Context: an optimization exercise on an open-source flow, tuned for small area and a short achievable clock period. The choices shown serve that exercise and are no tape-out recipe.
Where RTL was checked, it was by simulation tests only, not by an equivalence proof against the original.
Some runs may be left out. An edit can pass the tests and still lose a function that they never use.
No functional check of the RTL was part of runs 4 and 5.

**flow/design.v**
```verilog
module incline_sat(
    input [12:0] incline,
    output [9:0] incline_sat
);
assign incline_sat = (~incline[12] && |incline[12:9]) ? 10'h1FF : 
                    (incline[12] && ~(&incline[12:9])) ? 10'h200 : incline[9:0];
endmodule
module desiredDrive(
    input [11:0] avg_torque,
    input [4:0] cadence,
    input not_pedaling,
    input [12:0] incline,
    input [2:0] scale,
    output [11:0] target_curr
);
localparam TORQUE_MIN = 12'h380;
localparam TOO_SMALL = 5'h05;
logic [9:0] inc_sat;
incline_sat i1( .incline(incline), .incline_sat(inc_sat));
logic [10:0] incline_factor;
assign incline_factor = {inc_sat[9], inc_sat[9:0]} + 11'd256;
logic [8:0] incline_factor_limit;
assign incline_factor_limit = (incline_factor[10] == 1'b1) ? 9'h000 : (incline_factor[9]) ? 9'h1FF : incline_factor[8:0];
logic [5:0] cadence_factor;
assign cadence_factor = (|cadence[4:1]) ? ({1'b0, cadence} + 6'd32) : 6'h00;
logic [12:0]torque_off;
assign torque_off = {1'b0, avg_torque} - {1'b0, TORQUE_MIN};
logic [12:0] torque_pos;
assign torque_pos = (torque_off[12] == 1'b1) ? 12'h000 : torque_off[11:0];
logic [30:0]assist_prod;
assign assist_prod = not_pedaling ? 30'h00000000 : (torque_pos * incline_factor_limit * cadence_factor * scale);
assign target_curr = (|assist_prod[29:27]) ? 12'hFFF : assist_prod[26:15];
endmodule
module desiredDrive_reg(
    input clk, rst_n,
    input [11:0] avg_torque,
    input [4:0] cadence,
    input not_pedaling,
    input [12:0] incline,
    input [2:0] scale,
    output logic [11:0] target_curr
);
logic [11:0] avg_torque_r;
logic [4:0] cadence_r;
logic not_pedaling_r;
logic [12:0] incline_r;
logic [2:0] scale_r;
logic [11:0] target_curr_nxt;
always_ff @(posedge clk, negedge rst_n) begin
    if (!rst_n) begin
        avg_torque_r <= 12'h000;
        cadence_r <= 5'h00;
        not_pedaling_r <= 1'b0;
        incline_r <= 13'h0000;
        scale_r <= 3'h0;
    end
    else begin
        avg_torque_r <= avg_torque;
        cadence_r <= cadence;
        not_pedaling_r <= not_pedaling;
        incline_r <= incline;
        scale_r <= scale;
    end
end
desiredDrive iDD(.avg_torque(avg_torque_r), .cadence(cadence_r), .not_pedaling(not_pedaling_r),
                 .incline(incline_r), .scale(scale_r), .target_curr(target_curr_nxt));
always_ff @(posedge clk, negedge rst_n) begin
    if (!rst_n)
        target_curr <= 12'h000;
    else
        target_curr <= target_curr_nxt;
end
endmodule
```
**flow/run.sh**
```bash
#!/bin/bash
# synth_recipe.tcl (not shown) runs the flow's synth.tcl, then flattens the netlist and writes it again
# the make line also repeats each setting of config.mk as NAME=value (left out here)
make -C /OpenROAD-flow-scripts/flow DESIGN_CONFIG=/design/flow/config.mk WORK_HOME=/design/flow/orfs CLKGATE_MAP_FILE= SYNTH_SCRIPT=/design/flow/synth_recipe.tcl finish
```
**flow/config.mk**
```make
export PLATFORM = sky130hd
export DESIGN_NAME = desiredDrive_reg
export DESIGN_NICKNAME = desiredDrive_reg
export VERILOG_FILES = /design/flow/design.v
export SDC_FILE = /design/flow/constraint.sdc
export NUM_CORES = 4
export LEC_CHECK = 0
export CAP_MARGIN = 20
export CORE_MARGIN = 2
export CORE_UTILIZATION = 40
export SLEW_MARGIN = 20
```
**flow/constraint.sdc**
```tcl
create_clock -name core_clock -period 13.0 [get_ports {clk}]
set_input_delay 2.6000 -clock core_clock [delete_from_list [all_inputs] [get_ports {clk}]]
set_output_delay 2.6000 -clock core_clock [all_outputs]
set_load 0.01 [all_outputs]
```
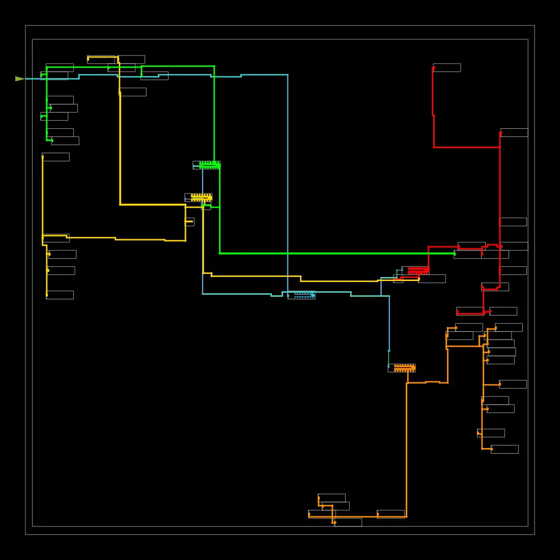
*Clock tree after CTS, run 1*
htree depth: 2
CTS Sinks: 46
CTS buffer count: 5

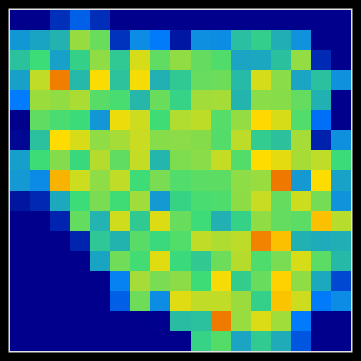
*Cell density map, run 1*
(2 px per um) 17 x 17 tiles, from dark blue (low) to red (high), 0 to 100% covered.
The fullest tile reaches 86%. The emptiest ninth of the die: south-west. 21% of the tiles are nearly empty. 3.5% of the tiles are over 75% full. The mean over all tiles is 40%.
Final Core Density: 44.9%
Initial Util: 40.9%
CORE AREA: 27100 sq um

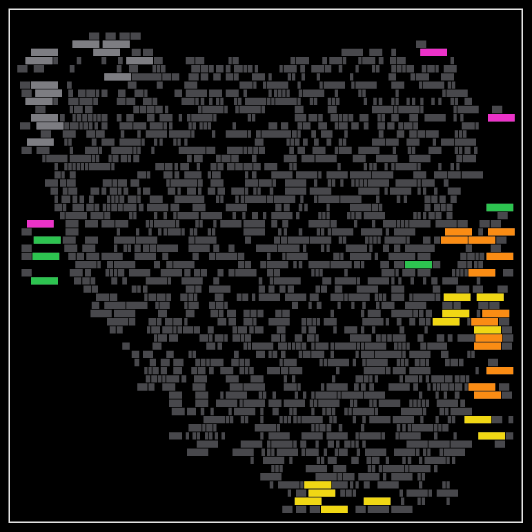
*Register map, names as in the netlist, run 1*
(3 px per um) Other sequential cells in the stronger gray, the rest of the logic in the fainter gray.
Key: orange = `incline_r` [sequential cells 13]; magenta = `scale_r` [sequential cells 3]; green = `cadence_r` [sequential cells 5]; yellow = `avg_torque_r` [sequential cells 12, where south-east]
Another 13 sequential cells are not colored.
Seq area share: 9.47%
FF/Latch Area: 1150 sq um

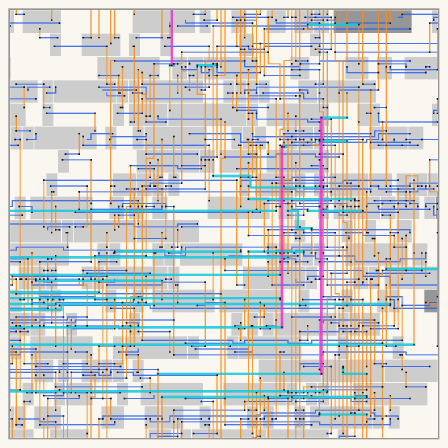
*A small window of the routed layout, run 1*
Window x 103 to 153, y 18 to 68 um. Cells in gray, sequential cells in the stronger gray; small squares are vias.
Key: cyan = M3; magenta = M4; blue = M1; orange = M2
Sequential cells in the window: 1. 186 logic cells have their middle in the window. Netlist names of flops here include `avg_torque_r` (1). Most frequent: inv_1 (45), fa_1 (33), nor2_1 (28).

==> impl_metrics.toml, run 1 <==
[status]
outcome = "no timing/DRC/antenna violations"

[clock_tree]
clk-insertion-delay-late_ns = 0.32

[placement]
dp.cells = 1719
io_buffers = 47

[worst_setup_path]
crit_path_end = "target_curr[6]"
cp.arrival_ns = 12.29
crit-reg2reg-launch = "incline_r[11]"
cp_max_fo = 12

[hold_path]
min_path_type = "reg -> reg"
whs_path_depth = 1

[synth]
syn_area_sq_um = 11100
synthFlopType = "dfrtp_1"
synth-seq-area-share_pct = 10.4
synth_edf_count = 0

[timing]
fin_crit_sh_pct = 93.1
fmax_mhz = 82.6
fin_skew_ns = 0.0172

[routing]
vias = 8770
wire_per_inst_um = 14.5
drt-pass1-iter-count = 5

[global_routing]
grtUsageTotal_pct = 18.8
antenna_found_initial = 0

[floorplan]
io_pins = 48
die_h_um = 171

[job]
drv_cap = 0
[run 1: kinds of logic (layout without fill, tap and decap cells)]
logic type	count (synthesis)	in the layout	synth area share (%)
compound gates	180	180	11.5
xor+xnor	45	45	3.55
fa+ha+maj	283	283	43.7
buf+inv	287	320	9.85
flops	46	46	10.4
mux	6	6	0.553
simple gates	477	477	20.5
[run 1: sequential cells by signal (all words and copies together), names as in the netlist]
register	cells
avg_torque_r	12
scale_r	3
target_curr	12
cadence_r	5
not_pedaling_r	1
incline_r	13
[run 1: per-layer routing]
metal | GRT usage (%) | share of wire (%) | wire length [um] | vias to the layer above
li1 | - | - | - | 4267
met1 | 26.4 | 48 | 12000 | 4318
met2 | 30.9 | 46 | 11500 | 166
met3 | 3.10 | 4.9 | 1220 | 19
met4 | 3.34 | 1.0 | 259 | 0
met5 | 0 | 0 | 0 | -
[run 1: cell type report]
class                           count  area, sq um
Clock buffer                        5          125
Clock inverter                      3         26.3
Fill cell                        2686        14900
Inverter                          249          935
Multi-Input combinational cell    991         8870
Sequential cell                    46         1150
Tap cell                          372          465
Timing Repair Buffer               63          586
[run 1: critical path, delay by kind of cell (launching register included)]
kind            cells  cell delay (ns)
buf+inv            10             0.87
compound gates     17             3.85
xor+xnor            2             0.34
simple gates        8             1.20
flops               1             0.42
fa+ha+maj          12             5.33
[run 1: through the flow]
| stage | cell area [sq um] | util, % | hold WS [ns] |
|---|---|---|---|
| after floorplan | 11100 | - | 0.501 |
| after global placement | 12000 | 44.2 | 0.744 |
| after detailed placement | 12000 | 44.2 | 0.757 |
| after CTS | 12100 | 44.7 | 0.781 |
| after global routing | 12200 | 44.9 | 0.820 |
| final | 12200 | 44.9 | 0.770 |
[run 1: cell usage in the layout, fill, tap and decap left out, drive strengths merged, types with 40 or more instances in the layout]
cell	count
a21oi	51
inv	252
nor2	81
fa	174
clkdlybuf4s50	46
nand2	201
and2	60
nand3	40
ha	109
dfrtp	46
### M2 wires, run 1

(2 px per um)
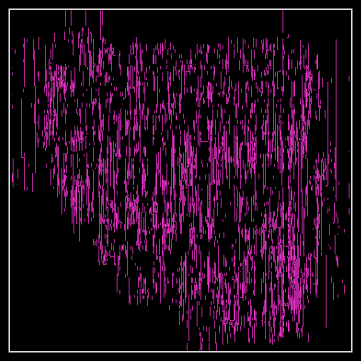

--- run 2 (changed files replaced; the others as in run 1) ---
==> flow/design.v <==
module incline_sat(
    input [12:0] incline,
    output [9:0] incline_sat
);
assign incline_sat = (~incline[12] && |incline[12:9]) ? 10'h1FF : 
                    (incline[12] && ~(&incline[12:9])) ? 10'h200 : incline[9:0];
endmodule
module mul15x15(input [14:0] a, input [14:0] b, output [29:0] y);
    wire p0_0 = a[0] & b[0];
    wire p0_1 = a[0] & b[1];
    wire p0_2 = a[0] & b[2];
    wire p0_3 = a[0] & b[3];
    wire p0_4 = a[0] & b[4];
    wire p0_5 = a[0] & b[5];
    wire p0_6 = a[0] & b[6];
    wire p0_7 = a[0] & b[7];
    wire p0_8 = a[0] & b[8];
    wire p0_9 = a[0] & b[9];
    wire p0_10 = a[0] & b[10];
    wire p0_11 = a[0] & b[11];
    wire p0_12 = a[0] & b[12];
    wire p0_13 = a[0] & b[13];
    wire p0_14 = a[0] & b[14];
    wire p1_0 = a[1] & b[0];
    wire p1_1 = a[1] & b[1];
    wire p1_2 = a[1] & b[2];
    wire p1_3 = a[1] & b[3];
    wire p1_4 = a[1] & b[4];
    wire p1_5 = a[1] & b[5];
    wire p1_6 = a[1] & b[6];
    wire p1_7 = a[1] & b[7];
    wire p1_8 = a[1] & b[8];
    wire p1_9 = a[1] & b[9];
    wire p1_10 = a[1] & b[10];
    wire p1_11 = a[1] & b[11];
    wire p1_12 = a[1] & b[12];
    wire p1_13 = a[1] & b[13];
    wire p1_14 = a[1] & b[14];
    wire p2_0 = a[2] & b[0];
    wire p2_1 = a[2] & b[1];
    wire p2_2 = a[2] & b[2];
    wire p2_3 = a[2] & b[3];
    wire p2_4 = a[2] & b[4];
    wire p2_5 = a[2] & b[5];
    wire p2_6 = a[2] & b[6];
    wire p2_7 = a[2] & b[7];
    wire p2_8 = a[2] & b[8];
    wire p2_9 = a[2] & b[9];
    wire p2_10 = a[2] & b[10];
    wire p2_11 = a[2] & b[11];
    wire p2_12 = a[2] & b[12];
    wire p2_13 = a[2] & b[13];
    wire p2_14 = a[2] & b[14];
    wire p3_0 = a[3] & b[0];
    wire p3_1 = a[3] & b[1];
    wire p3_2 = a[3] & b[2];
    wire p3_3 = a[3] & b[3];
    wire p3_4 = a[3] & b[4];
    wire p3_5 = a[3] & b[5];
    wire p3_6 = a[3] & b[6];
    wire p3_7 = a[3] & b[7];
    wire p3_8 = a[3] & b[8];
    wire p3_9 = a[3] & b[9];
    wire p3_10 = a[3] & b[10];
    wire p3_11 = a[3] & b[11];
    wire p3_12 = a[3] & b[12];
    wire p3_13 = a[3] & b[13];
    wire p3_14 = a[3] & b[14];
    wire p4_0 = a[4] & b[0];
    wire p4_1 = a[4] & b[1];
    wire p4_2 = a[4] & b[2];
    wire p4_3 = a[4] & b[3];
    wire p4_4 = a[4] & b[4];
    wire p4_5 = a[4] & b[5];
    wire p4_6 = a[4] & b[6];
    wire p4_7 = a[4] & b[7];
    wire p4_8 = a[4] & b[8];
    wire p4_9 = a[4] & b[9];
    wire p4_10 = a[4] & b[10];
    wire p4_11 = a[4] & b[11];
    wire p4_12 = a[4] & b[12];
    wire p4_13 = a[4] & b[13];
    wire p4_14 = a[4] & b[14];
    wire p5_0 = a[5] & b[0];
    wire p5_1 = a[5] & b[1];
    wire p5_2 = a[5] & b[2];
    wire p5_3 = a[5] & b[3];
    wire p5_4 = a[5] & b[4];
    wire p5_5 = a[5] & b[5];
    wire p5_6 = a[5] & b[6];
    wire p5_7 = a[5] & b[7];
    wire p5_8 = a[5] & b[8];
    wire p5_9 = a[5] & b[9];
    wire p5_10 = a[5] & b[10];
    wire p5_11 = a[5] & b[11];
    wire p5_12 = a[5] & b[12];
    wire p5_13 = a[5] & b[13];
    wire p5_14 = a[5] & b[14];
    wire p6_0 = a[6] & b[0];
    wire p6_1 = a[6] & b[1];
    wire p6_2 = a[6] & b[2];
    wire p6_3 = a[6] & b[3];
    wire p6_4 = a[6] & b[4];
    wire p6_5 = a[6] & b[5];
    wire p6_6 = a[6] & b[6];
    wire p6_7 = a[6] & b[7];
    wire p6_8 = a[6] & b[8];
    wire p6_9 = a[6] & b[9];
    wire p6_10 = a[6] & b[10];
    wire p6_11 = a[6] & b[11];
    wire p6_12 = a[6] & b[12];
    wire p6_13 = a[6] & b[13];
    wire p6_14 = a[6] & b[14];
    wire p7_0 = a[7] & b[0];
    wire p7_1 = a[7] & b[1];
    wire p7_2 = a[7] & b[2];
    wire p7_3 = a[7] & b[3];
    wire p7_4 = a[7] & b[4];
    wire p7_5 = a[7] & b[5];
    wire p7_6 = a[7] & b[6];
    wire p7_7 = a[7] & b[7];
    wire p7_8 = a[7] & b[8];
    wire p7_9 = a[7] & b[9];
    wire p7_10 = a[7] & b[10];
    wire p7_11 = a[7] & b[11];
    wire p7_12 = a[7] & b[12];
    wire p7_13 = a[7] & b[13];
    wire p7_14 = a[7] & b[14];
    wire p8_0 = a[8] & b[0];
    wire p8_1 = a[8] & b[1];
    wire p8_2 = a[8] & b[2];
    wire p8_3 = a[8] & b[3];
    wire p8_4 = a[8] & b[4];
    wire p8_5 = a[8] & b[5];
    wire p8_6 = a[8] & b[6];
    wire p8_7 = a[8] & b[7];
    wire p8_8 = a[8] & b[8];
    wire p8_9 = a[8] & b[9];
    wire p8_10 = a[8] & b[10];
    wire p8_11 = a[8] & b[11];
    wire p8_12 = a[8] & b[12];
    wire p8_13 = a[8] & b[13];
    wire p8_14 = a[8] & b[14];
    wire p9_0 = a[9] & b[0];
    wire p9_1 = a[9] & b[1];
    wire p9_2 = a[9] & b[2];
    wire p9_3 = a[9] & b[3];
    wire p9_4 = a[9] & b[4];
    wire p9_5 = a[9] & b[5];
    wire p9_6 = a[9] & b[6];
    wire p9_7 = a[9] & b[7];
    wire p9_8 = a[9] & b[8];
    wire p9_9 = a[9] & b[9];
    wire p9_10 = a[9] & b[10];
    wire p9_11 = a[9] & b[11];
    wire p9_12 = a[9] & b[12];
    wire p9_13 = a[9] & b[13];
    wire p9_14 = a[9] & b[14];
    wire p10_0 = a[10] & b[0];
    wire p10_1 = a[10] & b[1];
    wire p10_2 = a[10] & b[2];
    wire p10_3 = a[10] & b[3];
    wire p10_4 = a[10] & b[4];
    wire p10_5 = a[10] & b[5];
    wire p10_6 = a[10] & b[6];
    wire p10_7 = a[10] & b[7];
    wire p10_8 = a[10] & b[8];
    wire p10_9 = a[10] & b[9];
    wire p10_10 = a[10] & b[10];
    wire p10_11 = a[10] & b[11];
    wire p10_12 = a[10] & b[12];
    wire p10_13 = a[10] & b[13];
    wire p10_14 = a[10] & b[14];
    wire p11_0 = a[11] & b[0];
    wire p11_1 = a[11] & b[1];
    wire p11_2 = a[11] & b[2];
    wire p11_3 = a[11] & b[3];
    wire p11_4 = a[11] & b[4];
    wire p11_5 = a[11] & b[5];
    wire p11_6 = a[11] & b[6];
    wire p11_7 = a[11] & b[7];
    wire p11_8 = a[11] & b[8];
    wire p11_9 = a[11] & b[9];
    wire p11_10 = a[11] & b[10];
    wire p11_11 = a[11] & b[11];
    wire p11_12 = a[11] & b[12];
    wire p11_13 = a[11] & b[13];
    wire p11_14 = a[11] & b[14];
    wire p12_0 = a[12] & b[0];
    wire p12_1 = a[12] & b[1];
    wire p12_2 = a[12] & b[2];
    wire p12_3 = a[12] & b[3];
    wire p12_4 = a[12] & b[4];
    wire p12_5 = a[12] & b[5];
    wire p12_6 = a[12] & b[6];
    wire p12_7 = a[12] & b[7];
    wire p12_8 = a[12] & b[8];
    wire p12_9 = a[12] & b[9];
    wire p12_10 = a[12] & b[10];
    wire p12_11 = a[12] & b[11];
    wire p12_12 = a[12] & b[12];
    wire p12_13 = a[12] & b[13];
    wire p12_14 = a[12] & b[14];
    wire p13_0 = a[13] & b[0];
    wire p13_1 = a[13] & b[1];
    wire p13_2 = a[13] & b[2];
    wire p13_3 = a[13] & b[3];
    wire p13_4 = a[13] & b[4];
    wire p13_5 = a[13] & b[5];
    wire p13_6 = a[13] & b[6];
    wire p13_7 = a[13] & b[7];
    wire p13_8 = a[13] & b[8];
    wire p13_9 = a[13] & b[9];
    wire p13_10 = a[13] & b[10];
    wire p13_11 = a[13] & b[11];
    wire p13_12 = a[13] & b[12];
    wire p13_13 = a[13] & b[13];
    wire p13_14 = a[13] & b[14];
    wire p14_0 = a[14] & b[0];
    wire p14_1 = a[14] & b[1];
    wire p14_2 = a[14] & b[2];
    wire p14_3 = a[14] & b[3];
    wire p14_4 = a[14] & b[4];
    wire p14_5 = a[14] & b[5];
    wire p14_6 = a[14] & b[6];
    wire p14_7 = a[14] & b[7];
    wire p14_8 = a[14] & b[8];
    wire p14_9 = a[14] & b[9];
    wire p14_10 = a[14] & b[10];
    wire p14_11 = a[14] & b[11];
    wire p14_12 = a[14] & b[12];
    wire p14_13 = a[14] & b[13];
    wire p14_14 = a[14] & b[14];
    wire s1 = p0_13 ^ p1_12;
    wire c2 = p0_13 & p1_12;
    wire s3 = p0_14 ^ p1_13 ^ p2_12;
    wire c4 = (p0_14 & p1_13) | (p0_14 & p2_12) | (p1_13 & p2_12);
    wire s5 = p3_11 ^ p4_10;
    wire c6 = p3_11 & p4_10;
    wire s7 = p1_14 ^ p2_13 ^ p3_12;
    wire c8 = (p1_14 & p2_13) | (p1_14 & p3_12) | (p2_13 & p3_12);
    wire s9 = p4_11 ^ p5_10;
    wire c10 = p4_11 & p5_10;
    wire s11 = p2_14 ^ p3_13 ^ p4_12;
    wire c12 = (p2_14 & p3_13) | (p2_14 & p4_12) | (p3_13 & p4_12);
    wire s13 = p0_9 ^ p1_8;
    wire c14 = p0_9 & p1_8;
    wire s15 = p0_10 ^ p1_9 ^ p2_8;
    wire c16 = (p0_10 & p1_9) | (p0_10 & p2_8) | (p1_9 & p2_8);
    wire s17 = p3_7 ^ p4_6;
    wire c18 = p3_7 & p4_6;
    wire s19 = p0_11 ^ p1_10 ^ p2_9;
    wire c20 = (p0_11 & p1_10) | (p0_11 & p2_9) | (p1_10 & p2_9);
    wire s21 = p3_8 ^ p4_7 ^ p5_6;
    wire c22 = (p3_8 & p4_7) | (p3_8 & p5_6) | (p4_7 & p5_6);
    wire s23 = p6_5 ^ p7_4;
    wire c24 = p6_5 & p7_4;
    wire s25 = p0_12 ^ p1_11 ^ p2_10;
    wire c26 = (p0_12 & p1_11) | (p0_12 & p2_10) | (p1_11 & p2_10);
    wire s27 = p3_9 ^ p4_8 ^ p5_7;
    wire c28 = (p3_9 & p4_8) | (p3_9 & p5_7) | (p4_8 & p5_7);
    wire s29 = p6_6 ^ p7_5 ^ p8_4;
    wire c30 = (p6_6 & p7_5) | (p6_6 & p8_4) | (p7_5 & p8_4);
    wire s31 = p9_3 ^ p10_2;
    wire c32 = p9_3 & p10_2;
    wire s33 = p2_11 ^ p3_10 ^ p4_9;
    wire c34 = (p2_11 & p3_10) | (p2_11 & p4_9) | (p3_10 & p4_9);
    wire s35 = p5_8 ^ p6_7 ^ p7_6;
    wire c36 = (p5_8 & p6_7) | (p5_8 & p7_6) | (p6_7 & p7_6);
    wire s37 = p8_5 ^ p9_4 ^ p10_3;
    wire c38 = (p8_5 & p9_4) | (p8_5 & p10_3) | (p9_4 & p10_3);
    wire s39 = p11_2 ^ p12_1 ^ p13_0;
    wire c40 = (p11_2 & p12_1) | (p11_2 & p13_0) | (p12_1 & p13_0);
    wire s41 = p5_9 ^ p6_8 ^ p7_7;
    wire c42 = (p5_9 & p6_8) | (p5_9 & p7_7) | (p6_8 & p7_7);
    wire s43 = p8_6 ^ p9_5 ^ p10_4;
    wire c44 = (p8_6 & p9_5) | (p8_6 & p10_4) | (p9_5 & p10_4);
    wire s45 = p11_3 ^ p12_2 ^ p13_1;
    wire c46 = (p11_3 & p12_2) | (p11_3 & p13_1) | (p12_2 & p13_1);
    wire s47 = p14_0 ^ c2 ^ s3;
    wire c48 = (p14_0 & c2) | (p14_0 & s3) | (c2 & s3);
    wire s49 = p6_9 ^ p7_8 ^ p8_7;
    wire c50 = (p6_9 & p7_8) | (p6_9 & p8_7) | (p7_8 & p8_7);
    wire s51 = p9_6 ^ p10_5 ^ p11_4;
    wire c52 = (p9_6 & p10_5) | (p9_6 & p11_4) | (p10_5 & p11_4);
    wire s53 = p12_3 ^ p13_2 ^ p14_1;
    wire c54 = (p12_3 & p13_2) | (p12_3 & p14_1) | (p13_2 & p14_1);
    wire s55 = c4 ^ c6 ^ s7;
    wire c56 = (c4 & c6) | (c4 & s7) | (c6 & s7);
    wire s57 = p5_11 ^ p6_10 ^ p7_9;
    wire c58 = (p5_11 & p6_10) | (p5_11 & p7_9) | (p6_10 & p7_9);
    wire s59 = p8_8 ^ p9_7 ^ p10_6;
    wire c60 = (p8_8 & p9_7) | (p8_8 & p10_6) | (p9_7 & p10_6);
    wire s61 = p11_5 ^ p12_4 ^ p13_3;
    wire c62 = (p11_5 & p12_4) | (p11_5 & p13_3) | (p12_4 & p13_3);
    wire s63 = p14_2 ^ c8 ^ c10;
    wire c64 = (p14_2 & c8) | (p14_2 & c10) | (c8 & c10);
    wire s65 = p3_14 ^ p4_13 ^ p5_12;
    wire c66 = (p3_14 & p4_13) | (p3_14 & p5_12) | (p4_13 & p5_12);
    wire s67 = p6_11 ^ p7_10 ^ p8_9;
    wire c68 = (p6_11 & p7_10) | (p6_11 & p8_9) | (p7_10 & p8_9);
    wire s69 = p9_8 ^ p10_7 ^ p11_6;
    wire c70 = (p9_8 & p10_7) | (p9_8 & p11_6) | (p10_7 & p11_6);
    wire s71 = p12_5 ^ p13_4 ^ p14_3;
    wire c72 = (p12_5 & p13_4) | (p12_5 & p14_3) | (p13_4 & p14_3);
    wire s73 = p4_14 ^ p5_13 ^ p6_12;
    wire c74 = (p4_14 & p5_13) | (p4_14 & p6_12) | (p5_13 & p6_12);
    wire s75 = p7_11 ^ p8_10 ^ p9_9;
    wire c76 = (p7_11 & p8_10) | (p7_11 & p9_9) | (p8_10 & p9_9);
    wire s77 = p10_8 ^ p11_7 ^ p12_6;
    wire c78 = (p10_8 & p11_7) | (p10_8 & p12_6) | (p11_7 & p12_6);
    wire s79 = p5_14 ^ p6_13 ^ p7_12;
    wire c80 = (p5_14 & p6_13) | (p5_14 & p7_12) | (p6_13 & p7_12);
    wire s81 = p8_11 ^ p9_10 ^ p10_9;
    wire c82 = (p8_11 & p9_10) | (p8_11 & p10_9) | (p9_10 & p10_9);
    wire s83 = p6_14 ^ p7_13 ^ p8_12;
    wire c84 = (p6_14 & p7_13) | (p6_14 & p8_12) | (p7_13 & p8_12);
    wire s85 = p0_6 ^ p1_5;
    wire c86 = p0_6 & p1_5;
    wire s87 = p0_7 ^ p1_6 ^ p2_5;
    wire c88 = (p0_7 & p1_6) | (p0_7 & p2_5) | (p1_6 & p2_5);
    wire s89 = p3_4 ^ p4_3;
    wire c90 = p3_4 & p4_3;
    wire s91 = p0_8 ^ p1_7 ^ p2_6;
    wire c92 = (p0_8 & p1_7) | (p0_8 & p2_6) | (p1_7 & p2_6);
    wire s93 = p3_5 ^ p4_4 ^ p5_3;
    wire c94 = (p3_5 & p4_4) | (p3_5 & p5_3) | (p4_4 & p5_3);
    wire s95 = p6_2 ^ p7_1;
    wire c96 = p6_2 & p7_1;
    wire s97 = p2_7 ^ p3_6 ^ p4_5;
    wire c98 = (p2_7 & p3_6) | (p2_7 & p4_5) | (p3_6 & p4_5);
    wire s99 = p5_4 ^ p6_3 ^ p7_2;
    wire c100 = (p5_4 & p6_3) | (p5_4 & p7_2) | (p6_3 & p7_2);
    wire s101 = p8_1 ^ p9_0 ^ s13;
    wire c102 = (p8_1 & p9_0) | (p8_1 & s13) | (p9_0 & s13);
    wire s103 = p5_5 ^ p6_4 ^ p7_3;
    wire c104 = (p5_5 & p6_4) | (p5_5 & p7_3) | (p6_4 & p7_3);
    wire s105 = p8_2 ^ p9_1 ^ p10_0;
    wire c106 = (p8_2 & p9_1) | (p8_2 & p10_0) | (p9_1 & p10_0);
    wire s107 = c14 ^ s15 ^ s17;
    wire c108 = (c14 & s15) | (c14 & s17) | (s15 & s17);
    wire s109 = p8_3 ^ p9_2 ^ p10_1;
    wire c110 = (p8_3 & p9_2) | (p8_3 & p10_1) | (p9_2 & p10_1);
    wire s111 = p11_0 ^ c16 ^ c18;
    wire c112 = (p11_0 & c16) | (p11_0 & c18) | (c16 & c18);
    wire s113 = s19 ^ s21 ^ s23;
    wire c114 = (s19 & s21) | (s19 & s23) | (s21 & s23);
    wire s115 = p11_1 ^ p12_0 ^ c20;
    wire c116 = (p11_1 & p12_0) | (p11_1 & c20) | (p12_0 & c20);
    wire s117 = c22 ^ c24 ^ s25;
    wire c118 = (c22 & c24) | (c22 & s25) | (c24 & s25);
    wire s119 = s27 ^ s29 ^ s31;
    wire c120 = (s27 & s29) | (s27 & s31) | (s29 & s31);
    wire s121 = s1 ^ c26 ^ c28;
    wire c122 = (s1 & c26) | (s1 & c28) | (c26 & c28);
    wire s123 = c30 ^ c32 ^ s33;
    wire c124 = (c30 & c32) | (c30 & s33) | (c32 & s33);
    wire s125 = s35 ^ s37 ^ s39;
    wire c126 = (s35 & s37) | (s35 & s39) | (s37 & s39);
    wire s127 = s5 ^ c34 ^ c36;
    wire c128 = (s5 & c34) | (s5 & c36) | (c34 & c36);
    wire s129 = c38 ^ c40 ^ s41;
    wire c130 = (c38 & c40) | (c38 & s41) | (c40 & s41);
    wire s131 = s43 ^ s45 ^ s47;
    wire c132 = (s43 & s45) | (s43 & s47) | (s45 & s47);
    wire s133 = s9 ^ c42 ^ c44;
    wire c134 = (s9 & c42) | (s9 & c44) | (c42 & c44);
    wire s135 = c46 ^ c48 ^ s49;
    wire c136 = (c46 & c48) | (c46 & s49) | (c48 & s49);
    wire s137 = s51 ^ s53 ^ s55;
    wire c138 = (s51 & s53) | (s51 & s55) | (s53 & s55);
    wire s139 = s11 ^ c50 ^ c52;
    wire c140 = (s11 & c50) | (s11 & c52) | (c50 & c52);
    wire s141 = c54 ^ c56 ^ s57;
    wire c142 = (c54 & c56) | (c54 & s57) | (c56 & s57);
    wire s143 = s59 ^ s61 ^ s63;
    wire c144 = (s59 & s61) | (s59 & s63) | (s61 & s63);
    wire s145 = c12 ^ c58 ^ c60;
    wire c146 = (c12 & c58) | (c12 & c60) | (c58 & c60);
    wire s147 = c62 ^ c64 ^ s65;
    wire c148 = (c62 & c64) | (c62 & s65) | (c64 & s65);
    wire s149 = s67 ^ s69 ^ s71;
    wire c150 = (s67 & s69) | (s67 & s71) | (s69 & s71);
    wire s151 = p13_5 ^ p14_4 ^ c66;
    wire c152 = (p13_5 & p14_4) | (p13_5 & c66) | (p14_4 & c66);
    wire s153 = c68 ^ c70 ^ c72;
    wire c154 = (c68 & c70) | (c68 & c72) | (c70 & c72);
    wire s155 = s73 ^ s75 ^ s77;
    wire c156 = (s73 & s75) | (s73 & s77) | (s75 & s77);
    wire s157 = p11_8 ^ p12_7 ^ p13_6;
    wire c158 = (p11_8 & p12_7) | (p11_8 & p13_6) | (p12_7 & p13_6);
    wire s159 = p14_5 ^ c74 ^ c76;
    wire c160 = (p14_5 & c74) | (p14_5 & c76) | (c74 & c76);
    wire s161 = c78 ^ s79 ^ s81;
    wire c162 = (c78 & s79) | (c78 & s81) | (s79 & s81);
    wire s163 = p9_11 ^ p10_10 ^ p11_9;
    wire c164 = (p9_11 & p10_10) | (p9_11 & p11_9) | (p10_10 & p11_9);
    wire s165 = p12_8 ^ p13_7 ^ p14_6;
    wire c166 = (p12_8 & p13_7) | (p12_8 & p14_6) | (p13_7 & p14_6);
    wire s167 = c80 ^ c82 ^ s83;
    wire c168 = (c80 & c82) | (c80 & s83) | (c82 & s83);
    wire s169 = p7_14 ^ p8_13 ^ p9_12;
    wire c170 = (p7_14 & p8_13) | (p7_14 & p9_12) | (p8_13 & p9_12);
    wire s171 = p10_11 ^ p11_10 ^ p12_9;
    wire c172 = (p10_11 & p11_10) | (p10_11 & p12_9) | (p11_10 & p12_9);
    wire s173 = p13_8 ^ p14_7 ^ c84;
    wire c174 = (p13_8 & p14_7) | (p13_8 & c84) | (p14_7 & c84);
    wire s175 = p8_14 ^ p9_13 ^ p10_12;
    wire c176 = (p8_14 & p9_13) | (p8_14 & p10_12) | (p9_13 & p10_12);
    wire s177 = p11_11 ^ p12_10 ^ p13_9;
    wire c178 = (p11_11 & p12_10) | (p11_11 & p13_9) | (p12_10 & p13_9);
    wire s179 = p9_14 ^ p10_13 ^ p11_12;
    wire c180 = (p9_14 & p10_13) | (p9_14 & p11_12) | (p10_13 & p11_12);
    wire s181 = p0_4 ^ p1_3;
    wire c182 = p0_4 & p1_3;
    wire s183 = p0_5 ^ p1_4 ^ p2_3;
    wire c184 = (p0_5 & p1_4) | (p0_5 & p2_3) | (p1_4 & p2_3);
    wire s185 = p3_2 ^ p4_1;
    wire c186 = p3_2 & p4_1;
    wire s187 = p2_4 ^ p3_3 ^ p4_2;
    wire c188 = (p2_4 & p3_3) | (p2_4 & p4_2) | (p3_3 & p4_2);
    wire s189 = p5_1 ^ p6_0 ^ s85;
    wire c190 = (p5_1 & p6_0) | (p5_1 & s85) | (p6_0 & s85);
    wire s191 = p5_2 ^ p6_1 ^ p7_0;
    wire c192 = (p5_2 & p6_1) | (p5_2 & p7_0) | (p6_1 & p7_0);
    wire s193 = c86 ^ s87 ^ s89;
    wire c194 = (c86 & s87) | (c86 & s89) | (s87 & s89);
    wire s195 = p8_0 ^ c88 ^ c90;
    wire c196 = (p8_0 & c88) | (p8_0 & c90) | (c88 & c90);
    wire s197 = s91 ^ s93 ^ s95;
    wire c198 = (s91 & s93) | (s91 & s95) | (s93 & s95);
    wire s199 = c92 ^ c94 ^ c96;
    wire c200 = (c92 & c94) | (c92 & c96) | (c94 & c96);
    wire s201 = s97 ^ s99 ^ s101;
    wire c202 = (s97 & s99) | (s97 & s101) | (s99 & s101);
    wire s203 = c98 ^ c100 ^ c102;
    wire c204 = (c98 & c100) | (c98 & c102) | (c100 & c102);
    wire s205 = s103 ^ s105 ^ s107;
    wire c206 = (s103 & s105) | (s103 & s107) | (s105 & s107);
    wire s207 = c104 ^ c106 ^ c108;
    wire c208 = (c104 & c106) | (c104 & c108) | (c106 & c108);
    wire s209 = s109 ^ s111 ^ s113;
    wire c210 = (s109 & s111) | (s109 & s113) | (s111 & s113);
    wire s211 = c110 ^ c112 ^ c114;
    wire c212 = (c110 & c112) | (c110 & c114) | (c112 & c114);
    wire s213 = s115 ^ s117 ^ s119;
    wire c214 = (s115 & s117) | (s115 & s119) | (s117 & s119);
    wire s215 = c116 ^ c118 ^ c120;
    wire c216 = (c116 & c118) | (c116 & c120) | (c118 & c120);
    wire s217 = s121 ^ s123 ^ s125;
    wire c218 = (s121 & s123) | (s121 & s125) | (s123 & s125);
    wire s219 = c122 ^ c124 ^ c126;
    wire c220 = (c122 & c124) | (c122 & c126) | (c124 & c126);
    wire s221 = s127 ^ s129 ^ s131;
    wire c222 = (s127 & s129) | (s127 & s131) | (s129 & s131);
    wire s223 = c128 ^ c130 ^ c132;
    wire c224 = (c128 & c130) | (c128 & c132) | (c130 & c132);
    wire s225 = s133 ^ s135 ^ s137;
    wire c226 = (s133 & s135) | (s133 & s137) | (s135 & s137);
    wire s227 = c134 ^ c136 ^ c138;
    wire c228 = (c134 & c136) | (c134 & c138) | (c136 & c138);
    wire s229 = s139 ^ s141 ^ s143;
    wire c230 = (s139 & s141) | (s139 & s143) | (s141 & s143);
    wire s231 = c140 ^ c142 ^ c144;
    wire c232 = (c140 & c142) | (c140 & c144) | (c142 & c144);
    wire s233 = s145 ^ s147 ^ s149;
    wire c234 = (s145 & s147) | (s145 & s149) | (s147 & s149);
    wire s235 = c146 ^ c148 ^ c150;
    wire c236 = (c146 & c148) | (c146 & c150) | (c148 & c150);
    wire s237 = s151 ^ s153 ^ s155;
    wire c238 = (s151 & s153) | (s151 & s155) | (s153 & s155);
    wire s239 = c152 ^ c154 ^ c156;
    wire c240 = (c152 & c154) | (c152 & c156) | (c154 & c156);
    wire s241 = s157 ^ s159 ^ s161;
    wire c242 = (s157 & s159) | (s157 & s161) | (s159 & s161);
    wire s243 = c158 ^ c160 ^ c162;
    wire c244 = (c158 & c160) | (c158 & c162) | (c160 & c162);
    wire s245 = s163 ^ s165 ^ s167;
    wire c246 = (s163 & s165) | (s163 & s167) | (s165 & s167);
    wire s247 = c164 ^ c166 ^ c168;
    wire c248 = (c164 & c166) | (c164 & c168) | (c166 & c168);
    wire s249 = s169 ^ s171 ^ s173;
    wire c250 = (s169 & s171) | (s169 & s173) | (s171 & s173);
    wire s251 = p14_8 ^ c170 ^ c172;
    wire c252 = (p14_8 & c170) | (p14_8 & c172) | (c170 & c172);
    wire s253 = c174 ^ s175 ^ s177;
    wire c254 = (c174 & s175) | (c174 & s177) | (s175 & s177);
    wire s255 = p12_11 ^ p13_10 ^ p14_9;
    wire c256 = (p12_11 & p13_10) | (p12_11 & p14_9) | (p13_10 & p14_9);
    wire s257 = c176 ^ c178 ^ s179;
    wire c258 = (c176 & c178) | (c176 & s179) | (c178 & s179);
    wire s259 = p10_14 ^ p11_13 ^ p12_12;
    wire c260 = (p10_14 & p11_13) | (p10_14 & p12_12) | (p11_13 & p12_12);
    wire s261 = p13_11 ^ p14_10 ^ c180;
    wire c262 = (p13_11 & p14_10) | (p13_11 & c180) | (p14_10 & c180);
    wire s263 = p11_14 ^ p12_13 ^ p13_12;
    wire c264 = (p11_14 & p12_13) | (p11_14 & p13_12) | (p12_13 & p13_12);
    wire s265 = p0_3 ^ p1_2;
    wire c266 = p0_3 & p1_2;
    wire s267 = p2_2 ^ p3_1 ^ p4_0;
    wire c268 = (p2_2 & p3_1) | (p2_2 & p4_0) | (p3_1 & p4_0);
    wire s269 = p5_0 ^ c182 ^ s183;
    wire c270 = (p5_0 & c182) | (p5_0 & s183) | (c182 & s183);
    wire s271 = c184 ^ c186 ^ s187;
    wire c272 = (c184 & c186) | (c184 & s187) | (c186 & s187);
    wire s273 = c188 ^ c190 ^ s191;
    wire c274 = (c188 & c190) | (c188 & s191) | (c190 & s191);
    wire s275 = c192 ^ c194 ^ s195;
    wire c276 = (c192 & c194) | (c192 & s195) | (c194 & s195);
    wire s277 = c196 ^ c198 ^ s199;
    wire c278 = (c196 & c198) | (c196 & s199) | (c198 & s199);
    wire s279 = c200 ^ c202 ^ s203;
    wire c280 = (c200 & c202) | (c200 & s203) | (c202 & s203);
    wire s281 = c204 ^ c206 ^ s207;
    wire c282 = (c204 & c206) | (c204 & s207) | (c206 & s207);
    wire s283 = c208 ^ c210 ^ s211;
    wire c284 = (c208 & c210) | (c208 & s211) | (c210 & s211);
    wire s285 = c212 ^ c214 ^ s215;
    wire c286 = (c212 & c214) | (c212 & s215) | (c214 & s215);
    wire s287 = c216 ^ c218 ^ s219;
    wire c288 = (c216 & c218) | (c216 & s219) | (c218 & s219);
    wire s289 = c220 ^ c222 ^ s223;
    wire c290 = (c220 & c222) | (c220 & s223) | (c222 & s223);
    wire s291 = c224 ^ c226 ^ s227;
    wire c292 = (c224 & c226) | (c224 & s227) | (c226 & s227);
    wire s293 = c228 ^ c230 ^ s231;
    wire c294 = (c228 & c230) | (c228 & s231) | (c230 & s231);
    wire s295 = c232 ^ c234 ^ s235;
    wire c296 = (c232 & c234) | (c232 & s235) | (c234 & s235);
    wire s297 = c236 ^ c238 ^ s239;
    wire c298 = (c236 & c238) | (c236 & s239) | (c238 & s239);
    wire s299 = c240 ^ c242 ^ s243;
    wire c300 = (c240 & c242) | (c240 & s243) | (c242 & s243);
    wire s301 = c244 ^ c246 ^ s247;
    wire c302 = (c244 & c246) | (c244 & s247) | (c246 & s247);
    wire s303 = c248 ^ c250 ^ s251;
    wire c304 = (c248 & c250) | (c248 & s251) | (c250 & s251);
    wire s305 = c252 ^ c254 ^ s255;
    wire c306 = (c252 & c254) | (c252 & s255) | (c254 & s255);
    wire s307 = c256 ^ c258 ^ s259;
    wire c308 = (c256 & c258) | (c256 & s259) | (c258 & s259);
    wire s309 = p14_11 ^ c260 ^ c262;
    wire c310 = (p14_11 & c260) | (p14_11 & c262) | (c260 & c262);
    wire s311 = p12_14 ^ p13_13 ^ p14_12;
    wire c312 = (p12_14 & p13_13) | (p12_14 & p14_12) | (p13_13 & p14_12);
    wire s313 = p0_2 ^ p1_1;
    wire c314 = p0_2 & p1_1;
    wire s315 = p2_1 ^ p3_0 ^ s265;
    wire c316 = (p2_1 & p3_0) | (p2_1 & s265) | (p3_0 & s265);
    wire s317 = s181 ^ c266 ^ s267;
    wire c318 = (s181 & c266) | (s181 & s267) | (c266 & s267);
    wire s319 = s185 ^ c268 ^ s269;
    wire c320 = (s185 & c268) | (s185 & s269) | (c268 & s269);
    wire s321 = s189 ^ c270 ^ s271;
    wire c322 = (s189 & c270) | (s189 & s271) | (c270 & s271);
    wire s323 = s193 ^ c272 ^ s273;
    wire c324 = (s193 & c272) | (s193 & s273) | (c272 & s273);
    wire s325 = s197 ^ c274 ^ s275;
    wire c326 = (s197 & c274) | (s197 & s275) | (c274 & s275);
    wire s327 = s201 ^ c276 ^ s277;
    wire c328 = (s201 & c276) | (s201 & s277) | (c276 & s277);
    wire s329 = s205 ^ c278 ^ s279;
    wire c330 = (s205 & c278) | (s205 & s279) | (c278 & s279);
    wire s331 = s209 ^ c280 ^ s281;
    wire c332 = (s209 & c280) | (s209 & s281) | (c280 & s281);
    wire s333 = s213 ^ c282 ^ s283;
    wire c334 = (s213 & c282) | (s213 & s283) | (c282 & s283);
    wire s335 = s217 ^ c284 ^ s285;
    wire c336 = (s217 & c284) | (s217 & s285) | (c284 & s285);
    wire s337 = s221 ^ c286 ^ s287;
    wire c338 = (s221 & c286) | (s221 & s287) | (c286 & s287);
    wire s339 = s225 ^ c288 ^ s289;
    wire c340 = (s225 & c288) | (s225 & s289) | (c288 & s289);
    wire s341 = s229 ^ c290 ^ s291;
    wire c342 = (s229 & c290) | (s229 & s291) | (c290 & s291);
    wire s343 = s233 ^ c292 ^ s293;
    wire c344 = (s233 & c292) | (s233 & s293) | (c292 & s293);
    wire s345 = s237 ^ c294 ^ s295;
    wire c346 = (s237 & c294) | (s237 & s295) | (c294 & s295);
    wire s347 = s241 ^ c296 ^ s297;
    wire c348 = (s241 & c296) | (s241 & s297) | (c296 & s297);
    wire s349 = s245 ^ c298 ^ s299;
    wire c350 = (s245 & c298) | (s245 & s299) | (c298 & s299);
    wire s351 = s249 ^ c300 ^ s301;
    wire c352 = (s249 & c300) | (s249 & s301) | (c300 & s301);
    wire s353 = s253 ^ c302 ^ s303;
    wire c354 = (s253 & c302) | (s253 & s303) | (c302 & s303);
    wire s355 = s257 ^ c304 ^ s305;
    wire c356 = (s257 & c304) | (s257 & s305) | (c304 & s305);
    wire s357 = s261 ^ c306 ^ s307;
    wire c358 = (s261 & c306) | (s261 & s307) | (c306 & s307);
    wire s359 = s263 ^ c308 ^ s309;
    wire c360 = (s263 & c308) | (s263 & s309) | (c308 & s309);
    wire s361 = c264 ^ c310 ^ s311;
    wire c362 = (c264 & c310) | (c264 & s311) | (c310 & s311);
    wire s363 = p13_14 ^ p14_13 ^ c312;
    wire c364 = (p13_14 & p14_13) | (p13_14 & c312) | (p14_13 & c312);
    wire [29:0] r0 = {p14_14, c362, c360, c358, c356, c354, c352, c350, c348, c346, c344, c342, c340, c338, c336, c334, c332, c330, c328, c326, c324, c322, c320, c318, c316, c314, p2_0, p0_1, p0_0};
    wire [29:0] r1 = {c364, s363, s361, s359, s357, s355, s353, s351, s349, s347, s345, s343, s341, s339, s337, s335, s333, s331, s329, s327, s325, s323, s321, s319, s317, s315, s313, p1_0, 1'b0};
    assign y = r0 + r1;
endmodule
module desiredDrive(
    input [11:0] avg_torque,
    input [4:0] cadence,
    input not_pedaling,
    input [12:0] incline,
    input [2:0] scale,
    output [14:0] ts_prod,
    output [14:0] ic_prod
);
localparam TORQUE_MIN = 12'h380;
logic [9:0] inc_sat;
incline_sat i1( .incline(incline), .incline_sat(inc_sat));
logic [10:0] incline_factor;
assign incline_factor = {inc_sat[9], inc_sat[9:0]} + 11'd256;
logic [8:0] incline_factor_limit;
assign incline_factor_limit = (incline_factor[10] == 1'b1) ? 9'h000 : (incline_factor[9]) ? 9'h1FF : incline_factor[8:0];
logic active;
assign active = (|cadence[4:1]) & ~not_pedaling;
logic [5:0] cadence_factor;
assign cadence_factor = {1'b1, cadence};
logic [12:0] torque_off;
assign torque_off = {1'b0, avg_torque} - {1'b0, TORQUE_MIN};
logic [11:0] torque_pos;
assign torque_pos = torque_off[12] ? 12'h000 : torque_off[11:0];
logic [2:0] scale_g;
assign scale_g = active ? scale : 3'h0;
assign ts_prod = torque_pos * scale_g;
assign ic_prod = incline_factor_limit * cadence_factor;
endmodule
module desiredDrive_reg(
    input clk, rst_n,
    input [11:0] avg_torque,
    input [4:0] cadence,
    input not_pedaling,
    input [12:0] incline,
    input [2:0] scale,
    output logic [11:0] target_curr
);
logic [14:0] ts_nxt, ic_nxt;
logic [14:0] ts_r, ic_r;
desiredDrive iDD(.avg_torque(avg_torque), .cadence(cadence), .not_pedaling(not_pedaling),
                 .incline(incline), .scale(scale), .ts_prod(ts_nxt), .ic_prod(ic_nxt));
always_ff @(posedge clk, negedge rst_n) begin
    if (!rst_n) begin
        ts_r <= 15'h0000;
        ic_r <= 15'h0000;
    end
    else begin
        ts_r <= ts_nxt;
        ic_r <= ic_nxt;
    end
end
logic [29:0] prod;
mul15x15 iM(.a(ts_r), .b(ic_r), .y(prod));
always_ff @(posedge clk, negedge rst_n) begin
    if (!rst_n)
        target_curr <= 12'h000;
    else
        target_curr <= (|prod[29:27]) ? 12'hFFF : prod[26:15];
end
endmodule
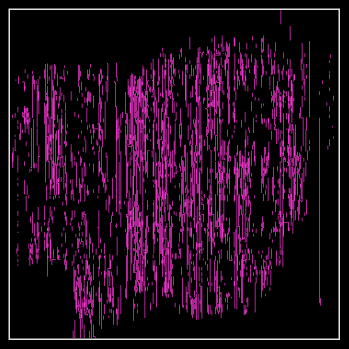
*M2 wires, run 2*
(2 px per um)
The longest straight run is 92.5 um. The layer carries 10700 um of wire. The wires run mostly vertical. The layer holds 47% of the routed length. 1231 nets have wire on it.
final WL: 22700 um
via count: 7325

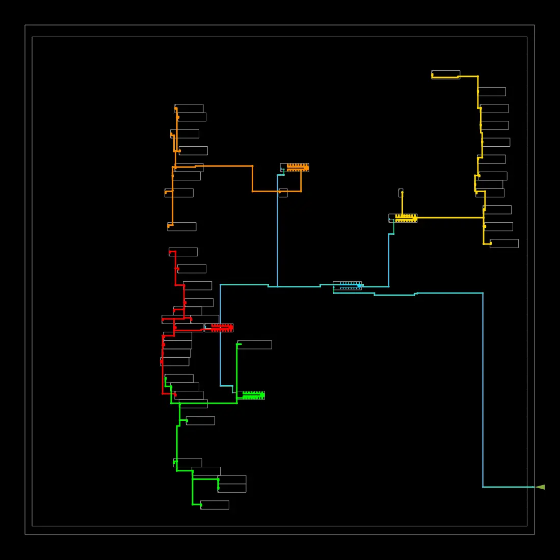
*Clock tree after CTS, run 2*
CTS root buf: clkbuf_16
CTS Sinks: 42
Seq cells: 42

==> impl_metrics.toml, run 2 <==
[synth]
synthXorXnorAreaFrac_pct = 2.64
yosys.area_share.simple_pct = 19.7
synth_top_family_by_area = "adder cells"
synthFlopType = "dfrtp_1"
syn_area_sq_um = 10300

[clock_tree]
clk-insertion-delay-late_ns = 0.30
cts_htree_levels = 2

[global_routing]
antenna_found_initial = 0
grtUsageTotal_pct = 18.5

[hold_path]
min_path_type = "reg -> reg"
whs_path_depth = 4

[worst_setup_path]
critPathBufInv = 3
critical-path-top-delay-family = "adder cells"
cp_max_fo = 11

[job]
drv_cap = 0

[routing]
drt-pass1-iter-count = 4

[cells_and_area]
fin_area_sq_um = 11200

[placement]
place_area_sq_um = 11000

[status]
outcome = "no timing/DRC/antenna violations"

[timing]
fmax_mhz = 132
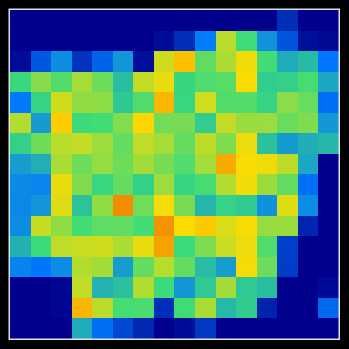
*Cell density map, run 2*
(2 px per um) 16 x 16 tiles, from dark blue (low) to red (high), 0 to 100% covered.
20% of the tiles are nearly empty. The mean over all tiles is 40%. 3.9% of the tiles are over 75% full. The fullest tile reaches 84%. The emptiest ninth of the die: south-east.
CORE AREA: 25200 sq um
Initial Util: 40.8%

run 2: cell types whose count changed after synthesis, moves of 7 or more:
| cell | before | now |
|---|---|---|
| a211oi_1 | 10 | 3 |
| a21o_1 | 30 | 13 |
| a21oi_1 | 51 | 35 |
| and2_1 | 60 | 147 |
| fa_1 | 174 | 208 |
| ha_1 | 109 | 80 |
| inv_1 | 249 | 260 |
| nand2_1 | 201 | 162 |
| nand3_1 | 40 | 32 |
| nor2_1 | 81 | 32 |
| o21ai_0 | 32 | 14 |
| xnor2_1 | 26 | 17 |
run 2: layout make-up:
| cell class | instances | area, sq um | area share [%] |
|---|---|---|---|
| clock buffers | 6 | 129 | 1.15 |
| inverters | 260 | 976 | 8.72 |
| repair buffers | 48 | 485 | 4.34 |
| flip-flops and latches | 42 | 1050 | 9.40 |
| multi-input cells | 825 | 8090 | 72.4 |
| well taps | 330 | 413 | 3.69 |
| clock inverters | 2 | 37.5 | 0.336 |
run 2: routing by layer:
layer | vias to the layer above | share of wire [%] | track usage [%]
li1 | 3520 | - | -
met4 | 0 | 1.4 | 4.55
met3 | 17 | 4.9 | 2.22
met1 | 3625 | 47 | 25.3
met2 | 163 | 47 | 31.4
met5 | - | 0 | 0
run 2: metrics by stage:
step                      cells  setup WS, ns  util, %
after floorplan            1170          5.95        -
after global placement     1504          5.20     43.7
after detailed placement   1504          5.04     43.7
after CTS                  1512          5.35     44.3
after global routing       1513          4.87     44.4
final                      1513          5.40     44.4
run 2: worst max path at each step:
| stage | depth (start not counted) | endpoint | slack (ns) | start |
|---|---|---|---|---|
| finish | 22 | ic_r[13] | 5.40 | incline[12] |
| global route | 23 | ic_r[13] | 4.87 | incline[12] |
| CTS | 22 | ic_r[13] | 5.35 | incline[12] |
| detailed placement | 22 | ic_r[13] | 5.04 | incline[12] |
| global placement | 21 | ic_r[13] | 5.20 | incline[12] |
| floorplan | 21 | ic_r[13] | 5.95 | incline[12] |
### A small window of the routed layout, run 2

Window x 98 to 148, y 16 to 66 um. Cells in gray, sequential cells in the stronger gray; small squares are vias.
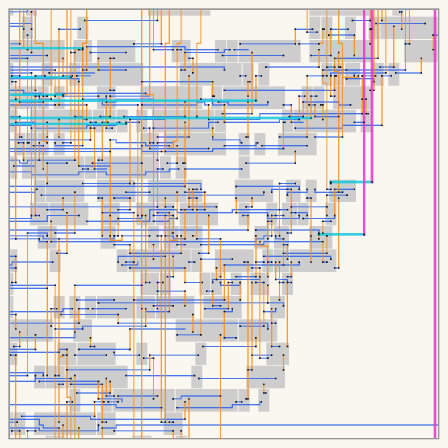

==> run 3, diff against run 2 <==
==> flow/flow/run.sh (new file) <==
#!/bin/bash
# Layout flow: the standard flow, except that Yosys's generic "synth -run fine:"
# step skips its early ABC pass (-noabc), so that extract_fa sees the RTL's full
# adders as written (without the input/output inversions the early ABC pass puts
# around them). Everything else (dfflibmap, the final ABC mapping, flatten,
# renaming, floorplan .. finish) is the standard flow unchanged.
set -euo pipefail
HERE=$(pwd)
# ORFS's synth.tcl with the one change
sed 's/synth -top \$::env(DESIGN_NAME) -run fine: {\*}\$synth_full_args/synth -top $::env(DESIGN_NAME) -run fine: -noabc {*}$synth_full_args/' \
    "$FLOW_HOME/scripts/synth.tcl" > "$HERE/synth_noabc.tcl"
grep -q -- '-run fine: -noabc' "$HERE/synth_noabc.tcl"
# The standard flow's synthesis wrapper, sourcing the changed synth.tcl
sed "s#source \$::env(SCRIPTS_DIR)/synth.tcl#source $HERE/synth_noabc.tcl#" synth_recipe.tcl > "$HERE/flow_synth.tcl"
grep -q "source $HERE/synth_noabc.tcl" "$HERE/flow_synth.tcl"
# standard.sh, pointed at that wrapper
sed "s#SYNTH_SCRIPT=[^ ]*#SYNTH_SCRIPT=$HERE/flow_synth.tcl#" standard.sh > "$HERE/flow_standard.sh"
grep -q "SYNTH_SCRIPT=$HERE/flow_synth.tcl" "$HERE/flow_standard.sh"
bash "$HERE/flow_standard.sh" finish > "$HERE/flow_make.log" 2>&1
==> flow/standard.sh (new file) <==
#!/bin/bash
# synth_recipe.tcl (not shown) runs the flow's synth.tcl, then flattens the netlist and writes it again
# the make line also repeats each setting of config.mk as NAME=value (left out here)
make -C /OpenROAD-flow-scripts/flow DESIGN_CONFIG=/design/flow/config.mk WORK_HOME=/design/flow/orfs CLKGATE_MAP_FILE= SYNTH_SCRIPT=/design/flow/synth_recipe.tcl "${@:-finish}"
removed: flow/run.sh
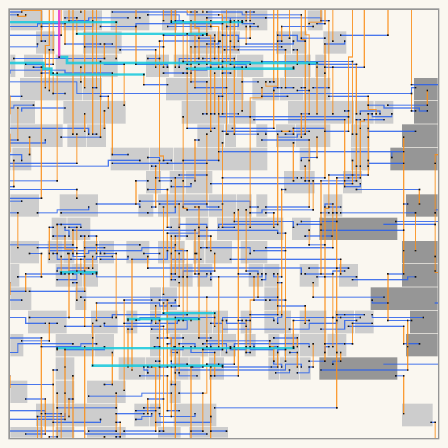
*A small window of the routed layout, run 3*
Window x 95 to 145, y 15 to 65 um. Cells in gray, sequential cells in the stronger gray; small squares are vias.

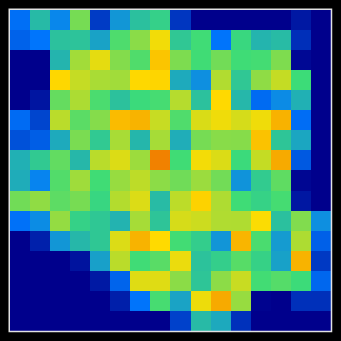
*Cell density map, run 3*
(2 px per um) 16 x 16 tiles, from dark blue (low) to red (high), 0 to 100% covered.
6.6% of the tiles are over 75% full. The densest ninth of the die: center. The emptiest ninth of the die: south-west.
CORE AREA: 24200 sq um
Final Core Density: 44.2%
Initial Util: 40.5%

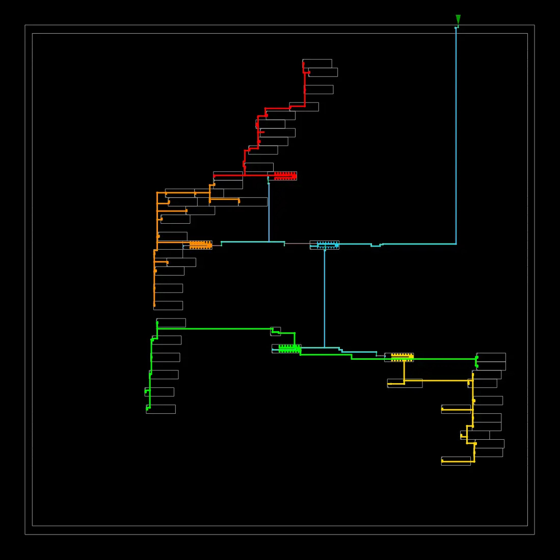
*Clock tree after CTS, run 3*

==> impl_metrics.toml, run 3 <==
[clock_tree]
clockRootBuffer = "clkbuf_16"
cts_htree_levels = 2
clk-insertion-delay-late_ns = 0.30
cts_sinks = 42

[global_routing]
grtUsageTotal_pct = 18.1
antenna_found_initial = 0

[placement]
pre_cts_ws_ns = 5.11
place_area_sq_um = 10500

[routing]
drt-pass1-iter-count = 5
totalWireLength_um = 22100
vias = 6637

[worst_setup_path]
critPathBufInv = 2
critical-path-top-delay-family = "adder cells"
cp_max_fo = 8

[hold_path]
whs_path_depth = 4
min_path_type = "reg -> reg"

[job]
drv_cap = 0

[timing]
fmax_mhz = 131
fin_ws_ns = 5.39

[synth]
syn_area_sq_um = 9790

[cells_and_area]
layout.nets = 1275
fin_area_sq_um = 10700

[status]
outcome = "no timing/DRC/antenna violations"
[run 3: cell count changes after synthesis, sizes merged, moves of 6 or more]
cell,change
inv,-249
a21oi,+13
nor2,+23
nand3,-18
and3,-6
and2,+120
nand4,+14
nand2,-117
o21ai,-9
[run 3: worst reg2reg max path: stages, from the launching register on]
cell	delay, ns
dfrtp_1	0.57
and2_1	0.29
fa_1	0.51
fa_1	0.54
fa_1	0.46
fa_1	0.51
fa_1	0.53
fa_1	0.49
ha_1	0.38
nand2_1	0.13
o31ai_1	0.70
a31oi_4	0.23
o21ai_2	0.21
mux2i_2	0.56
nand4_1	0.18
[run 3: stage by stage]
step / instances
final: 1276
after CTS: 1276
after detailed placement: 1268
after floorplan: 937
after global placement: 1268
after global routing: 1276
[run 3: cells by family after synthesis]
kind of cell             after synthesis  synth area share [%]
AO/OA/AOI/OAI                         93                  6.51
adder cells (fa/ha/maj)              288                  52.8
buffers and inverters                 51                  2.08
XOR/XNOR                              33                  2.95
multiplexers                           2                 0.294
flip-flops                            42                  10.7
AND/OR/NAND/NOR                      428                  24.6
[run 3: layout make-up]
class | count | area, sq um
Multi-Input combinational cell | 844 | 8530
Tap cell | 324 | 405
Timing Repair Buffer | 47 | 465
Clock inverter | 3 | 68.8
Inverter | 11 | 41.3
Clock buffer | 5 | 125
Sequential cell | 42 | 1050
Fill cell | 2320 | 13500
[run 3: per-layer routing]
layer	part of all wire, %	global-route usage [%]	wire (um)	up-vias
met5	0	0	0	-
met4	1.1	3.48	249	0
met3	3.9	2.79	866	18
met2	48	29.8	10600	141
met1	47	25.7	10400	3384
li1	-	-	-	3094
[run 3: how the worst max path moves through the flow]
stage	startpoint	end	slack, ns	depth (start not counted)
2_1_floorplan	incline[10]	ic_r[13]	6.05	20
3_3_place_gp	incline[10]	ic_r[13]	5.24	21
3_5_place_dp	incline[10]	ic_r[13]	5.11	21
4_1_cts	incline[10]	ic_r[13]	5.41	21
5_1_grt	incline[10]	ic_r[13]	4.94	21
6_report	incline[10]	ic_r[13]	5.39	21
### Register map, names as in the netlist, run 3

(4 px per um) Other sequential cells in the stronger gray, the rest of the logic in the fainter gray.
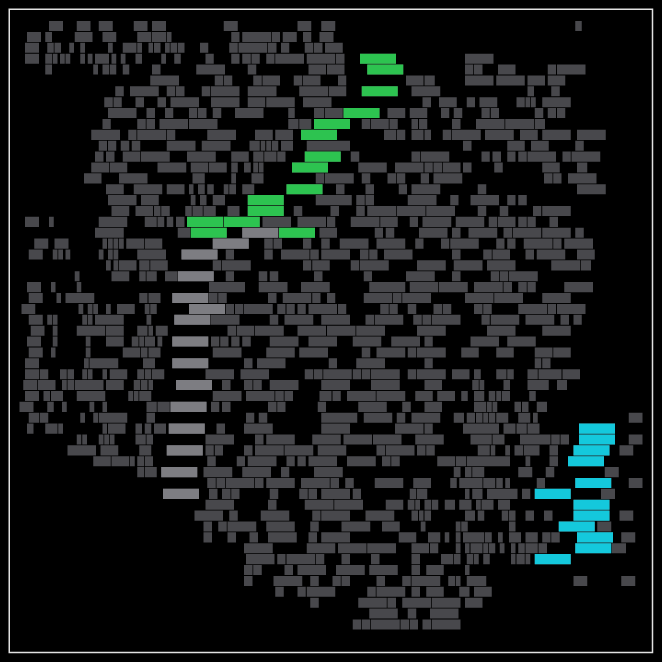

--- run 4: outline of the changes from run 3 ---
flow/design.v: 662 -> 1318 lines; modules unchanged: 1
  cpa_ts: new, 137 lines
  cpa_ic: new, 137 lines
  cpa_prod: new, 200 lines
  desiredDrive: edited, 29 -> 204 lines
  desiredDrive_reg: edited, 32 -> 633 lines
  removed: mul15x15
==> module desiredDrive as of run 4 <==
module desiredDrive(
    input [11:0] avg_torque,
    input [4:0] cadence,
    input not_pedaling,
    input [12:0] incline,
    input [2:0] scale,
    output [14:0] ts_prod,
    output [14:0] ic_prod
);
logic torque_ge;
assign torque_ge = avg_torque[11] | avg_torque[10] | (avg_torque[9] & avg_torque[8] & avg_torque[7]);
logic [11:0] torque_pos;
assign torque_pos = {avg_torque[11:7] - 5'd7, avg_torque[6:0]};
logic inc_hi, inc_lo;
assign inc_hi = ~incline[12] & (|incline[11:8]);
assign inc_lo = incline[12] & ~(&incline[11:8]);
logic [8:0] incline_factor_lo;
assign incline_factor_lo = {~incline[8], incline[7:0]};
logic [8:0] incline_factor_limit;
assign incline_factor_limit = incline_factor_lo | {9{inc_hi}};
logic active;
assign active = (|cadence[4:1]) & ~not_pedaling & torque_ge & ~inc_lo;
logic [2:0] scale_g;
assign scale_g = active ? scale : 3'h0;
wire a_p1 = torque_pos[0] & scale[0];
wire a_p2 = torque_pos[0] & scale[1];
wire a_p3 = torque_pos[0] & scale[2];
wire a_p4 = torque_pos[1] & scale[0];
wire a_p5 = torque_pos[1] & scale[1];
wire a_p6 = torque_pos[1] & scale[2];
wire a_p7 = torque_pos[2] & scale[0];
wire a_p8 = torque_pos[2] & scale[1];
wire a_p9 = torque_pos[2] & scale[2];
wire a_p10 = torque_pos[3] & scale[0];
wire a_p11 = torque_pos[3] & scale[1];
wire a_p12 = torque_pos[3] & scale[2];
wire a_p13 = torque_pos[4] & scale[0];
wire a_p14 = torque_pos[4] & scale[1];
wire a_p15 = torque_pos[4] & scale[2];
wire a_p16 = torque_pos[5] & scale[0];
wire a_p17 = torque_pos[5] & scale[1];
wire a_p18 = torque_pos[5] & scale[2];
wire a_p19 = torque_pos[6] & scale[0];
wire a_p20 = torque_pos[6] & scale[1];
wire a_p21 = torque_pos[6] & scale[2];
wire a_p22 = torque_pos[7] & scale[0];
wire a_p23 = torque_pos[7] & scale[1];
wire a_p24 = torque_pos[7] & scale[2];
wire a_p25 = torque_pos[8] & scale[0];
wire a_p26 = torque_pos[8] & scale[1];
wire a_p27 = torque_pos[8] & scale[2];
wire a_p28 = torque_pos[9] & scale[0];
wire a_p29 = torque_pos[9] & scale[1];
wire a_p30 = torque_pos[9] & scale[2];
wire a_p31 = torque_pos[10] & scale[0];
wire a_p32 = torque_pos[10] & scale[1];
wire a_p33 = torque_pos[10] & scale[2];
wire a_p34 = torque_pos[11] & scale[0];
wire a_p35 = torque_pos[11] & scale[1];
wire a_p36 = torque_pos[11] & scale[2];
wire a_s37 = a_p3 ^ a_p5;
wire a_c38 = a_p3 & a_p5;
wire a_s39 = a_p6 ^ a_p8 ^ a_p10;
wire a_c40 = (a_p6 & a_p8) | (a_p6 & a_p10) | (a_p8 & a_p10);
wire a_s41 = a_p9 ^ a_p11 ^ a_p13;
wire a_c42 = (a_p9 & a_p11) | (a_p9 & a_p13) | (a_p11 & a_p13);
wire a_s43 = a_p12 ^ a_p14 ^ a_p16;
wire a_c44 = (a_p12 & a_p14) | (a_p12 & a_p16) | (a_p14 & a_p16);
wire a_s45 = a_p15 ^ a_p17 ^ a_p19;
wire a_c46 = (a_p15 & a_p17) | (a_p15 & a_p19) | (a_p17 & a_p19);
wire a_s47 = a_p18 ^ a_p20 ^ a_p22;
wire a_c48 = (a_p18 & a_p20) | (a_p18 & a_p22) | (a_p20 & a_p22);
wire a_s49 = a_p21 ^ a_p23 ^ a_p25;
wire a_c50 = (a_p21 & a_p23) | (a_p21 & a_p25) | (a_p23 & a_p25);
wire a_s51 = a_p24 ^ a_p26 ^ a_p28;
wire a_c52 = (a_p24 & a_p26) | (a_p24 & a_p28) | (a_p26 & a_p28);
wire a_s53 = a_p27 ^ a_p29 ^ a_p31;
wire a_c54 = (a_p27 & a_p29) | (a_p27 & a_p31) | (a_p29 & a_p31);
wire a_s55 = a_p30 ^ a_p32 ^ a_p34;
wire a_c56 = (a_p30 & a_p32) | (a_p30 & a_p34) | (a_p32 & a_p34);
wire a_s57 = a_p33 ^ a_p35;
wire a_c58 = a_p33 & a_p35;
wire [14:0] a_q59;
cpa_ts u_cpa_ts(.a({1'b0, a_p36, a_c56, a_c54, a_c52, a_c50, a_c48, a_c46, a_c44, a_c42, a_c40, a_c38, a_p7, a_p2, a_p1}), .b({1'b0, a_c58, a_s57, a_s55, a_s53, a_s51, a_s49, a_s47, a_s45, a_s43, a_s41, a_s39, a_s37, a_p4, 1'b0}), .s(a_q59));
wire a_p60 = incline_factor_lo[0] & cadence[0];
wire a_p61 = incline_factor_lo[0] & cadence[1];
wire a_p62 = incline_factor_lo[0] & cadence[2];
wire a_p63 = incline_factor_lo[0] & cadence[3];
wire a_p64 = incline_factor_lo[0] & cadence[4];
wire a_p65 = incline_factor_lo[1] & cadence[0];
wire a_p66 = incline_factor_lo[1] & cadence[1];
wire a_p67 = incline_factor_lo[1] & cadence[2];
wire a_p68 = incline_factor_lo[1] & cadence[3];
wire a_p69 = incline_factor_lo[1] & cadence[4];
wire a_p70 = incline_factor_lo[2] & cadence[0];
wire a_p71 = incline_factor_lo[2] & cadence[1];
wire a_p72 = incline_factor_lo[2] & cadence[2];
wire a_p73 = incline_factor_lo[2] & cadence[3];
wire a_p74 = incline_factor_lo[2] & cadence[4];
wire a_p75 = incline_factor_lo[3] & cadence[0];
wire a_p76 = incline_factor_lo[3] & cadence[1];
wire a_p77 = incline_factor_lo[3] & cadence[2];
wire a_p78 = incline_factor_lo[3] & cadence[3];
wire a_p79 = incline_factor_lo[3] & cadence[4];
wire a_p80 = incline_factor_lo[4] & cadence[0];
wire a_p81 = incline_factor_lo[4] & cadence[1];
wire a_p82 = incline_factor_lo[4] & cadence[2];
wire a_p83 = incline_factor_lo[4] & cadence[3];
wire a_p84 = incline_factor_lo[4] & cadence[4];
wire a_p85 = incline_factor_lo[5] & cadence[0];
wire a_p86 = incline_factor_lo[5] & cadence[1];
wire a_p87 = incline_factor_lo[5] & cadence[2];
wire a_p88 = incline_factor_lo[5] & cadence[3];
wire a_p89 = incline_factor_lo[5] & cadence[4];
wire a_p90 = incline_factor_lo[6] & cadence[0];
wire a_p91 = incline_factor_lo[6] & cadence[1];
wire a_p92 = incline_factor_lo[6] & cadence[2];
wire a_p93 = incline_factor_lo[6] & cadence[3];
wire a_p94 = incline_factor_lo[6] & cadence[4];
wire a_p95 = incline_factor_lo[7] & cadence[0];
wire a_p96 = incline_factor_lo[7] & cadence[1];
wire a_p97 = incline_factor_lo[7] & cadence[2];
wire a_p98 = incline_factor_lo[7] & cadence[3];
wire a_p99 = incline_factor_lo[7] & cadence[4];
wire a_p100 = incline_factor_lo[8] & cadence[0];
wire a_p101 = incline_factor_lo[8] & cadence[1];
wire a_p102 = incline_factor_lo[8] & cadence[2];
wire a_p103 = incline_factor_lo[8] & cadence[3];
wire a_p104 = incline_factor_lo[8] & cadence[4];
wire a_s105 = a_p62 ^ a_p66;
wire a_c106 = a_p62 & a_p66;
wire a_s107 = a_p63 ^ a_p67 ^ a_p71;
wire a_c108 = (a_p63 & a_p67) | (a_p63 & a_p71) | (a_p67 & a_p71);
wire a_s109 = a_p75 ^ a_c106;
wire a_c110 = a_p75 & a_c106;
wire a_s111 = a_p64 ^ a_p68 ^ a_p72;
wire a_c112 = (a_p64 & a_p68) | (a_p64 & a_p72) | (a_p68 & a_p72);
wire a_s113 = a_p76 ^ a_p80 ^ a_c108;
wire a_c114 = (a_p76 & a_p80) | (a_p76 & a_c108) | (a_p80 & a_c108);
wire a_s115 = a_c110 ^ a_s111;
wire a_c116 = a_c110 & a_s111;
wire a_s117 = incline_factor_lo[0] ^ a_p69 ^ a_p73;
wire a_c118 = (incline_factor_lo[0] & a_p69) | (incline_factor_lo[0] & a_p73) | (a_p69 & a_p73);
wire a_s119 = a_p77 ^ a_p81 ^ a_p85;
wire a_c120 = (a_p77 & a_p81) | (a_p77 & a_p85) | (a_p81 & a_p85);
wire a_s121 = a_c112 ^ a_s117 ^ a_s119;
wire a_c122 = (a_c112 & a_s117) | (a_c112 & a_s119) | (a_s117 & a_s119);
wire a_s123 = a_c116 ^ a_c114;
wire a_c124 = a_c116 & a_c114;
wire a_s125 = incline_factor_lo[1] ^ a_p74 ^ a_p78;
wire a_c126 = (incline_factor_lo[1] & a_p74) | (incline_factor_lo[1] & a_p78) | (a_p74 & a_p78);
wire a_s127 = a_p82 ^ a_p86 ^ a_p90;
wire a_c128 = (a_p82 & a_p86) | (a_p82 & a_p90) | (a_p86 & a_p90);
wire a_s129 = a_c118 ^ a_c120 ^ a_s125;
wire a_c130 = (a_c118 & a_c120) | (a_c118 & a_s125) | (a_c120 & a_s125);
wire a_s131 = a_s127 ^ a_c122 ^ a_c124;
wire a_c132 = (a_s127 & a_c122) | (a_s127 & a_c124) | (a_c122 & a_c124);
wire a_s133 = incline_factor_lo[2] ^ a_p79 ^ a_p83;
wire a_c134 = (incline_factor_lo[2] & a_p79) | (incline_factor_lo[2] & a_p83) | (a_p79 & a_p83);
wire a_s135 = a_p87 ^ a_p91 ^ a_p95;
wire a_c136 = (a_p87 & a_p91) | (a_p87 & a_p95) | (a_p91 & a_p95);
wire a_s137 = a_c126 ^ a_c128 ^ a_s133;
wire a_c138 = (a_c126 & a_c128) | (a_c126 & a_s133) | (a_c128 & a_s133);
wire a_s139 = a_s135 ^ a_c130 ^ a_s137;
wire a_c140 = (a_s135 & a_c130) | (a_s135 & a_s137) | (a_c130 & a_s137);
wire a_s141 = incline_factor_lo[3] ^ a_p84 ^ a_p88;
wire a_c142 = (incline_factor_lo[3] & a_p84) | (incline_factor_lo[3] & a_p88) | (a_p84 & a_p88);
wire a_s143 = a_p92 ^ a_p96 ^ a_p100;
wire a_c144 = (a_p92 & a_p96) | (a_p92 & a_p100) | (a_p96 & a_p100);
wire a_s145 = a_c134 ^ a_c136 ^ a_s141;
wire a_c146 = (a_c134 & a_c136) | (a_c134 & a_s141) | (a_c136 & a_s141);
wire a_s147 = a_s143 ^ a_c138 ^ a_s145;
wire a_c148 = (a_s143 & a_c138) | (a_s143 & a_s145) | (a_c138 & a_s145);
wire a_s149 = incline_factor_lo[4] ^ a_p89 ^ a_p93;
wire a_c150 = (incline_factor_lo[4] & a_p89) | (incline_factor_lo[4] & a_p93) | (a_p89 & a_p93);
wire a_s151 = a_p97 ^ a_p101 ^ a_c142;
wire a_c152 = (a_p97 & a_p101) | (a_p97 & a_c142) | (a_p101 & a_c142);
wire a_s153 = a_c144 ^ a_s149 ^ a_c146;
wire a_c154 = (a_c144 & a_s149) | (a_c144 & a_c146) | (a_s149 & a_c146);
wire a_s155 = a_s151 ^ a_c148;
wire a_c156 = a_s151 & a_c148;
wire a_s157 = incline_factor_lo[5] ^ a_p94 ^ a_p98;
wire a_c158 = (incline_factor_lo[5] & a_p94) | (incline_factor_lo[5] & a_p98) | (a_p94 & a_p98);
wire a_s159 = a_p102 ^ a_c150 ^ a_s157;
wire a_c160 = (a_p102 & a_c150) | (a_p102 & a_s157) | (a_c150 & a_s157);
wire a_s161 = a_c152 ^ a_s159 ^ a_c154;
wire a_c162 = (a_c152 & a_s159) | (a_c152 & a_c154) | (a_s159 & a_c154);
wire a_s163 = incline_factor_lo[6] ^ a_p99 ^ a_p103;
wire a_c164 = (incline_factor_lo[6] & a_p99) | (incline_factor_lo[6] & a_p103) | (a_p99 & a_p103);
wire a_s165 = a_c158 ^ a_s163 ^ a_c160;
wire a_c166 = (a_c158 & a_s163) | (a_c158 & a_c160) | (a_s163 & a_c160);
wire a_s167 = incline_factor_lo[7] ^ a_p104 ^ a_c164;
wire a_c168 = (incline_factor_lo[7] & a_p104) | (incline_factor_lo[7] & a_c164) | (a_p104 & a_c164);
wire [14:0] a_q169;
cpa_ic u_cpa_ic(.a({1'b0, incline_factor_lo[8], a_c166, a_c162, a_c156, a_s153, a_c140, a_c132, a_s129, a_s121, a_s113, a_s107, a_p70, a_p61, a_p60}), .b({1'b0, a_c168, a_s167, a_s165, a_s161, a_s155, a_s147, a_s139, a_s131, a_s123, a_s115, a_s109, a_s105, a_p65, 1'b0}), .s(a_q169));
logic [5:0] cf_m1;
assign cf_m1 = {1'b1, cadence} - 6'd1;
logic [14:0] ic_lo_prod;
assign ic_lo_prod = {a_q169[14], a_q169[13], a_q169[12], a_q169[11], a_q169[10], a_q169[9], a_q169[8], a_q169[7], a_q169[6], a_q169[5], a_q169[4], a_q169[3], a_q169[2], a_q169[1], a_q169[0]};
logic [14:0] ic_sel;
assign ic_sel = inc_hi ? {cf_m1, 3'b111, ~cf_m1} : ic_lo_prod;
assign ts_prod = {15{active}} & {a_q59[14], a_q59[13], a_q59[12], a_q59[11], a_q59[10], a_q59[9], a_q59[8], a_q59[7], a_q59[6], a_q59[5], a_q59[4], a_q59[3], a_q59[2], a_q59[1], a_q59[0]};
assign ic_prod = {ic_sel[14], ic_sel[13], ic_sel[12], ic_sel[11], ic_sel[10], ic_sel[9], ic_sel[8], ic_sel[7], ic_sel[6], ic_sel[5], ic_sel[4], ic_sel[3], ic_sel[2], ic_sel[1], ic_sel[0]};
endmodule
==> flow/flow/run.sh (replaced) <==
#!/bin/bash
# Layout flow: the standard flow (standard.sh), with these changes:
#  - synthesis: Yosys's generic "synth -run fine:" step skips its early ABC
#    pass (-noabc), so that extract_fa sees the RTL's full adders as written
#    (without the input/output inversions that pass puts around them), and
#    extract_fa looks for full adders only (EXTRACT_FA_ARGS); the rest of
#    synthesis (dfflibmap, the final ABC mapping, flatten, renaming) is as in
#    the standard flow's synthesis;
#  - the port buffers are PORT_BUF cells;
#  - ORFS's timing repair aims for SETUP_SLACK_MARGIN ns of setup slack.
# The SDC, the clock period and every other step are the standard flow's.
set -euo pipefail
HERE=$(pwd)
EXTRACT_FA_ARGS=""
SETUP_MARGIN=7.6
PORT_BUF=sky130_fd_sc_hd__buf_1
# ORFS's synth.tcl with the changes
sed -e 's/synth -top \$::env(DESIGN_NAME) -run fine: {\*}\$synth_full_args/synth -top $::env(DESIGN_NAME) -run fine: -noabc {*}$synth_full_args/' \
    -e "s/extract_fa {\*}\[dont_use_extract_fa_args\]/extract_fa $EXTRACT_FA_ARGS/" \
    "$FLOW_HOME/scripts/synth.tcl" > "$HERE/synth_changed.tcl"
grep -q -- '-run fine: -noabc' "$HERE/synth_changed.tcl"
grep -q -- "^ *extract_fa $EXTRACT_FA_ARGS\$" "$HERE/synth_changed.tcl"
# The standard flow's synthesis wrapper, sourcing the changed synth.tcl
sed "s#source \$::env(SCRIPTS_DIR)/synth.tcl#source $HERE/synth_changed.tcl#" synth_recipe.tcl > "$HERE/flow_synth.tcl"
grep -q "source $HERE/synth_changed.tcl" "$HERE/flow_synth.tcl"
# standard.sh, pointed at that wrapper
sed "s#SYNTH_SCRIPT=[^ ]*#SYNTH_SCRIPT=$HERE/flow_synth.tcl#" standard.sh > "$HERE/flow_standard.sh"
grep -q "SYNTH_SCRIPT=$HERE/flow_synth.tcl" "$HERE/flow_standard.sh"
bash "$HERE/flow_standard.sh" SETUP_SLACK_MARGIN=$SETUP_MARGIN \
    "BUFFER_PORTS_ARGS=-buffer_cell $PORT_BUF" finish > "$HERE/flow_make.log" 2>&1
--- a/flow/config.mk
+++ b/flow/config.mk
@@ -6,6 +6,9 @@
 export NUM_CORES = 4
 export LEC_CHECK = 0
+export ABC_AREA = 1
 export CAP_MARGIN = 20
 export CORE_MARGIN = 2
 export CORE_UTILIZATION = 40
+export CTS_BUF_LIST = sky130_fd_sc_hd__clkbuf_4 sky130_fd_sc_hd__clkbuf_8
 export SLEW_MARGIN = 20
+export TNS_END_PERCENT = 5
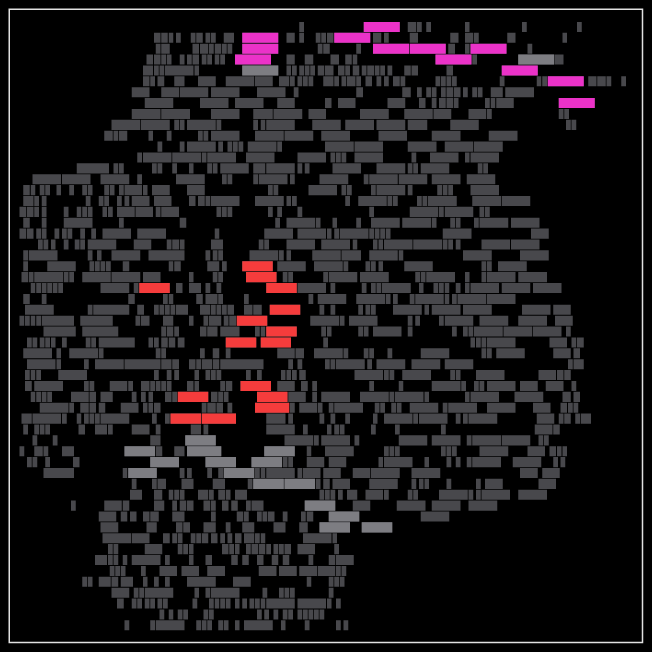
*Register map, names as in the netlist, run 4*
(4 px per um) Other sequential cells in the stronger gray, the rest of the logic in the fainter gray.
Seq area share: 9.80%
FF/Latch Area: 993 sq um
Final Core Density: 43.5%

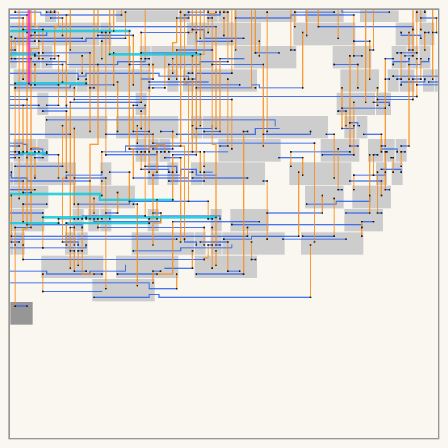
*A small window of the routed layout, run 4*
Window x 93 to 143, y 14 to 64 um. Cells in gray, sequential cells in the stronger gray; small squares are vias.
Key: cyan = M3; blue = M1; magenta = M4; orange = M2
Most frequent: nor2_1 (40), fa_1 (29), ha_1 (10). Sequential cells in the window: 0. 93 logic cells have their middle in the window.

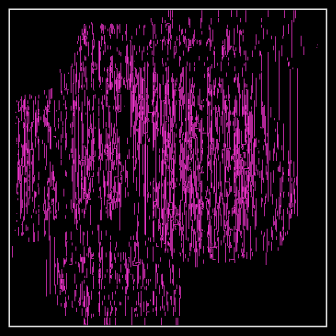
*M2 wires, run 4*
(2 px per um)
The layer holds 48% of the routed length. The wires run mostly vertical. 1203 nets have wire on it.
final WL: 22600 um
met2 GRT Util: 33.6%

==> impl_metrics.toml, run 4 <==
[status]
outcome = "no timing/DRC/antenna violations"

[floorplan]
core_area_sq_um = 23300
die_h_um = 158
start_util_pct = 40.6
die_w_um = 158

[routing]
drt-pass1-iter-count = 5
antenna_left = 0
wire_per_inst_um = 15.4
vias = 7498

[timing]
tightest_slew_ns = 0.758
fin_skew_ns = 0.00874
fmax_mhz = 188
final.setup.tns_ns = 0
period_minus_slack_ns = 5.31
fin_crit_sh_pct = 40.9

[clock_tree]
cts_sinks = 44
cts_htree_levels = 2
clk-insertion-delay-late_ns = 0.33
clockRootBuffer = "clkbuf_8"
cts_buffer_depth = 2

[synth]
syn_area_sq_um = 9480
synth_seq_cells = 44
synth_top_area_share_pct = 43.5
synth-async-reset-ratio_pct = 31.8
synthFlopType = "dfxtp_1"
synth_top_area_cell = "fa_1"
synth-seq-area-share_pct = 10.0

[worst_setup_path]
r2r_slack_ns = 7.79
critical-path-top-delay-family = "adder cells"
worst-path-stages = 16
crit-reg2reg-launch = "ts_rn[6]"
cp_max_fo = 6
critPathBufInv = 3
crit_path_end = "ic_rn[9]"
startpoint = "incline[1]"
crit_path_max_incr_delay_ns = 0.52
path_cells = "buf_1 > nand2_1 > inv_1 > fa_2 > fa_1 > ha_1 > fa_1 > ha_4 > a21oi_2 > nor2_1 > nor2_1 > nand2_1 > or2_2 > nand3_1 > o21ai_0 > inv_1"

[global_routing]
grtUsageTotal_pct = 19.8
antenna_found_initial = 0

[cells_and_area]
drive_gt1_share_pct = 7.29
top_regs = "ic_rn: 15 flops, ts_rn: 15 flops, curr_r: 12 flops"
layout.nets = 1467

[job]
drv_cap = 0

[hold_path]
min_path_type = "reg -> reg"
whs_path_depth = 2
## run 4: cell types whose count changed in the layout (fill, tap and decap cells not counted), moves of 14 or more
cell,before,now
nor2_1,55,291
or2_2,2,16
clkdlybuf4s50_1,46,0
dfrtp_1,42,14
and2_1,263,0
buf_1,0,36
nand3_1,14,34
nand2_1,45,181
dfxtp_2,0,25
inv_1,11,117
## run 4: cells by family after synthesis
| group | Yosys count | synth area share (%) |
|---|---|---|
| flip-flops | 44 | 10.0 |
| XOR/XNOR | 19 | 1.76 |
| other | 1 | 0.0396 |
| buffers and inverters | 161 | 6.56 |
| AND/OR/NAND/NOR | 539 | 22.7 |
| AO/OA/AOI/OAI | 94 | 5.65 |
| adder cells (fa/ha/maj) | 280 | 53.3 |
## run 4: per-layer routing
layer  vias to the layer above  wire (um)  track usage [%]
li1                       3517          -                -
met1                      3760      10400             27.8
met2                       199      11000             33.6
met3                        22       1020             1.83
met4                         0        274             3.64
met5                         -          0                0
## run 4: cell type report
cell class                 instances  area, sq um
clock buffer                       5         68.8
clock inverter                     3         45.0
fill                            2295        13200
inverter                         118          443
multi-input combinational        933         7980
sequential                        44          993
tap                              319          399
timing repair buffer              49          210
## run 4: metrics by stage
step	setup slack, ns	instances	hold WS [ns]	instance area (sq um)
after detailed placement	7.14	1463	0.710	9960
after CTS	7.60	1471	0.723	10100
after global placement	7.18	1463	0.715	9960
final	7.69	1471	0.725	10100
after global routing	7.51	1471	0.764	10100
after floorplan	7.57	1138	0.490	9560
## run 4: what timing repair did
action | 4_1_cts | 5_1_grt
setup endpoints to repair | 8 | 17
endpoints found under the hold margin | 0 | 0
resized for setup | 25 | 22
## run 4: tightest hold or removal path, stage by stage, from the launching register on
cell and delay [ns]:
dfrtp_1 0.55, nand2_1 0.12, inv_1 0.03
### Cell density map, run 4

(2 px per um) 16 x 16 tiles, from dark blue (low) to red (high), 0 to 100% covered.
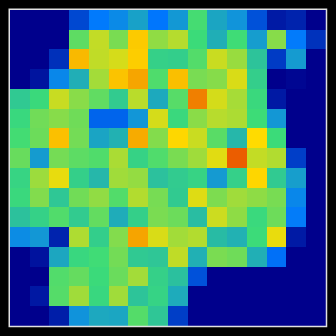

==> run 5, diff against run 4 <==
--- a/flow/design.v
+++ b/flow/design.v
@@ -37,109 +37,75 @@
 wire h29 = a[13] ^ b[13];
 wire h30 = a[14] ^ b[14];
-wire G31 = g15 | (h30 & g14);
-wire P32 = h30 & h29;
-wire G33 = g14 | (h29 & g13);
-wire P34 = h29 & h28;
-wire G35 = g13 | (h28 & g12);
-wire P36 = h28 & h27;
-wire G37 = g12 | (h27 & g11);
-wire P38 = h27 & h26;
-wire G39 = g11 | (h26 & g10);
-wire P40 = h26 & h25;
-wire G41 = g10 | (h25 & g9);
-wire P42 = h25 & h24;
-wire G43 = g9 | (h24 & g8);
-wire P44 = h24 & h23;
-wire G45 = g8 | (h23 & g7);
-wire P46 = h23 & h22;
-wire G47 = g7 | (h22 & g6);
-wire P48 = h22 & h21;
-wire G49 = g6 | (h21 & g5);
-wire P50 = h21 & h20;
-wire G51 = g5 | (h20 & g4);
-wire P52 = h20 & h19;
-wire G53 = g4 | (h19 & g3);
-wire P54 = h19 & h18;
-wire G55 = g3 | (h18 & g2);
-wire P56 = h18 & h17;
-wire G57 = g2 | (h17 & g1);
-wire P58 = h17 & h16;
-wire G59 = G31 | (P32 & G35);
-wire P60 = P32 & P36;
-wire G61 = G33 | (P34 & G37);
-wire P62 = P34 & P38;
-wire G63 = G35 | (P36 & G39);
-wire P64 = P36 & P40;
-wire G65 = G37 | (P38 & G41);
-wire P66 = P38 & P42;
-wire G67 = G39 | (P40 & G43);
-wire P68 = P40 & P44;
-wire G69 = G41 | (P42 & G45);
-wire P70 = P42 & P46;
-wire G71 = G43 | (P44 & G47);
-wire P72 = P44 & P48;
-wire G73 = G45 | (P46 & G49);
-wire P74 = P46 & P50;
-wire G75 = G47 | (P48 & G51);
-wire P76 = P48 & P52;
-wire G77 = G49 | (P50 & G53);
-wire P78 = P50 & P54;
-wire G79 = G51 | (P52 & G55);
-wire P80 = P52 & P56;
-wire G81 = G53 | (P54 & G57);
-wire P82 = P54 & P58;
-wire G83 = G55 | (P56 & g1);
-wire P84 = P56 & h16;
-wire G85 = G59 | (P60 & G67);
-wire P86 = P60 & P68;
-wire G87 = G61 | (P62 & G69);
-wire P88 = P62 & P70;
-wire G89 = G63 | (P64 & G71);
-wire P90 = P64 & P72;
-wire G91 = G65 | (P66 & G73);
-wire P92 = P66 & P74;
-wire G93 = G67 | (P68 & G75);
-wire P94 = P68 & P76;
-wire G95 = G69 | (P70 & G77);
-wire P96 = P70 & P78;
-wire G97 = G71 | (P72 & G79);
-wire P98 = P72 & P80;
-wire G99 = G73 | (P74 & G81);
-wire P100 = P74 & P82;
-wire G101 = G75 | (P76 & G83);
-wire P102 = P76 & P84;
-wire G103 = G77 | (P78 & G57);
-wire P104 = P78 & P58;
-wire G105 = G79 | (P80 & g1);
-wire P106 = P80 & h16;
-wire G107 = G85 | (P86 & G101);
-wire P108 = P86 & P102;
-wire G109 = G87 | (P88 & G103);
-wire P110 = P88 & P104;
-wire G111 = G89 | (P90 & G105);
-wire P112 = P90 & P106;
-wire G113 = G91 | (P92 & G81);
-wire P114 = P92 & P82;
-wire G115 = G93 | (P94 & G83);
-wire P116 = P94 & P84;
-wire G117 = G95 | (P96 & G57);
-wire P118 = P96 & P58;
-wire G119 = G97 | (P98 & g1);
-wire P120 = P98 & h16;
-wire o121 = h17 ^ g1;
-wire o122 = h18 ^ G57;
-wire o123 = h19 ^ G83;
-wire o124 = h20 ^ G81;
-wire o125 = h21 ^ G105;
-wire o126 = h22 ^ G103;
-wire o127 = h23 ^ G101;
-wire o128 = h24 ^ G99;
-wire o129 = h25 ^ G119;
-wire o130 = h26 ^ G117;
-wire o131 = h27 ^ G115;
-wire o132 = h28 ^ G113;
-wire o133 = h29 ^ G111;
-wire o134 = h30 ^ G109;
-assign s = {o134, o133, o132, o131, o130, o129, o128, o127, o126, o125, o124, o123, o122, o121, h16};
+wire G31 = g2 | (h17 & g1);
+wire P32 = h17 & h16;
+wire G33 = g4 | (h19 & g3);
+wire P34 = h19 & h18;
+wire G35 = g6 | (h21 & g5);
+wire P36 = h21 & h20;
+wire G37 = g8 | (h23 & g7);
+wire P38 = h23 & h22;
+wire G39 = g10 | (h25 & g9);
+wire P40 = h25 & h24;
+wire G41 = g12 | (h27 & g11);
+wire P42 = h27 & h26;
+wire G43 = g14 | (h29 & g13);
+wire P44 = h29 & h28;
+wire G45 = g3 | (h18 & G31);
+wire P46 = h18 & P32;
+wire G47 = G33 | (P34 & G31);
+wire P48 = P34 & P32;
+wire G49 = g7 | (h22 & G35);
+wire P50 = h22 & P36;
+wire G51 = G37 | (P38 & G35);
+wire P52 = P38 & P36;
+wire G53 = g11 | (h26 & G39);
+wire P54 = h26 & P40;
+wire G55 = G41 | (P42 & G39);
+wire P56 = P42 & P40;
+wire G57 = g15 | (h30 & G43);
+wire P58 = h30 & P44;
+wire G59 = g5 | (h20 & G47);
+wire P60 = h20 & P48;
+wire G61 = G35 | (P36 & G47);
+wire P62 = P36 & P48;
+wire G63 = G49 | (P50 & G47);
+wire P64 = P50 & P48;
+wire G65 = G51 | (P52 & G47);
+wire P66 = P52 & P48;
+wire G67 = g13 | (h28 & G55);
+wire P68 = h28 & P56;
+wire G69 = G43 | (P44 & G55);
+wire P70 = P44 & P56;
+wire G71 = G57 | (P58 & G55);
+wire P72 = P58 & P56;
+wire G73 = g9 | (h24 & G65);
+wire P74 = h24 & P66;
+wire G75 = G39 | (P40 & G65);
+wire P76 = P40 & P66;
+wire G77 = G53 | (P54 & G65);
+wire P78 = P54 & P66;
+wire G79 = G55 | (P56 & G65);
+wire P80 = P56 & P66;
+wire G81 = G67 | (P68 & G65);
+wire P82 = P68 & P66;
+wire G83 = G69 | (P70 & G65);
+wire P84 = P70 & P66;
+wire G85 = G71 | (P72 & G65);
+wire P86 = P72 & P66;
+wire o87 = h17 ^ g1;
+wire o88 = h18 ^ G31;
+wire o89 = h19 ^ G45;
+wire o90 = h20 ^ G47;
+wire o91 = h21 ^ G59;
+wire o92 = h22 ^ G61;
+wire o93 = h23 ^ G63;
+wire o94 = h24 ^ G65;
+wire o95 = h25 ^ G73;
+wire o96 = h26 ^ G75;
+wire o97 = h27 ^ G77;
+wire o98 = h28 ^ G79;
+wire o99 = h29 ^ G81;
+wire o100 = h30 ^ G83;
+assign s = {o100, o99, o98, o97, o96, o95, o94, o93, o92, o91, o90, o89, o88, o87, h16};
 endmodule
 module cpa_ic(input [14:0] a, input [14:0] b, output [14:0] s);
@@ -174,109 +140,75 @@
 wire h29 = a[13] ^ b[13];
 wire h30 = a[14] ^ b[14];
-wire G31 = g15 | (h30 & g14);
-wire P32 = h30 & h29;
-wire G33 = g14 | (h29 & g13);
-wire P34 = h29 & h28;
-wire G35 = g13 | (h28 & g12);
-wire P36 = h28 & h27;
-wire G37 = g12 | (h27 & g11);
-wire P38 = h27 & h26;
-wire G39 = g11 | (h26 & g10);
-wire P40 = h26 & h25;
-wire G41 = g10 | (h25 & g9);
-wire P42 = h25 & h24;
-wire G43 = g9 | (h24 & g8);
-wire P44 = h24 & h23;
-wire G45 = g8 | (h23 & g7);
-wire P46 = h23 & h22;
-wire G47 = g7 | (h22 & g6);
-wire P48 = h22 & h21;
-wire G49 = g6 | (h21 & g5);
-wire P50 = h21 & h20;
-wire G51 = g5 | (h20 & g4);
-wire P52 = h20 & h19;
-wire G53 = g4 | (h19 & g3);
-wire P54 = h19 & h18;
-wire G55 = g3 | (h18 & g2);
-wire P56 = h18 & h17;
-wire G57 = g2 | (h17 & g1);
-wire P58 = h17 & h16;
-wire G59 = G31 | (P32 & G35);
-wire P60 = P32 & P36;
-wire G61 = G33 | (P34 & G37);
-wire P62 = P34 & P38;
-wire G63 = G35 | (P36 & G39);
-wire P64 = P36 & P40;
-wire G65 = G37 | (P38 & G41);
-wire P66 = P38 & P42;
-wire G67 = G39 | (P40 & G43);
-wire P68 = P40 & P44;
-wire G69 = G41 | (P42 & G45);
-wire P70 = P42 & P46;
-wire G71 = G43 | (P44 & G47);
-wire P72 = P44 & P48;
-wire G73 = G45 | (P46 & G49);
-wire P74 = P46 & P50;
-wire G75 = G47 | (P48 & G51);
-wire P76 = P48 & P52;
-wire G77 = G49 | (P50 & G53);
-wire P78 = P50 & P54;
-wire G79 = G51 | (P52 & G55);
-wire P80 = P52 & P56;
-wire G81 = G53 | (P54 & G57);
-wire P82 = P54 & P58;
-wire G83 = G55 | (P56 & g1);
-wire P84 = P56 & h16;
-wire G85 = G59 | (P60 & G67);
-wire P86 = P60 & P68;
-wire G87 = G61 | (P62 & G69);
-wire P88 = P62 & P70;
-wire G89 = G63 | (P64 & G71);
-wire P90 = P64 & P72;
-wire G91 = G65 | (P66 & G73);
-wire P92 = P66 & P74;
-wire G93 = G67 | (P68 & G75);
-wire P94 = P68 & P76;
-wire G95 = G69 | (P70 & G77);
-wire P96 = P70 & P78;
-wire G97 = G71 | (P72 & G79);
-wire P98 = P72 & P80;
-wire G99 = G73 | (P74 & G81);
-wire P100 = P74 & P82;
-wire G101 = G75 | (P76 & G83);
-wire P102 = P76 & P84;
-wire G103 = G77 | (P78 & G57);
-wire P104 = P78 & P58;
-wire G105 = G79 | (P80 & g1);
-wire P106 = P80 & h16;
-wire G107 = G85 | (P86 & G101);
-wire P108 = P86 & P102;
-wire G109 = G87 | (P88 & G103);
-wire P110 = P88 & P104;
-wire G111 = G89 | (P90 & G105);
-wire P112 = P90 & P106;
-wire G113 = G91 | (P92 & G81);
-wire P114 = P92 & P82;
-wire G115 = G93 | (P94 & G83);
-wire P116 = P94 & P84;
-wire G117 = G95 | (P96 & G57);
-wire P118 = P96 & P58;
-wire G119 = G97 | (P98 & g1);
-wire P120 = P98 & h16;
-wire o121 = h17 ^ g1;
-wire o122 = h18 ^ G57;
-wire o123 = h19 ^ G83;
-wire o124 = h20 ^ G81;
-wire o125 = h21 ^ G105;
-wire o126 = h22 ^ G103;
-wire o127 = h23 ^ G101;
-wire o128 = h24 ^ G99;
-wire o129 = h25 ^ G119;
-wire o130 = h26 ^ G117;
-wire o131 = h27 ^ G115;
-wire o132 = h28 ^ G113;
-wire o133 = h29 ^ G111;
-wire o134 = h30 ^ G109;
-assign s = {o134, o133, o132, o131, o130, o129, o128, o127, o126, o125, o124, o123, o122, o121, h16};
+wire G31 = g2 | (h17 & g1);
+wire P32 = h17 & h16;
+wire G33 = g4 | (h19 & g3);
+wire P34 = h19 & h18;
+wire G35 = g6 | (h21 & g5);
+wire P36 = h21 & h20;
+wire G37 = g8 | (h23 & g7);
+wire P38 = h23 & h22;
+wire G39 = g10 | (h25 & g9);
+wire P40 = h25 & h24;
+wire G41 = g12 | (h27 & g11);
+wire P42 = h27 & h26;
+wire G43 = g14 | (h29 & g13);
+wire P44 = h29 & h28;
+wire G45 = g3 | (h18 & G31);
+wire P46 = h18 & P32;
+wire G47 = G33 | (P34 & G31);
+wire P48 = P34 & P32;
+wire G49 = g7 | (h22 & G35);
+wire P50 = h22 & P36;
+wire G51 = G37 | (P38 & G35);
+wire P52 = P38 & P36;
+wire G53 = g11 | (h26 & G39);
+wire P54 = h26 & P40;
+wire G55 = G41 | (P42 & G39);
+wire P56 = P42 & P40;
+wire G57 = g15 | (h30 & G43);
+wire P58 = h30 & P44;
+wire G59 = g5 | (h20 & G47);
+wire P60 = h20 & P48;
+wire G61 = G35 | (P36 & G47);
+wire P62 = P36 & P48;
+wire G63 = G49 | (P50 & G47);
+wire P64 = P50 & P48;
+wire G65 = G51 | (P52 & G47);
+wire P66 = P52 & P48;
+wire G67 = g13 | (h28 & G55);
+wire P68 = h28 & P56;
+wire G69 = G43 | (P44 & G55);
+wire P70 = P44 & P56;
+wire G71 = G57 | (P58 & G55);
+wire P72 = P58 & P56;
+wire G73 = g9 | (h24 & G65);
+wire P74 = h24 & P66;
+wire G75 = G39 | (P40 & G65);
+wire P76 = P40 & P66;
+wire G77 = G53 | (P54 & G65);
+wire P78 = P54 & P66;
+wire G79 = G55 | (P56 & G65);
+wire P80 = P56 & P66;
+wire G81 = G67 | (P68 & G65);
+wire P82 = P68 & P66;
+wire G83 = G69 | (P70 & G65);
+wire P84 = P70 & P66;
+wire G85 = G71 | (P72 & G65);
+wire P86 = P72 & P66;
+wire o87 = h17 ^ g1;
+wire o88 = h18 ^ G31;
+wire o89 = h19 ^ G45;
+wire o90 = h20 ^ G47;
+wire o91 = h21 ^ G59;
+wire o92 = h22 ^ G61;
+wire o93 = h23 ^ G63;
+wire o94 = h24 ^ G65;
+wire o95 = h25 ^ G73;
+wire o96 = h26 ^ G75;
+wire o97 = h27 ^ G77;
+wire o98 = h28 ^ G79;
+wire o99 = h29 ^ G81;
+wire o100 = h30 ^ G83;
+assign s = {o100, o99, o98, o97, o96, o95, o94, o93, o92, o91, o90, o89, o88, o87, h16};
 endmodule
 module cpa_prod(input [27:0] a, input [27:0] b, output [12:0] s);
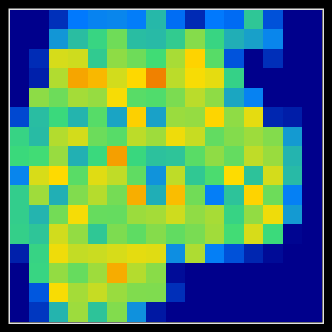
*Cell density map, run 5*
(2 px per um) 16 x 16 tiles, from dark blue (low) to red (high), 0 to 100% covered.
The fullest tile reaches 85%. 22% of the tiles are nearly empty. 5.1% of the tiles are over 75% full.
Final Core Density: 44.3%
CORE AREA: 22700 sq um

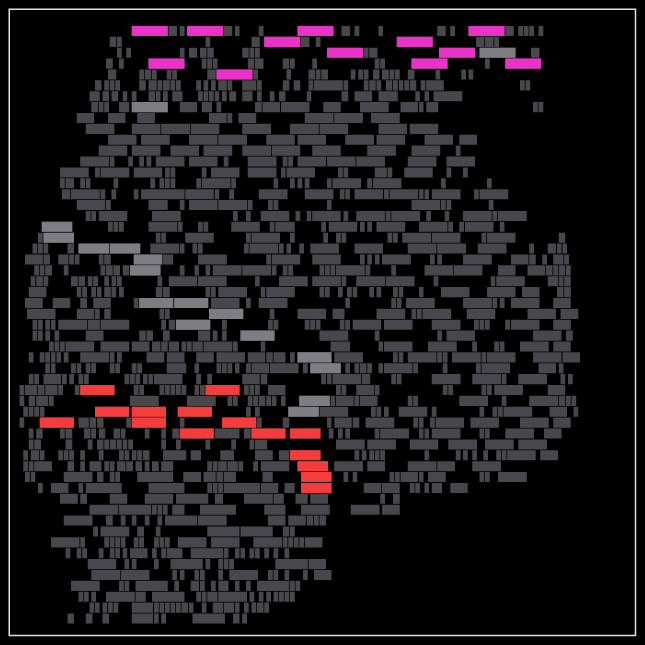
*Register map, names as in the netlist, run 5*
(4 px per um) Other sequential cells in the stronger gray, the rest of the logic in the fainter gray.
Key: magenta = `curr_r` [sequential cells 12]; red = `ic_rn` [sequential cells 15]
Another 17 sequential cells are not colored.
Seq area share: 10.2%

==> impl_metrics.toml, run 5 <==
[cells_and_area]
drive_gt1_share_pct = 9.60
seq_area_sq_um = 1030
layout.nets = 1423
top_regs = "ic_rn: 15 flops, ts_rn: 15 flops, curr_r: 12 flops"
multiInputGateArea_sq_um = 7840

[timing]
tightest_slew_ns = 0.793
fin_crit_sh_pct = 41.0
final.setup.tns_ns = 0
fin_ws_ns = 7.67
fin_skew_ns = 0.0125

[routing]
highest_layer = "met4"
vias = 7187
totalWireLength_um = 21300
met1_length_um = 9420
antenna_left = 0
wire_per_inst_um = 15.3

[global_routing]
busiest_layer = "met2"
grtUsageTotal_pct = 19.4

[clock_tree]
cts_buffer_depth = 2
cts_htree_levels = 2

[synth]
synth_top_area_share_pct = 45.4
synthFlopType = "dfxtp_1"
synth-seq-area-share_pct = 10.3
syn_area_sq_um = 9270

[hold_path]
min_path_type = "reg -> reg"
whs_path_depth = 2

[worst_setup_path]
crit_path_max_incr_delay_ns = 0.60
worst-path-stages = 15

[floorplan]
die_h_um = 156
die_w_um = 156

[status]
outcome = "no timing/DRC/antenna violations"

[placement]
pre_cts_ws_ns = 7.10
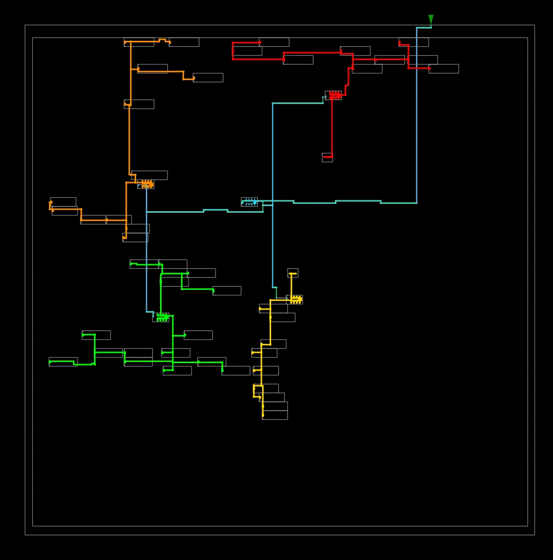
*Clock tree after CTS, run 5*
CTS Sinks: 44
CTS root buf: clkbuf_8
Seq cells: 44

run 5: cell count changes after synthesis, moves of 4 or more:
cell     change
nand2_1     -23
fa_1         +4
xor2_1       -4
nor2_1       -6
o21ai_0     -10
run 5: layout make-up:
type | count | share of cell area (%)
clock inverter | 3 | 0.472
sequential | 44 | 10.2
clock buffer | 5 | 0.683
timing repair buffer | 51 | 2.78
tap | 285 | 3.54
inverter | 120 | 4.47
multi-input combinational | 881 | 77.8
run 5: cells by family (layout without fill, tap and decap cells):
logic type | count (synthesis) | count (layout) | synth area share, %
AOI/OAI and AO/OA | 77 | 77 | 4.67
xor gates and xnor gates | 12 | 12 | 1.13
DFF | 44 | 44 | 10.3
buffers and inverters | 162 | 179 | 6.72
other | 1 | 1 | 0.0405
and+or+nand+nor | 507 | 507 | 21.8
adders and majority gates | 284 | 284 | 55.4
run 5: worst paths after layout:
| kind | startpoint | end | slack (ns) |
|---|---|---|---|
| min | valid | curr_r[0] | 0.72 |
| max in group asynchronous | rst_n | curr_r[7] | 10.19 |
| min in group asynchronous | rst_n | curr_r[1] | 2.32 |
| max reg2reg | ic_rn[2] | curr_r[2] | 7.86 |
| max | cadence[4] | ic_rn[9] | 7.67 |
| min reg2reg | valid | curr_r[0] | 0.72 |
run 5: repair_timing:
action / in CTS / in global routing
gates resized for setup: 25 / 77
pin swaps: 0 / 16
endpoints found under the setup margin: 9 / 15
endpoints found under the hold margin: 0 / 0
buffers inserted: 0 / 3
run 5: metrics by stage:
step / util (%) / instance area [sq um] / std cells
6_report: 44.3 / 10100 / 1389
5_1_grt: 44.3 / 10100 / 1389
4_1_cts: 43.4 / 9860 / 1386
3_5_place_dp: 42.8 / 9720 / 1378
3_3_place_gp: 42.8 / 9720 / 1378
2_1_floorplan: - / 9360 / 1087
### M2 wires, run 5

(2 px per um)
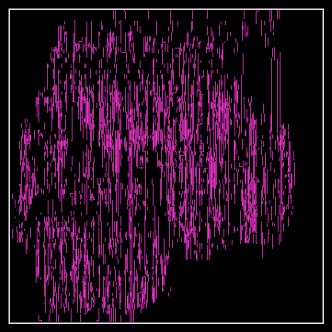

--- run 6: outline of the changes from run 5 ---
flow/design.v: 1250 -> 1235 lines; modules unchanged: 1
  desiredDrive: edited, 204 -> 392 lines
  desiredDrive_reg: edited, 633 -> 836 lines
  removed: cpa_ts, cpa_ic, cpa_prod
==> flow/flow/run.sh (replaced) <==
#!/bin/bash
# Layout flow: the standard flow, except that Yosys's generic "synth -run fine:"
# step skips its early ABC pass (-noabc), so that extract_fa sees the RTL's full
# adders as written (without the input/output inversions the early ABC pass puts
# around them). Everything else (dfflibmap, the final ABC mapping, flatten,
# renaming, floorplan .. finish) is the standard flow unchanged.
set -euo pipefail
HERE=$(pwd)
# ORFS's synth.tcl with the one change
sed 's/synth -top \$::env(DESIGN_NAME) -run fine: {\*}\$synth_full_args/synth -top $::env(DESIGN_NAME) -run fine: -noabc {*}$synth_full_args/' \
    "$FLOW_HOME/scripts/synth.tcl" > "$HERE/synth_noabc.tcl"
grep -q -- '-run fine: -noabc' "$HERE/synth_noabc.tcl"
# The standard flow's synthesis wrapper, sourcing the changed synth.tcl
sed "s#source \$::env(SCRIPTS_DIR)/synth.tcl#source $HERE/synth_noabc.tcl#" synth_recipe.tcl > "$HERE/flow_synth.tcl"
grep -q "source $HERE/synth_noabc.tcl" "$HERE/flow_synth.tcl"
# standard.sh, pointed at that wrapper
sed "s#SYNTH_SCRIPT=[^ ]*#SYNTH_SCRIPT=$HERE/flow_synth.tcl#" standard.sh > "$HERE/flow_standard.sh"
grep -q "SYNTH_SCRIPT=$HERE/flow_synth.tcl" "$HERE/flow_standard.sh"
bash "$HERE/flow_standard.sh" SETUP_SLACK_MARGIN=6.5 finish > "$HERE/flow_make.log" 2>&1
--- a/flow/config.mk
+++ b/flow/config.mk
@@ -6,9 +6,6 @@
 export NUM_CORES = 4
 export LEC_CHECK = 0
-export ABC_AREA = 1
 export CAP_MARGIN = 20
 export CORE_MARGIN = 2
 export CORE_UTILIZATION = 40
-export CTS_BUF_LIST = sky130_fd_sc_hd__clkbuf_4 sky130_fd_sc_hd__clkbuf_8
 export SLEW_MARGIN = 20
-export TNS_END_PERCENT = 5
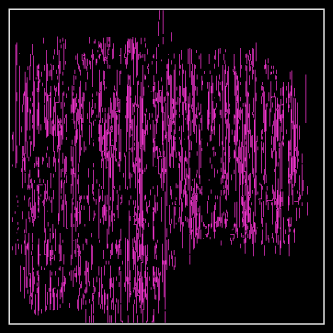
*M2 wires, run 6*
(2 px per um)
The longest straight run is 74.8 um. The layer carries 10700 um of wire. The layer holds 50% of the routed length. The wires run mostly vertical.
final WL: 21500 um
via count: 6211
met2 GRT Util: 33.8%

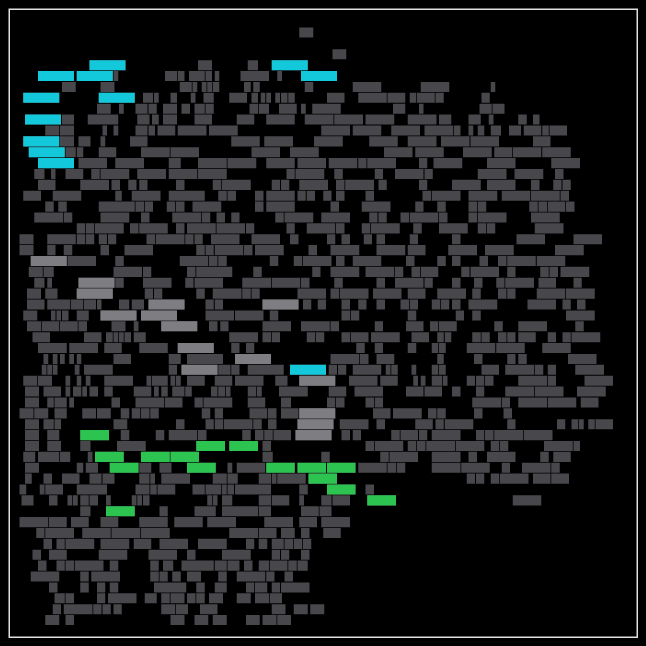
*Register map, names as in the netlist, run 6*
(4 px per um) Other sequential cells in the stronger gray, the rest of the logic in the fainter gray.
Key: green = `ic_r` [sequential cells 15]; cyan = `target_curr` [sequential cells 12]
Another 15 sequential cells are not colored.
Seq area share: 9.44%
FF/Latch Area: 976 sq um
Final Core Density: 45.4%

==> impl_metrics.toml, run 6 <==
[hold_path]
min_path_type = "reg -> reg"
hp-start = "ic_r[14]"
whs_path_depth = 5
worstHoldEndpoint = "target_curr[11]"

[synth]
synthMuxAreaShare_pct = 0
synthAdderAreaFrac_pct = 55.4
synth-async-reset-ratio_pct = 64.3
syn_area_sq_um = 9310
synth_top_family_by_area = "adder cells"
synth_compound_area_share_pct = 5.21
synthFlopType = "dfrtp_1"
synthXorXnorAreaFrac_pct = 2.35
synthTopCellsByCount = "270 x and2_1, 211 x fa_1, 75 x ha_1"
synth_top_area_share_pct = 45.4
ys_warn_count = 1
synth-seq-area-share_pct = 10.5
yosys.area_share.simple_pct = 24.8

[cells_and_area]
layout_common_cells = "268 x and2_1, 209 x fa_1, 72 x ha_1, 42 x clkdlybuf4s50_1, 32 x nor2_1"
fin_area_sq_um = 10300
drive_gt1_share_pct = 5.19
top_regs = "ic_r: 15 flops, ts_r: 15 flops, target_curr: 12 flops"
layout.nets = 1208

[clock_tree]
cts_sinks = 42
path_clk_slew_ns = 0.07
cts_buffer_depth = 2
clockRootBuffer = "clkbuf_16"
cts_htree_levels = 2

[global_routing]
antenna_found_initial = 0
grtUsageTotal_pct = 19.4

[worst_setup_path]
path_cells = "clkdlybuf4s15_1 > nor4_2 > nor2_2 > or2_4 > and2_4 > fa_1 > fa_1 > fa_1 > ha_4 > o21ai_2 > a21oi_2 > o41a_1 > a41o_1 > o31ai_4 > xnor2_1"
timing.rr.end = "target_curr[4]"
crit_path_max_incr_delay_ns = 0.57
crit-reg2reg-launch = "ic_r[13]"
cp-start-kind = "input pin"
r2r_slack_ns = 6.89

[timing]
fin_skew_ns = 0.0111
rsz0062_at_grt = "false"
final.setup.tns_ns = 0
fin_ws_ns = 6.66
fmax_mhz = 158
tightest_slew_ns = 0.845
period_minus_slack_ns = 6.34
fin_crit_sh_pct = 48.7

[status]
outcome = "no timing/DRC/antenna violations"

[routing]
wire_per_inst_um = 17.9
antenna_left = 0

[floorplan]
die_h_um = 157
die_w_um = 157

[placement]
place_area_sq_um = 10100
pre_cts_ws_ns = 5.71
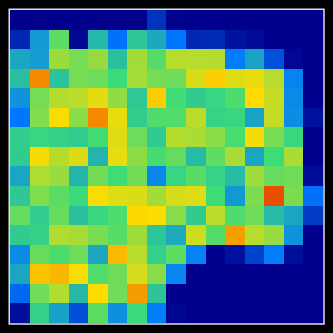
*Cell density map, run 6*
(2 px per um) 16 x 16 tiles, from dark blue (low) to red (high), 0 to 100% covered.
The fullest tile reaches 91%. The emptiest ninth of the die: south-east. 4.7% of the tiles are over 75% full.
Initial Util: 40.9%
CORE AREA: 22800 sq um

run 6: what timing repair did:
item / 4_1_cts / 5_1_grt
buffers inserted: 5 / 2
setup endpoints to repair: 7 / 5
pin swaps: 13 / 17
resized for setup: 20 / 16
run 6: critical path: cells and delay by family:
kind,cells,cell delay [ns]
compound gates,5,1.06
xor+xnor,1,0.14
fa+ha+maj,4,1.77
buf+inv,1,0.19
simple gates,4,0.78
run 6: how the worst max path moves through the flow:
stage | startpoint | endpoint | slack [ns]
floorplan | incline[8] | ic_r[13] | 6.51
global placement | incline[8] | ic_r[13] | 5.76
detailed placement | incline[8] | ic_r[13] | 5.71
CTS | incline[11] | ic_r[13] | 6.52
global route | incline[8] | ic_r[13] | 6.49
finish | incline[11] | ic_r[13] | 6.66
run 6: area by class of cell:
class / instances / area [sq um] / area share, %
clock buffers: 5 / 125 / 1.21
clock inverters: 3 / 18.8 / 0.182
inverters: 10 / 37.5 / 0.363
multi-input cells: 771 / 8260 / 79.9
flip-flops and latches: 42 / 976 / 9.44
well taps: 313 / 392 / 3.79
repair buffers: 56 / 526 / 5.08
run 6: stage by stage:
step           std cells
6_report            1200
5_1_grt             1200
4_1_cts             1198
3_5_place_dp        1185
3_3_place_gp        1185
2_1_floorplan        855
run 6: routing by layer:
| layer | routed length [um] | vias to the layer above | GRT usage [%] |
|---|---|---|---|
| li1 | - | 2840 | - |
| met1 | 9750 | 3245 | 26.6 |
| met2 | 10700 | 105 | 33.8 |
| met3 | 690 | 21 | 1.72 |
| met4 | 369 | 0 | 3.89 |
| met5 | 0 | - | 0 |
run 6: cells by family (layout without fill, tap and decap cells):
group	Yosys count	in the layout
xor+xnor	25	25
simple gates	394	394
compound gates	66	66
fa+ha+maj	286	286
flops	42	42
buf+inv	42	74
### A small window of the routed layout, run 6

Window x 92 to 142, y 14 to 64 um. Cells in gray, sequential cells in the stronger gray; small squares are vias.
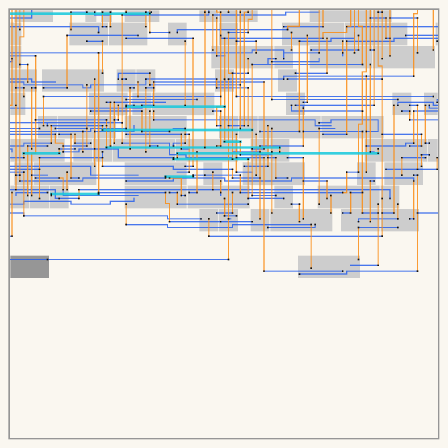

==> run 7, diff against run 6 <==
--- a/flow/flow/run.sh
+++ b/flow/flow/run.sh
@@ -17,3 +17,3 @@
 sed "s#SYNTH_SCRIPT=[^ ]*#SYNTH_SCRIPT=$HERE/flow_synth.tcl#" standard.sh > "$HERE/flow_standard.sh"
 grep -q "SYNTH_SCRIPT=$HERE/flow_synth.tcl" "$HERE/flow_standard.sh"
-bash "$HERE/flow_standard.sh" SETUP_SLACK_MARGIN=6.5 finish > "$HERE/flow_make.log" 2>&1
+bash "$HERE/flow_standard.sh" SETUP_SLACK_MARGIN=7.5 finish > "$HERE/flow_make.log" 2>&1
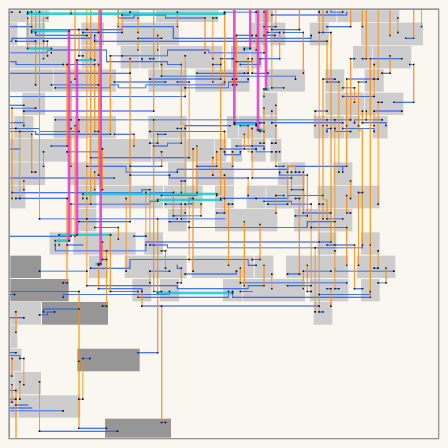
*A small window of the routed layout, run 7*
Window x 92 to 142, y 14 to 64 um. Cells in gray, sequential cells in the stronger gray; small squares are vias.
Key: magenta = M4; blue = M1; cyan = M3; orange = M2
Netlist names of flops here include `ic_r` (5). Sequential cells in the window: 5. Most frequent: and2_1 (34), fa_1 (23), ha_1 (14). 99 logic cells have their middle in the window.

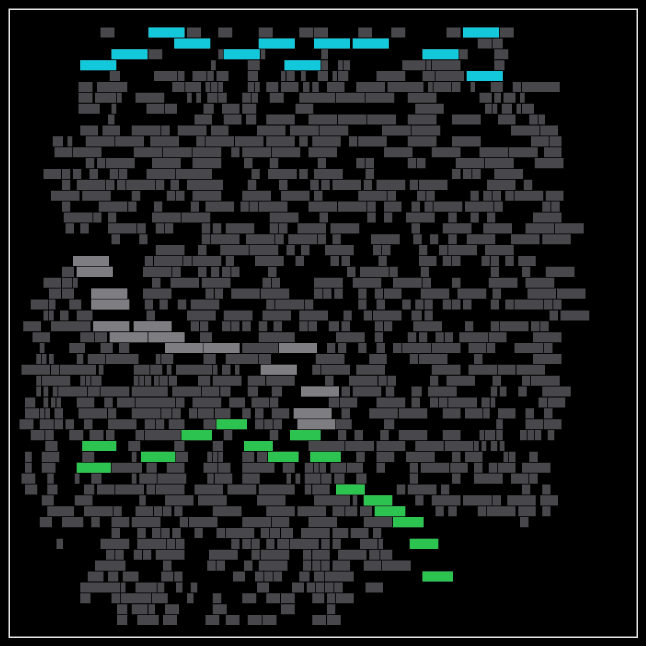
*Register map, names as in the netlist, run 7*
(4 px per um) Other sequential cells in the stronger gray, the rest of the logic in the fainter gray.
Key: cyan = `target_curr` [sequential cells 12]; green = `ic_r` [sequential cells 15]
Another 15 sequential cells are not colored.
FF/Latch Area: 1010 sq um
Seq area share: 9.24%

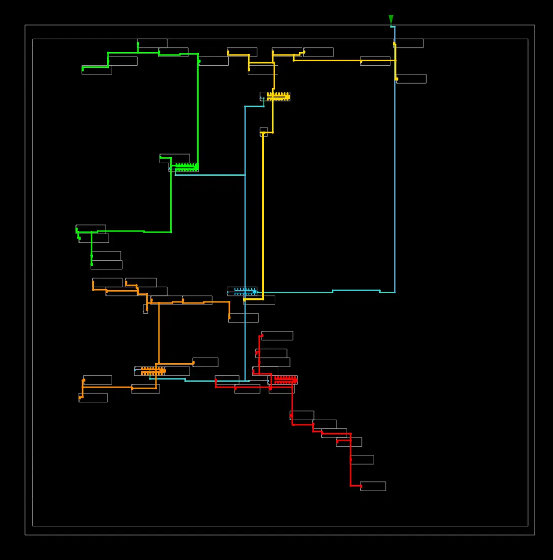
*Clock tree after CTS, run 7*
CTS root buf: clkbuf_16
Seq cells: 42

==> impl_metrics.toml, run 7 <==
[status]
outcome = "no timing/DRC/antenna violations"

[floorplan]
die_h_um = 157
start_util_pct = 40.9
die_w_um = 157
core_area_sq_um = 22800

[clock_tree]
path_clk_slew_ns = 0.07
cts_htree_levels = 2
cts_buffer_depth = 2
cts_sinks = 42

[synth]
synthFlopType = "dfrtp_1"
synth-async-reset-ratio_pct = 64.3
syn_inst = 855
synth_top_area_share_pct = 45.4
ys_warn_count = 1
syn_area_sq_um = 9310
synthTopCellsByCount = "270 x and2_1, 211 x fa_1, 75 x ha_1"
yosysMostFrequentCell = "and2_1"

[worst_setup_path]
path_cells = "buf_6 > nor4_4 > nor2_4 > or2_4 > and2_4 > fa_1 > fa_1 > fa_1 > ha_4 > o21ai_2 > a21oi_2 > o41a_1 > buf_4 > fa_2 > xor2_1"
r2r_slack_ns = 7.54
end_kind = "flip-flop"
startpoint = "incline[10]"
crit_path_max_incr_delay_ns = 0.55
cp-start-kind = "input pin"
crit-reg2reg-launch = "ts_r[7]"
critical-path-top-delay-family = "adder cells"
critPathBufInv = 2

[global_routing]
antenna_found_initial = 0
grtUsageTotal_pct = 19.8

[hold_path]
hp-start = "ic_r[14]"
min_path_type = "reg -> reg"

[cells_and_area]
top_regs = "ic_r: 15 flops, ts_r: 15 flops, target_curr: 12 flops"
layout_common_cells = "268 x and2_1, 208 x fa_1, 68 x ha_1, 32 x clkdlybuf4s50_1, 28 x buf_4"
stdcell_count = 1228
drive_gt1_share_pct = 14.1
nFillCells = 2105
layout.nets = 1236

[routing]
drt-pass1-iter-count = 4
totalWireLength_um = 21700
wire_per_inst_um = 17.7
vias = 6345
antenna_left = 0

[timing]
fmax_mhz = 163
tightest_slew_ns = 0.612
period_minus_slack_ns = 6.14
rsz0062_at_grt = "true"
fin_ws_ns = 6.86
fin_skew_ns = 0.00812
slew_viol_final = 0
final.setup.tns_ns = 0
fin_crit_sh_pct = 47.3

[placement]
dp.cells = 1184
pre_cts_ws_ns = 5.96
[run 7: cell counts after synthesis]
No cell type changed its count.
[run 7: kinds of logic (layout without fill, tap and decap cells)]
kind of cell    Yosys count  in the layout  synth area share, %
fa+ha+maj               286            286                 55.4
simple gates            394            394                 24.8
xor+xnor                 25             25                 2.35
buf+inv                  42            101                 1.69
flops                    42             42                 10.5
compound gates           66             67                 5.21
[run 7: cell type report]
type | count | area (sq um) | share of cell area, %
timing repair buffer | 83 | 764 | 7.02
inverter | 10 | 37.5 | 0.344
sequential | 42 | 1010 | 9.24
multi-input combinational | 772 | 8540 | 78.3
clock inverter | 1 | 6.26 | 0.0574
tap | 313 | 392 | 3.59
clock buffer | 7 | 154 | 1.41
[run 7: final timing paths]
| kind | end | cells past startpoint |
|---|---|---|
| worst max-delay path | ic_r[9] | 15 |
| worst min-delay path | target_curr[11] | 5 |
| worst max register to register | target_curr[2] | 15 |
| worst min register to register | target_curr[11] | 5 |
| max in group asynchronous | ts_r[0] | 2 |
| min in group asynchronous | target_curr[0] | 2 |
[run 7: tightest hold or removal path, stage by stage, from the launching register on]
cell,delay [ns]
dfxtp_4,0.44
and2_1,0.15
ha_1,0.12
or4_1,0.09
nor2_1,0.07
nand3b_1,0.08
[run 7: timing repair]
item	CTS	global route
pin swaps	34	22
endpoints found under the setup margin	34	29
setup buffers	25	9
gates resized for setup	99	50
gates cloned	2	0
[run 7: stage by stage]
step                      instance area (sq um)  hold WS [ns]  util (%)
after global placement                    10100          1.25      44.5
after floorplan                            9390         0.951         -
final                                     10900         0.999      47.8
after detailed placement                  10100          1.24      44.5
after CTS                                 10600          1.26      46.7
after global routing                      10900          1.11      47.8
[run 7: metal layers]
layer / wire length [um] / global-route usage (%) / up-vias
li1: - / - / 2895
met1: 9550 / 25.5 / 3313
met2: 10700 / 34.1 / 101
met3: 587 / 1.97 / 36
met4: 879 / 8.26 / 0
met5: 0 / 0 / -

-- separate check: timing with driven ports --
No port has a modelled driver above. Below, the same layouts with a new extraction and two added sets of constraints.
Step 1 sets driving cells, clkbuf_16 on the clock port and buf_2 on the other inputs (assumed; they add their load-dependent delay and slew).
Step 2 also shifts input and output timing later by t, the mid clock arrival at the registers, as if the neighbouring blocks saw the same clock.
Slacks: ideal / step 1 / step 2; pairs: ideal / step 1.
run	t (ns)	slack for setup (ns)	hold slack, ns
run 1	0.367	0.894 / 0.894 / 0.894	0.770 / 0.770 / 0.770
run 2	0.337	5.402 / 5.422 / 5.085	1.228 / 1.228 / 1.228
run 3	0.338	5.390 / 5.414 / 5.076	1.389 / 1.389 / 1.389
run 4	0.361	7.688 / 7.704 / 7.343	0.725 / 0.725 / 0.725
run 5	0.362	7.672 / 7.661 / 7.298	0.722 / 0.722 / 0.722
run 6	0.318	6.664 / 6.673 / 6.356	1.233 / 1.233 / 1.233
run 7	0.345	6.856 / 6.870 / 6.525	0.999 / 0.999 / 0.999
After both steps every run listed still meets setup and hold. For run 5, which loses most, drivers alone change the setup slack by -0.011 ns; drivers and shift together by -0.374 ns.
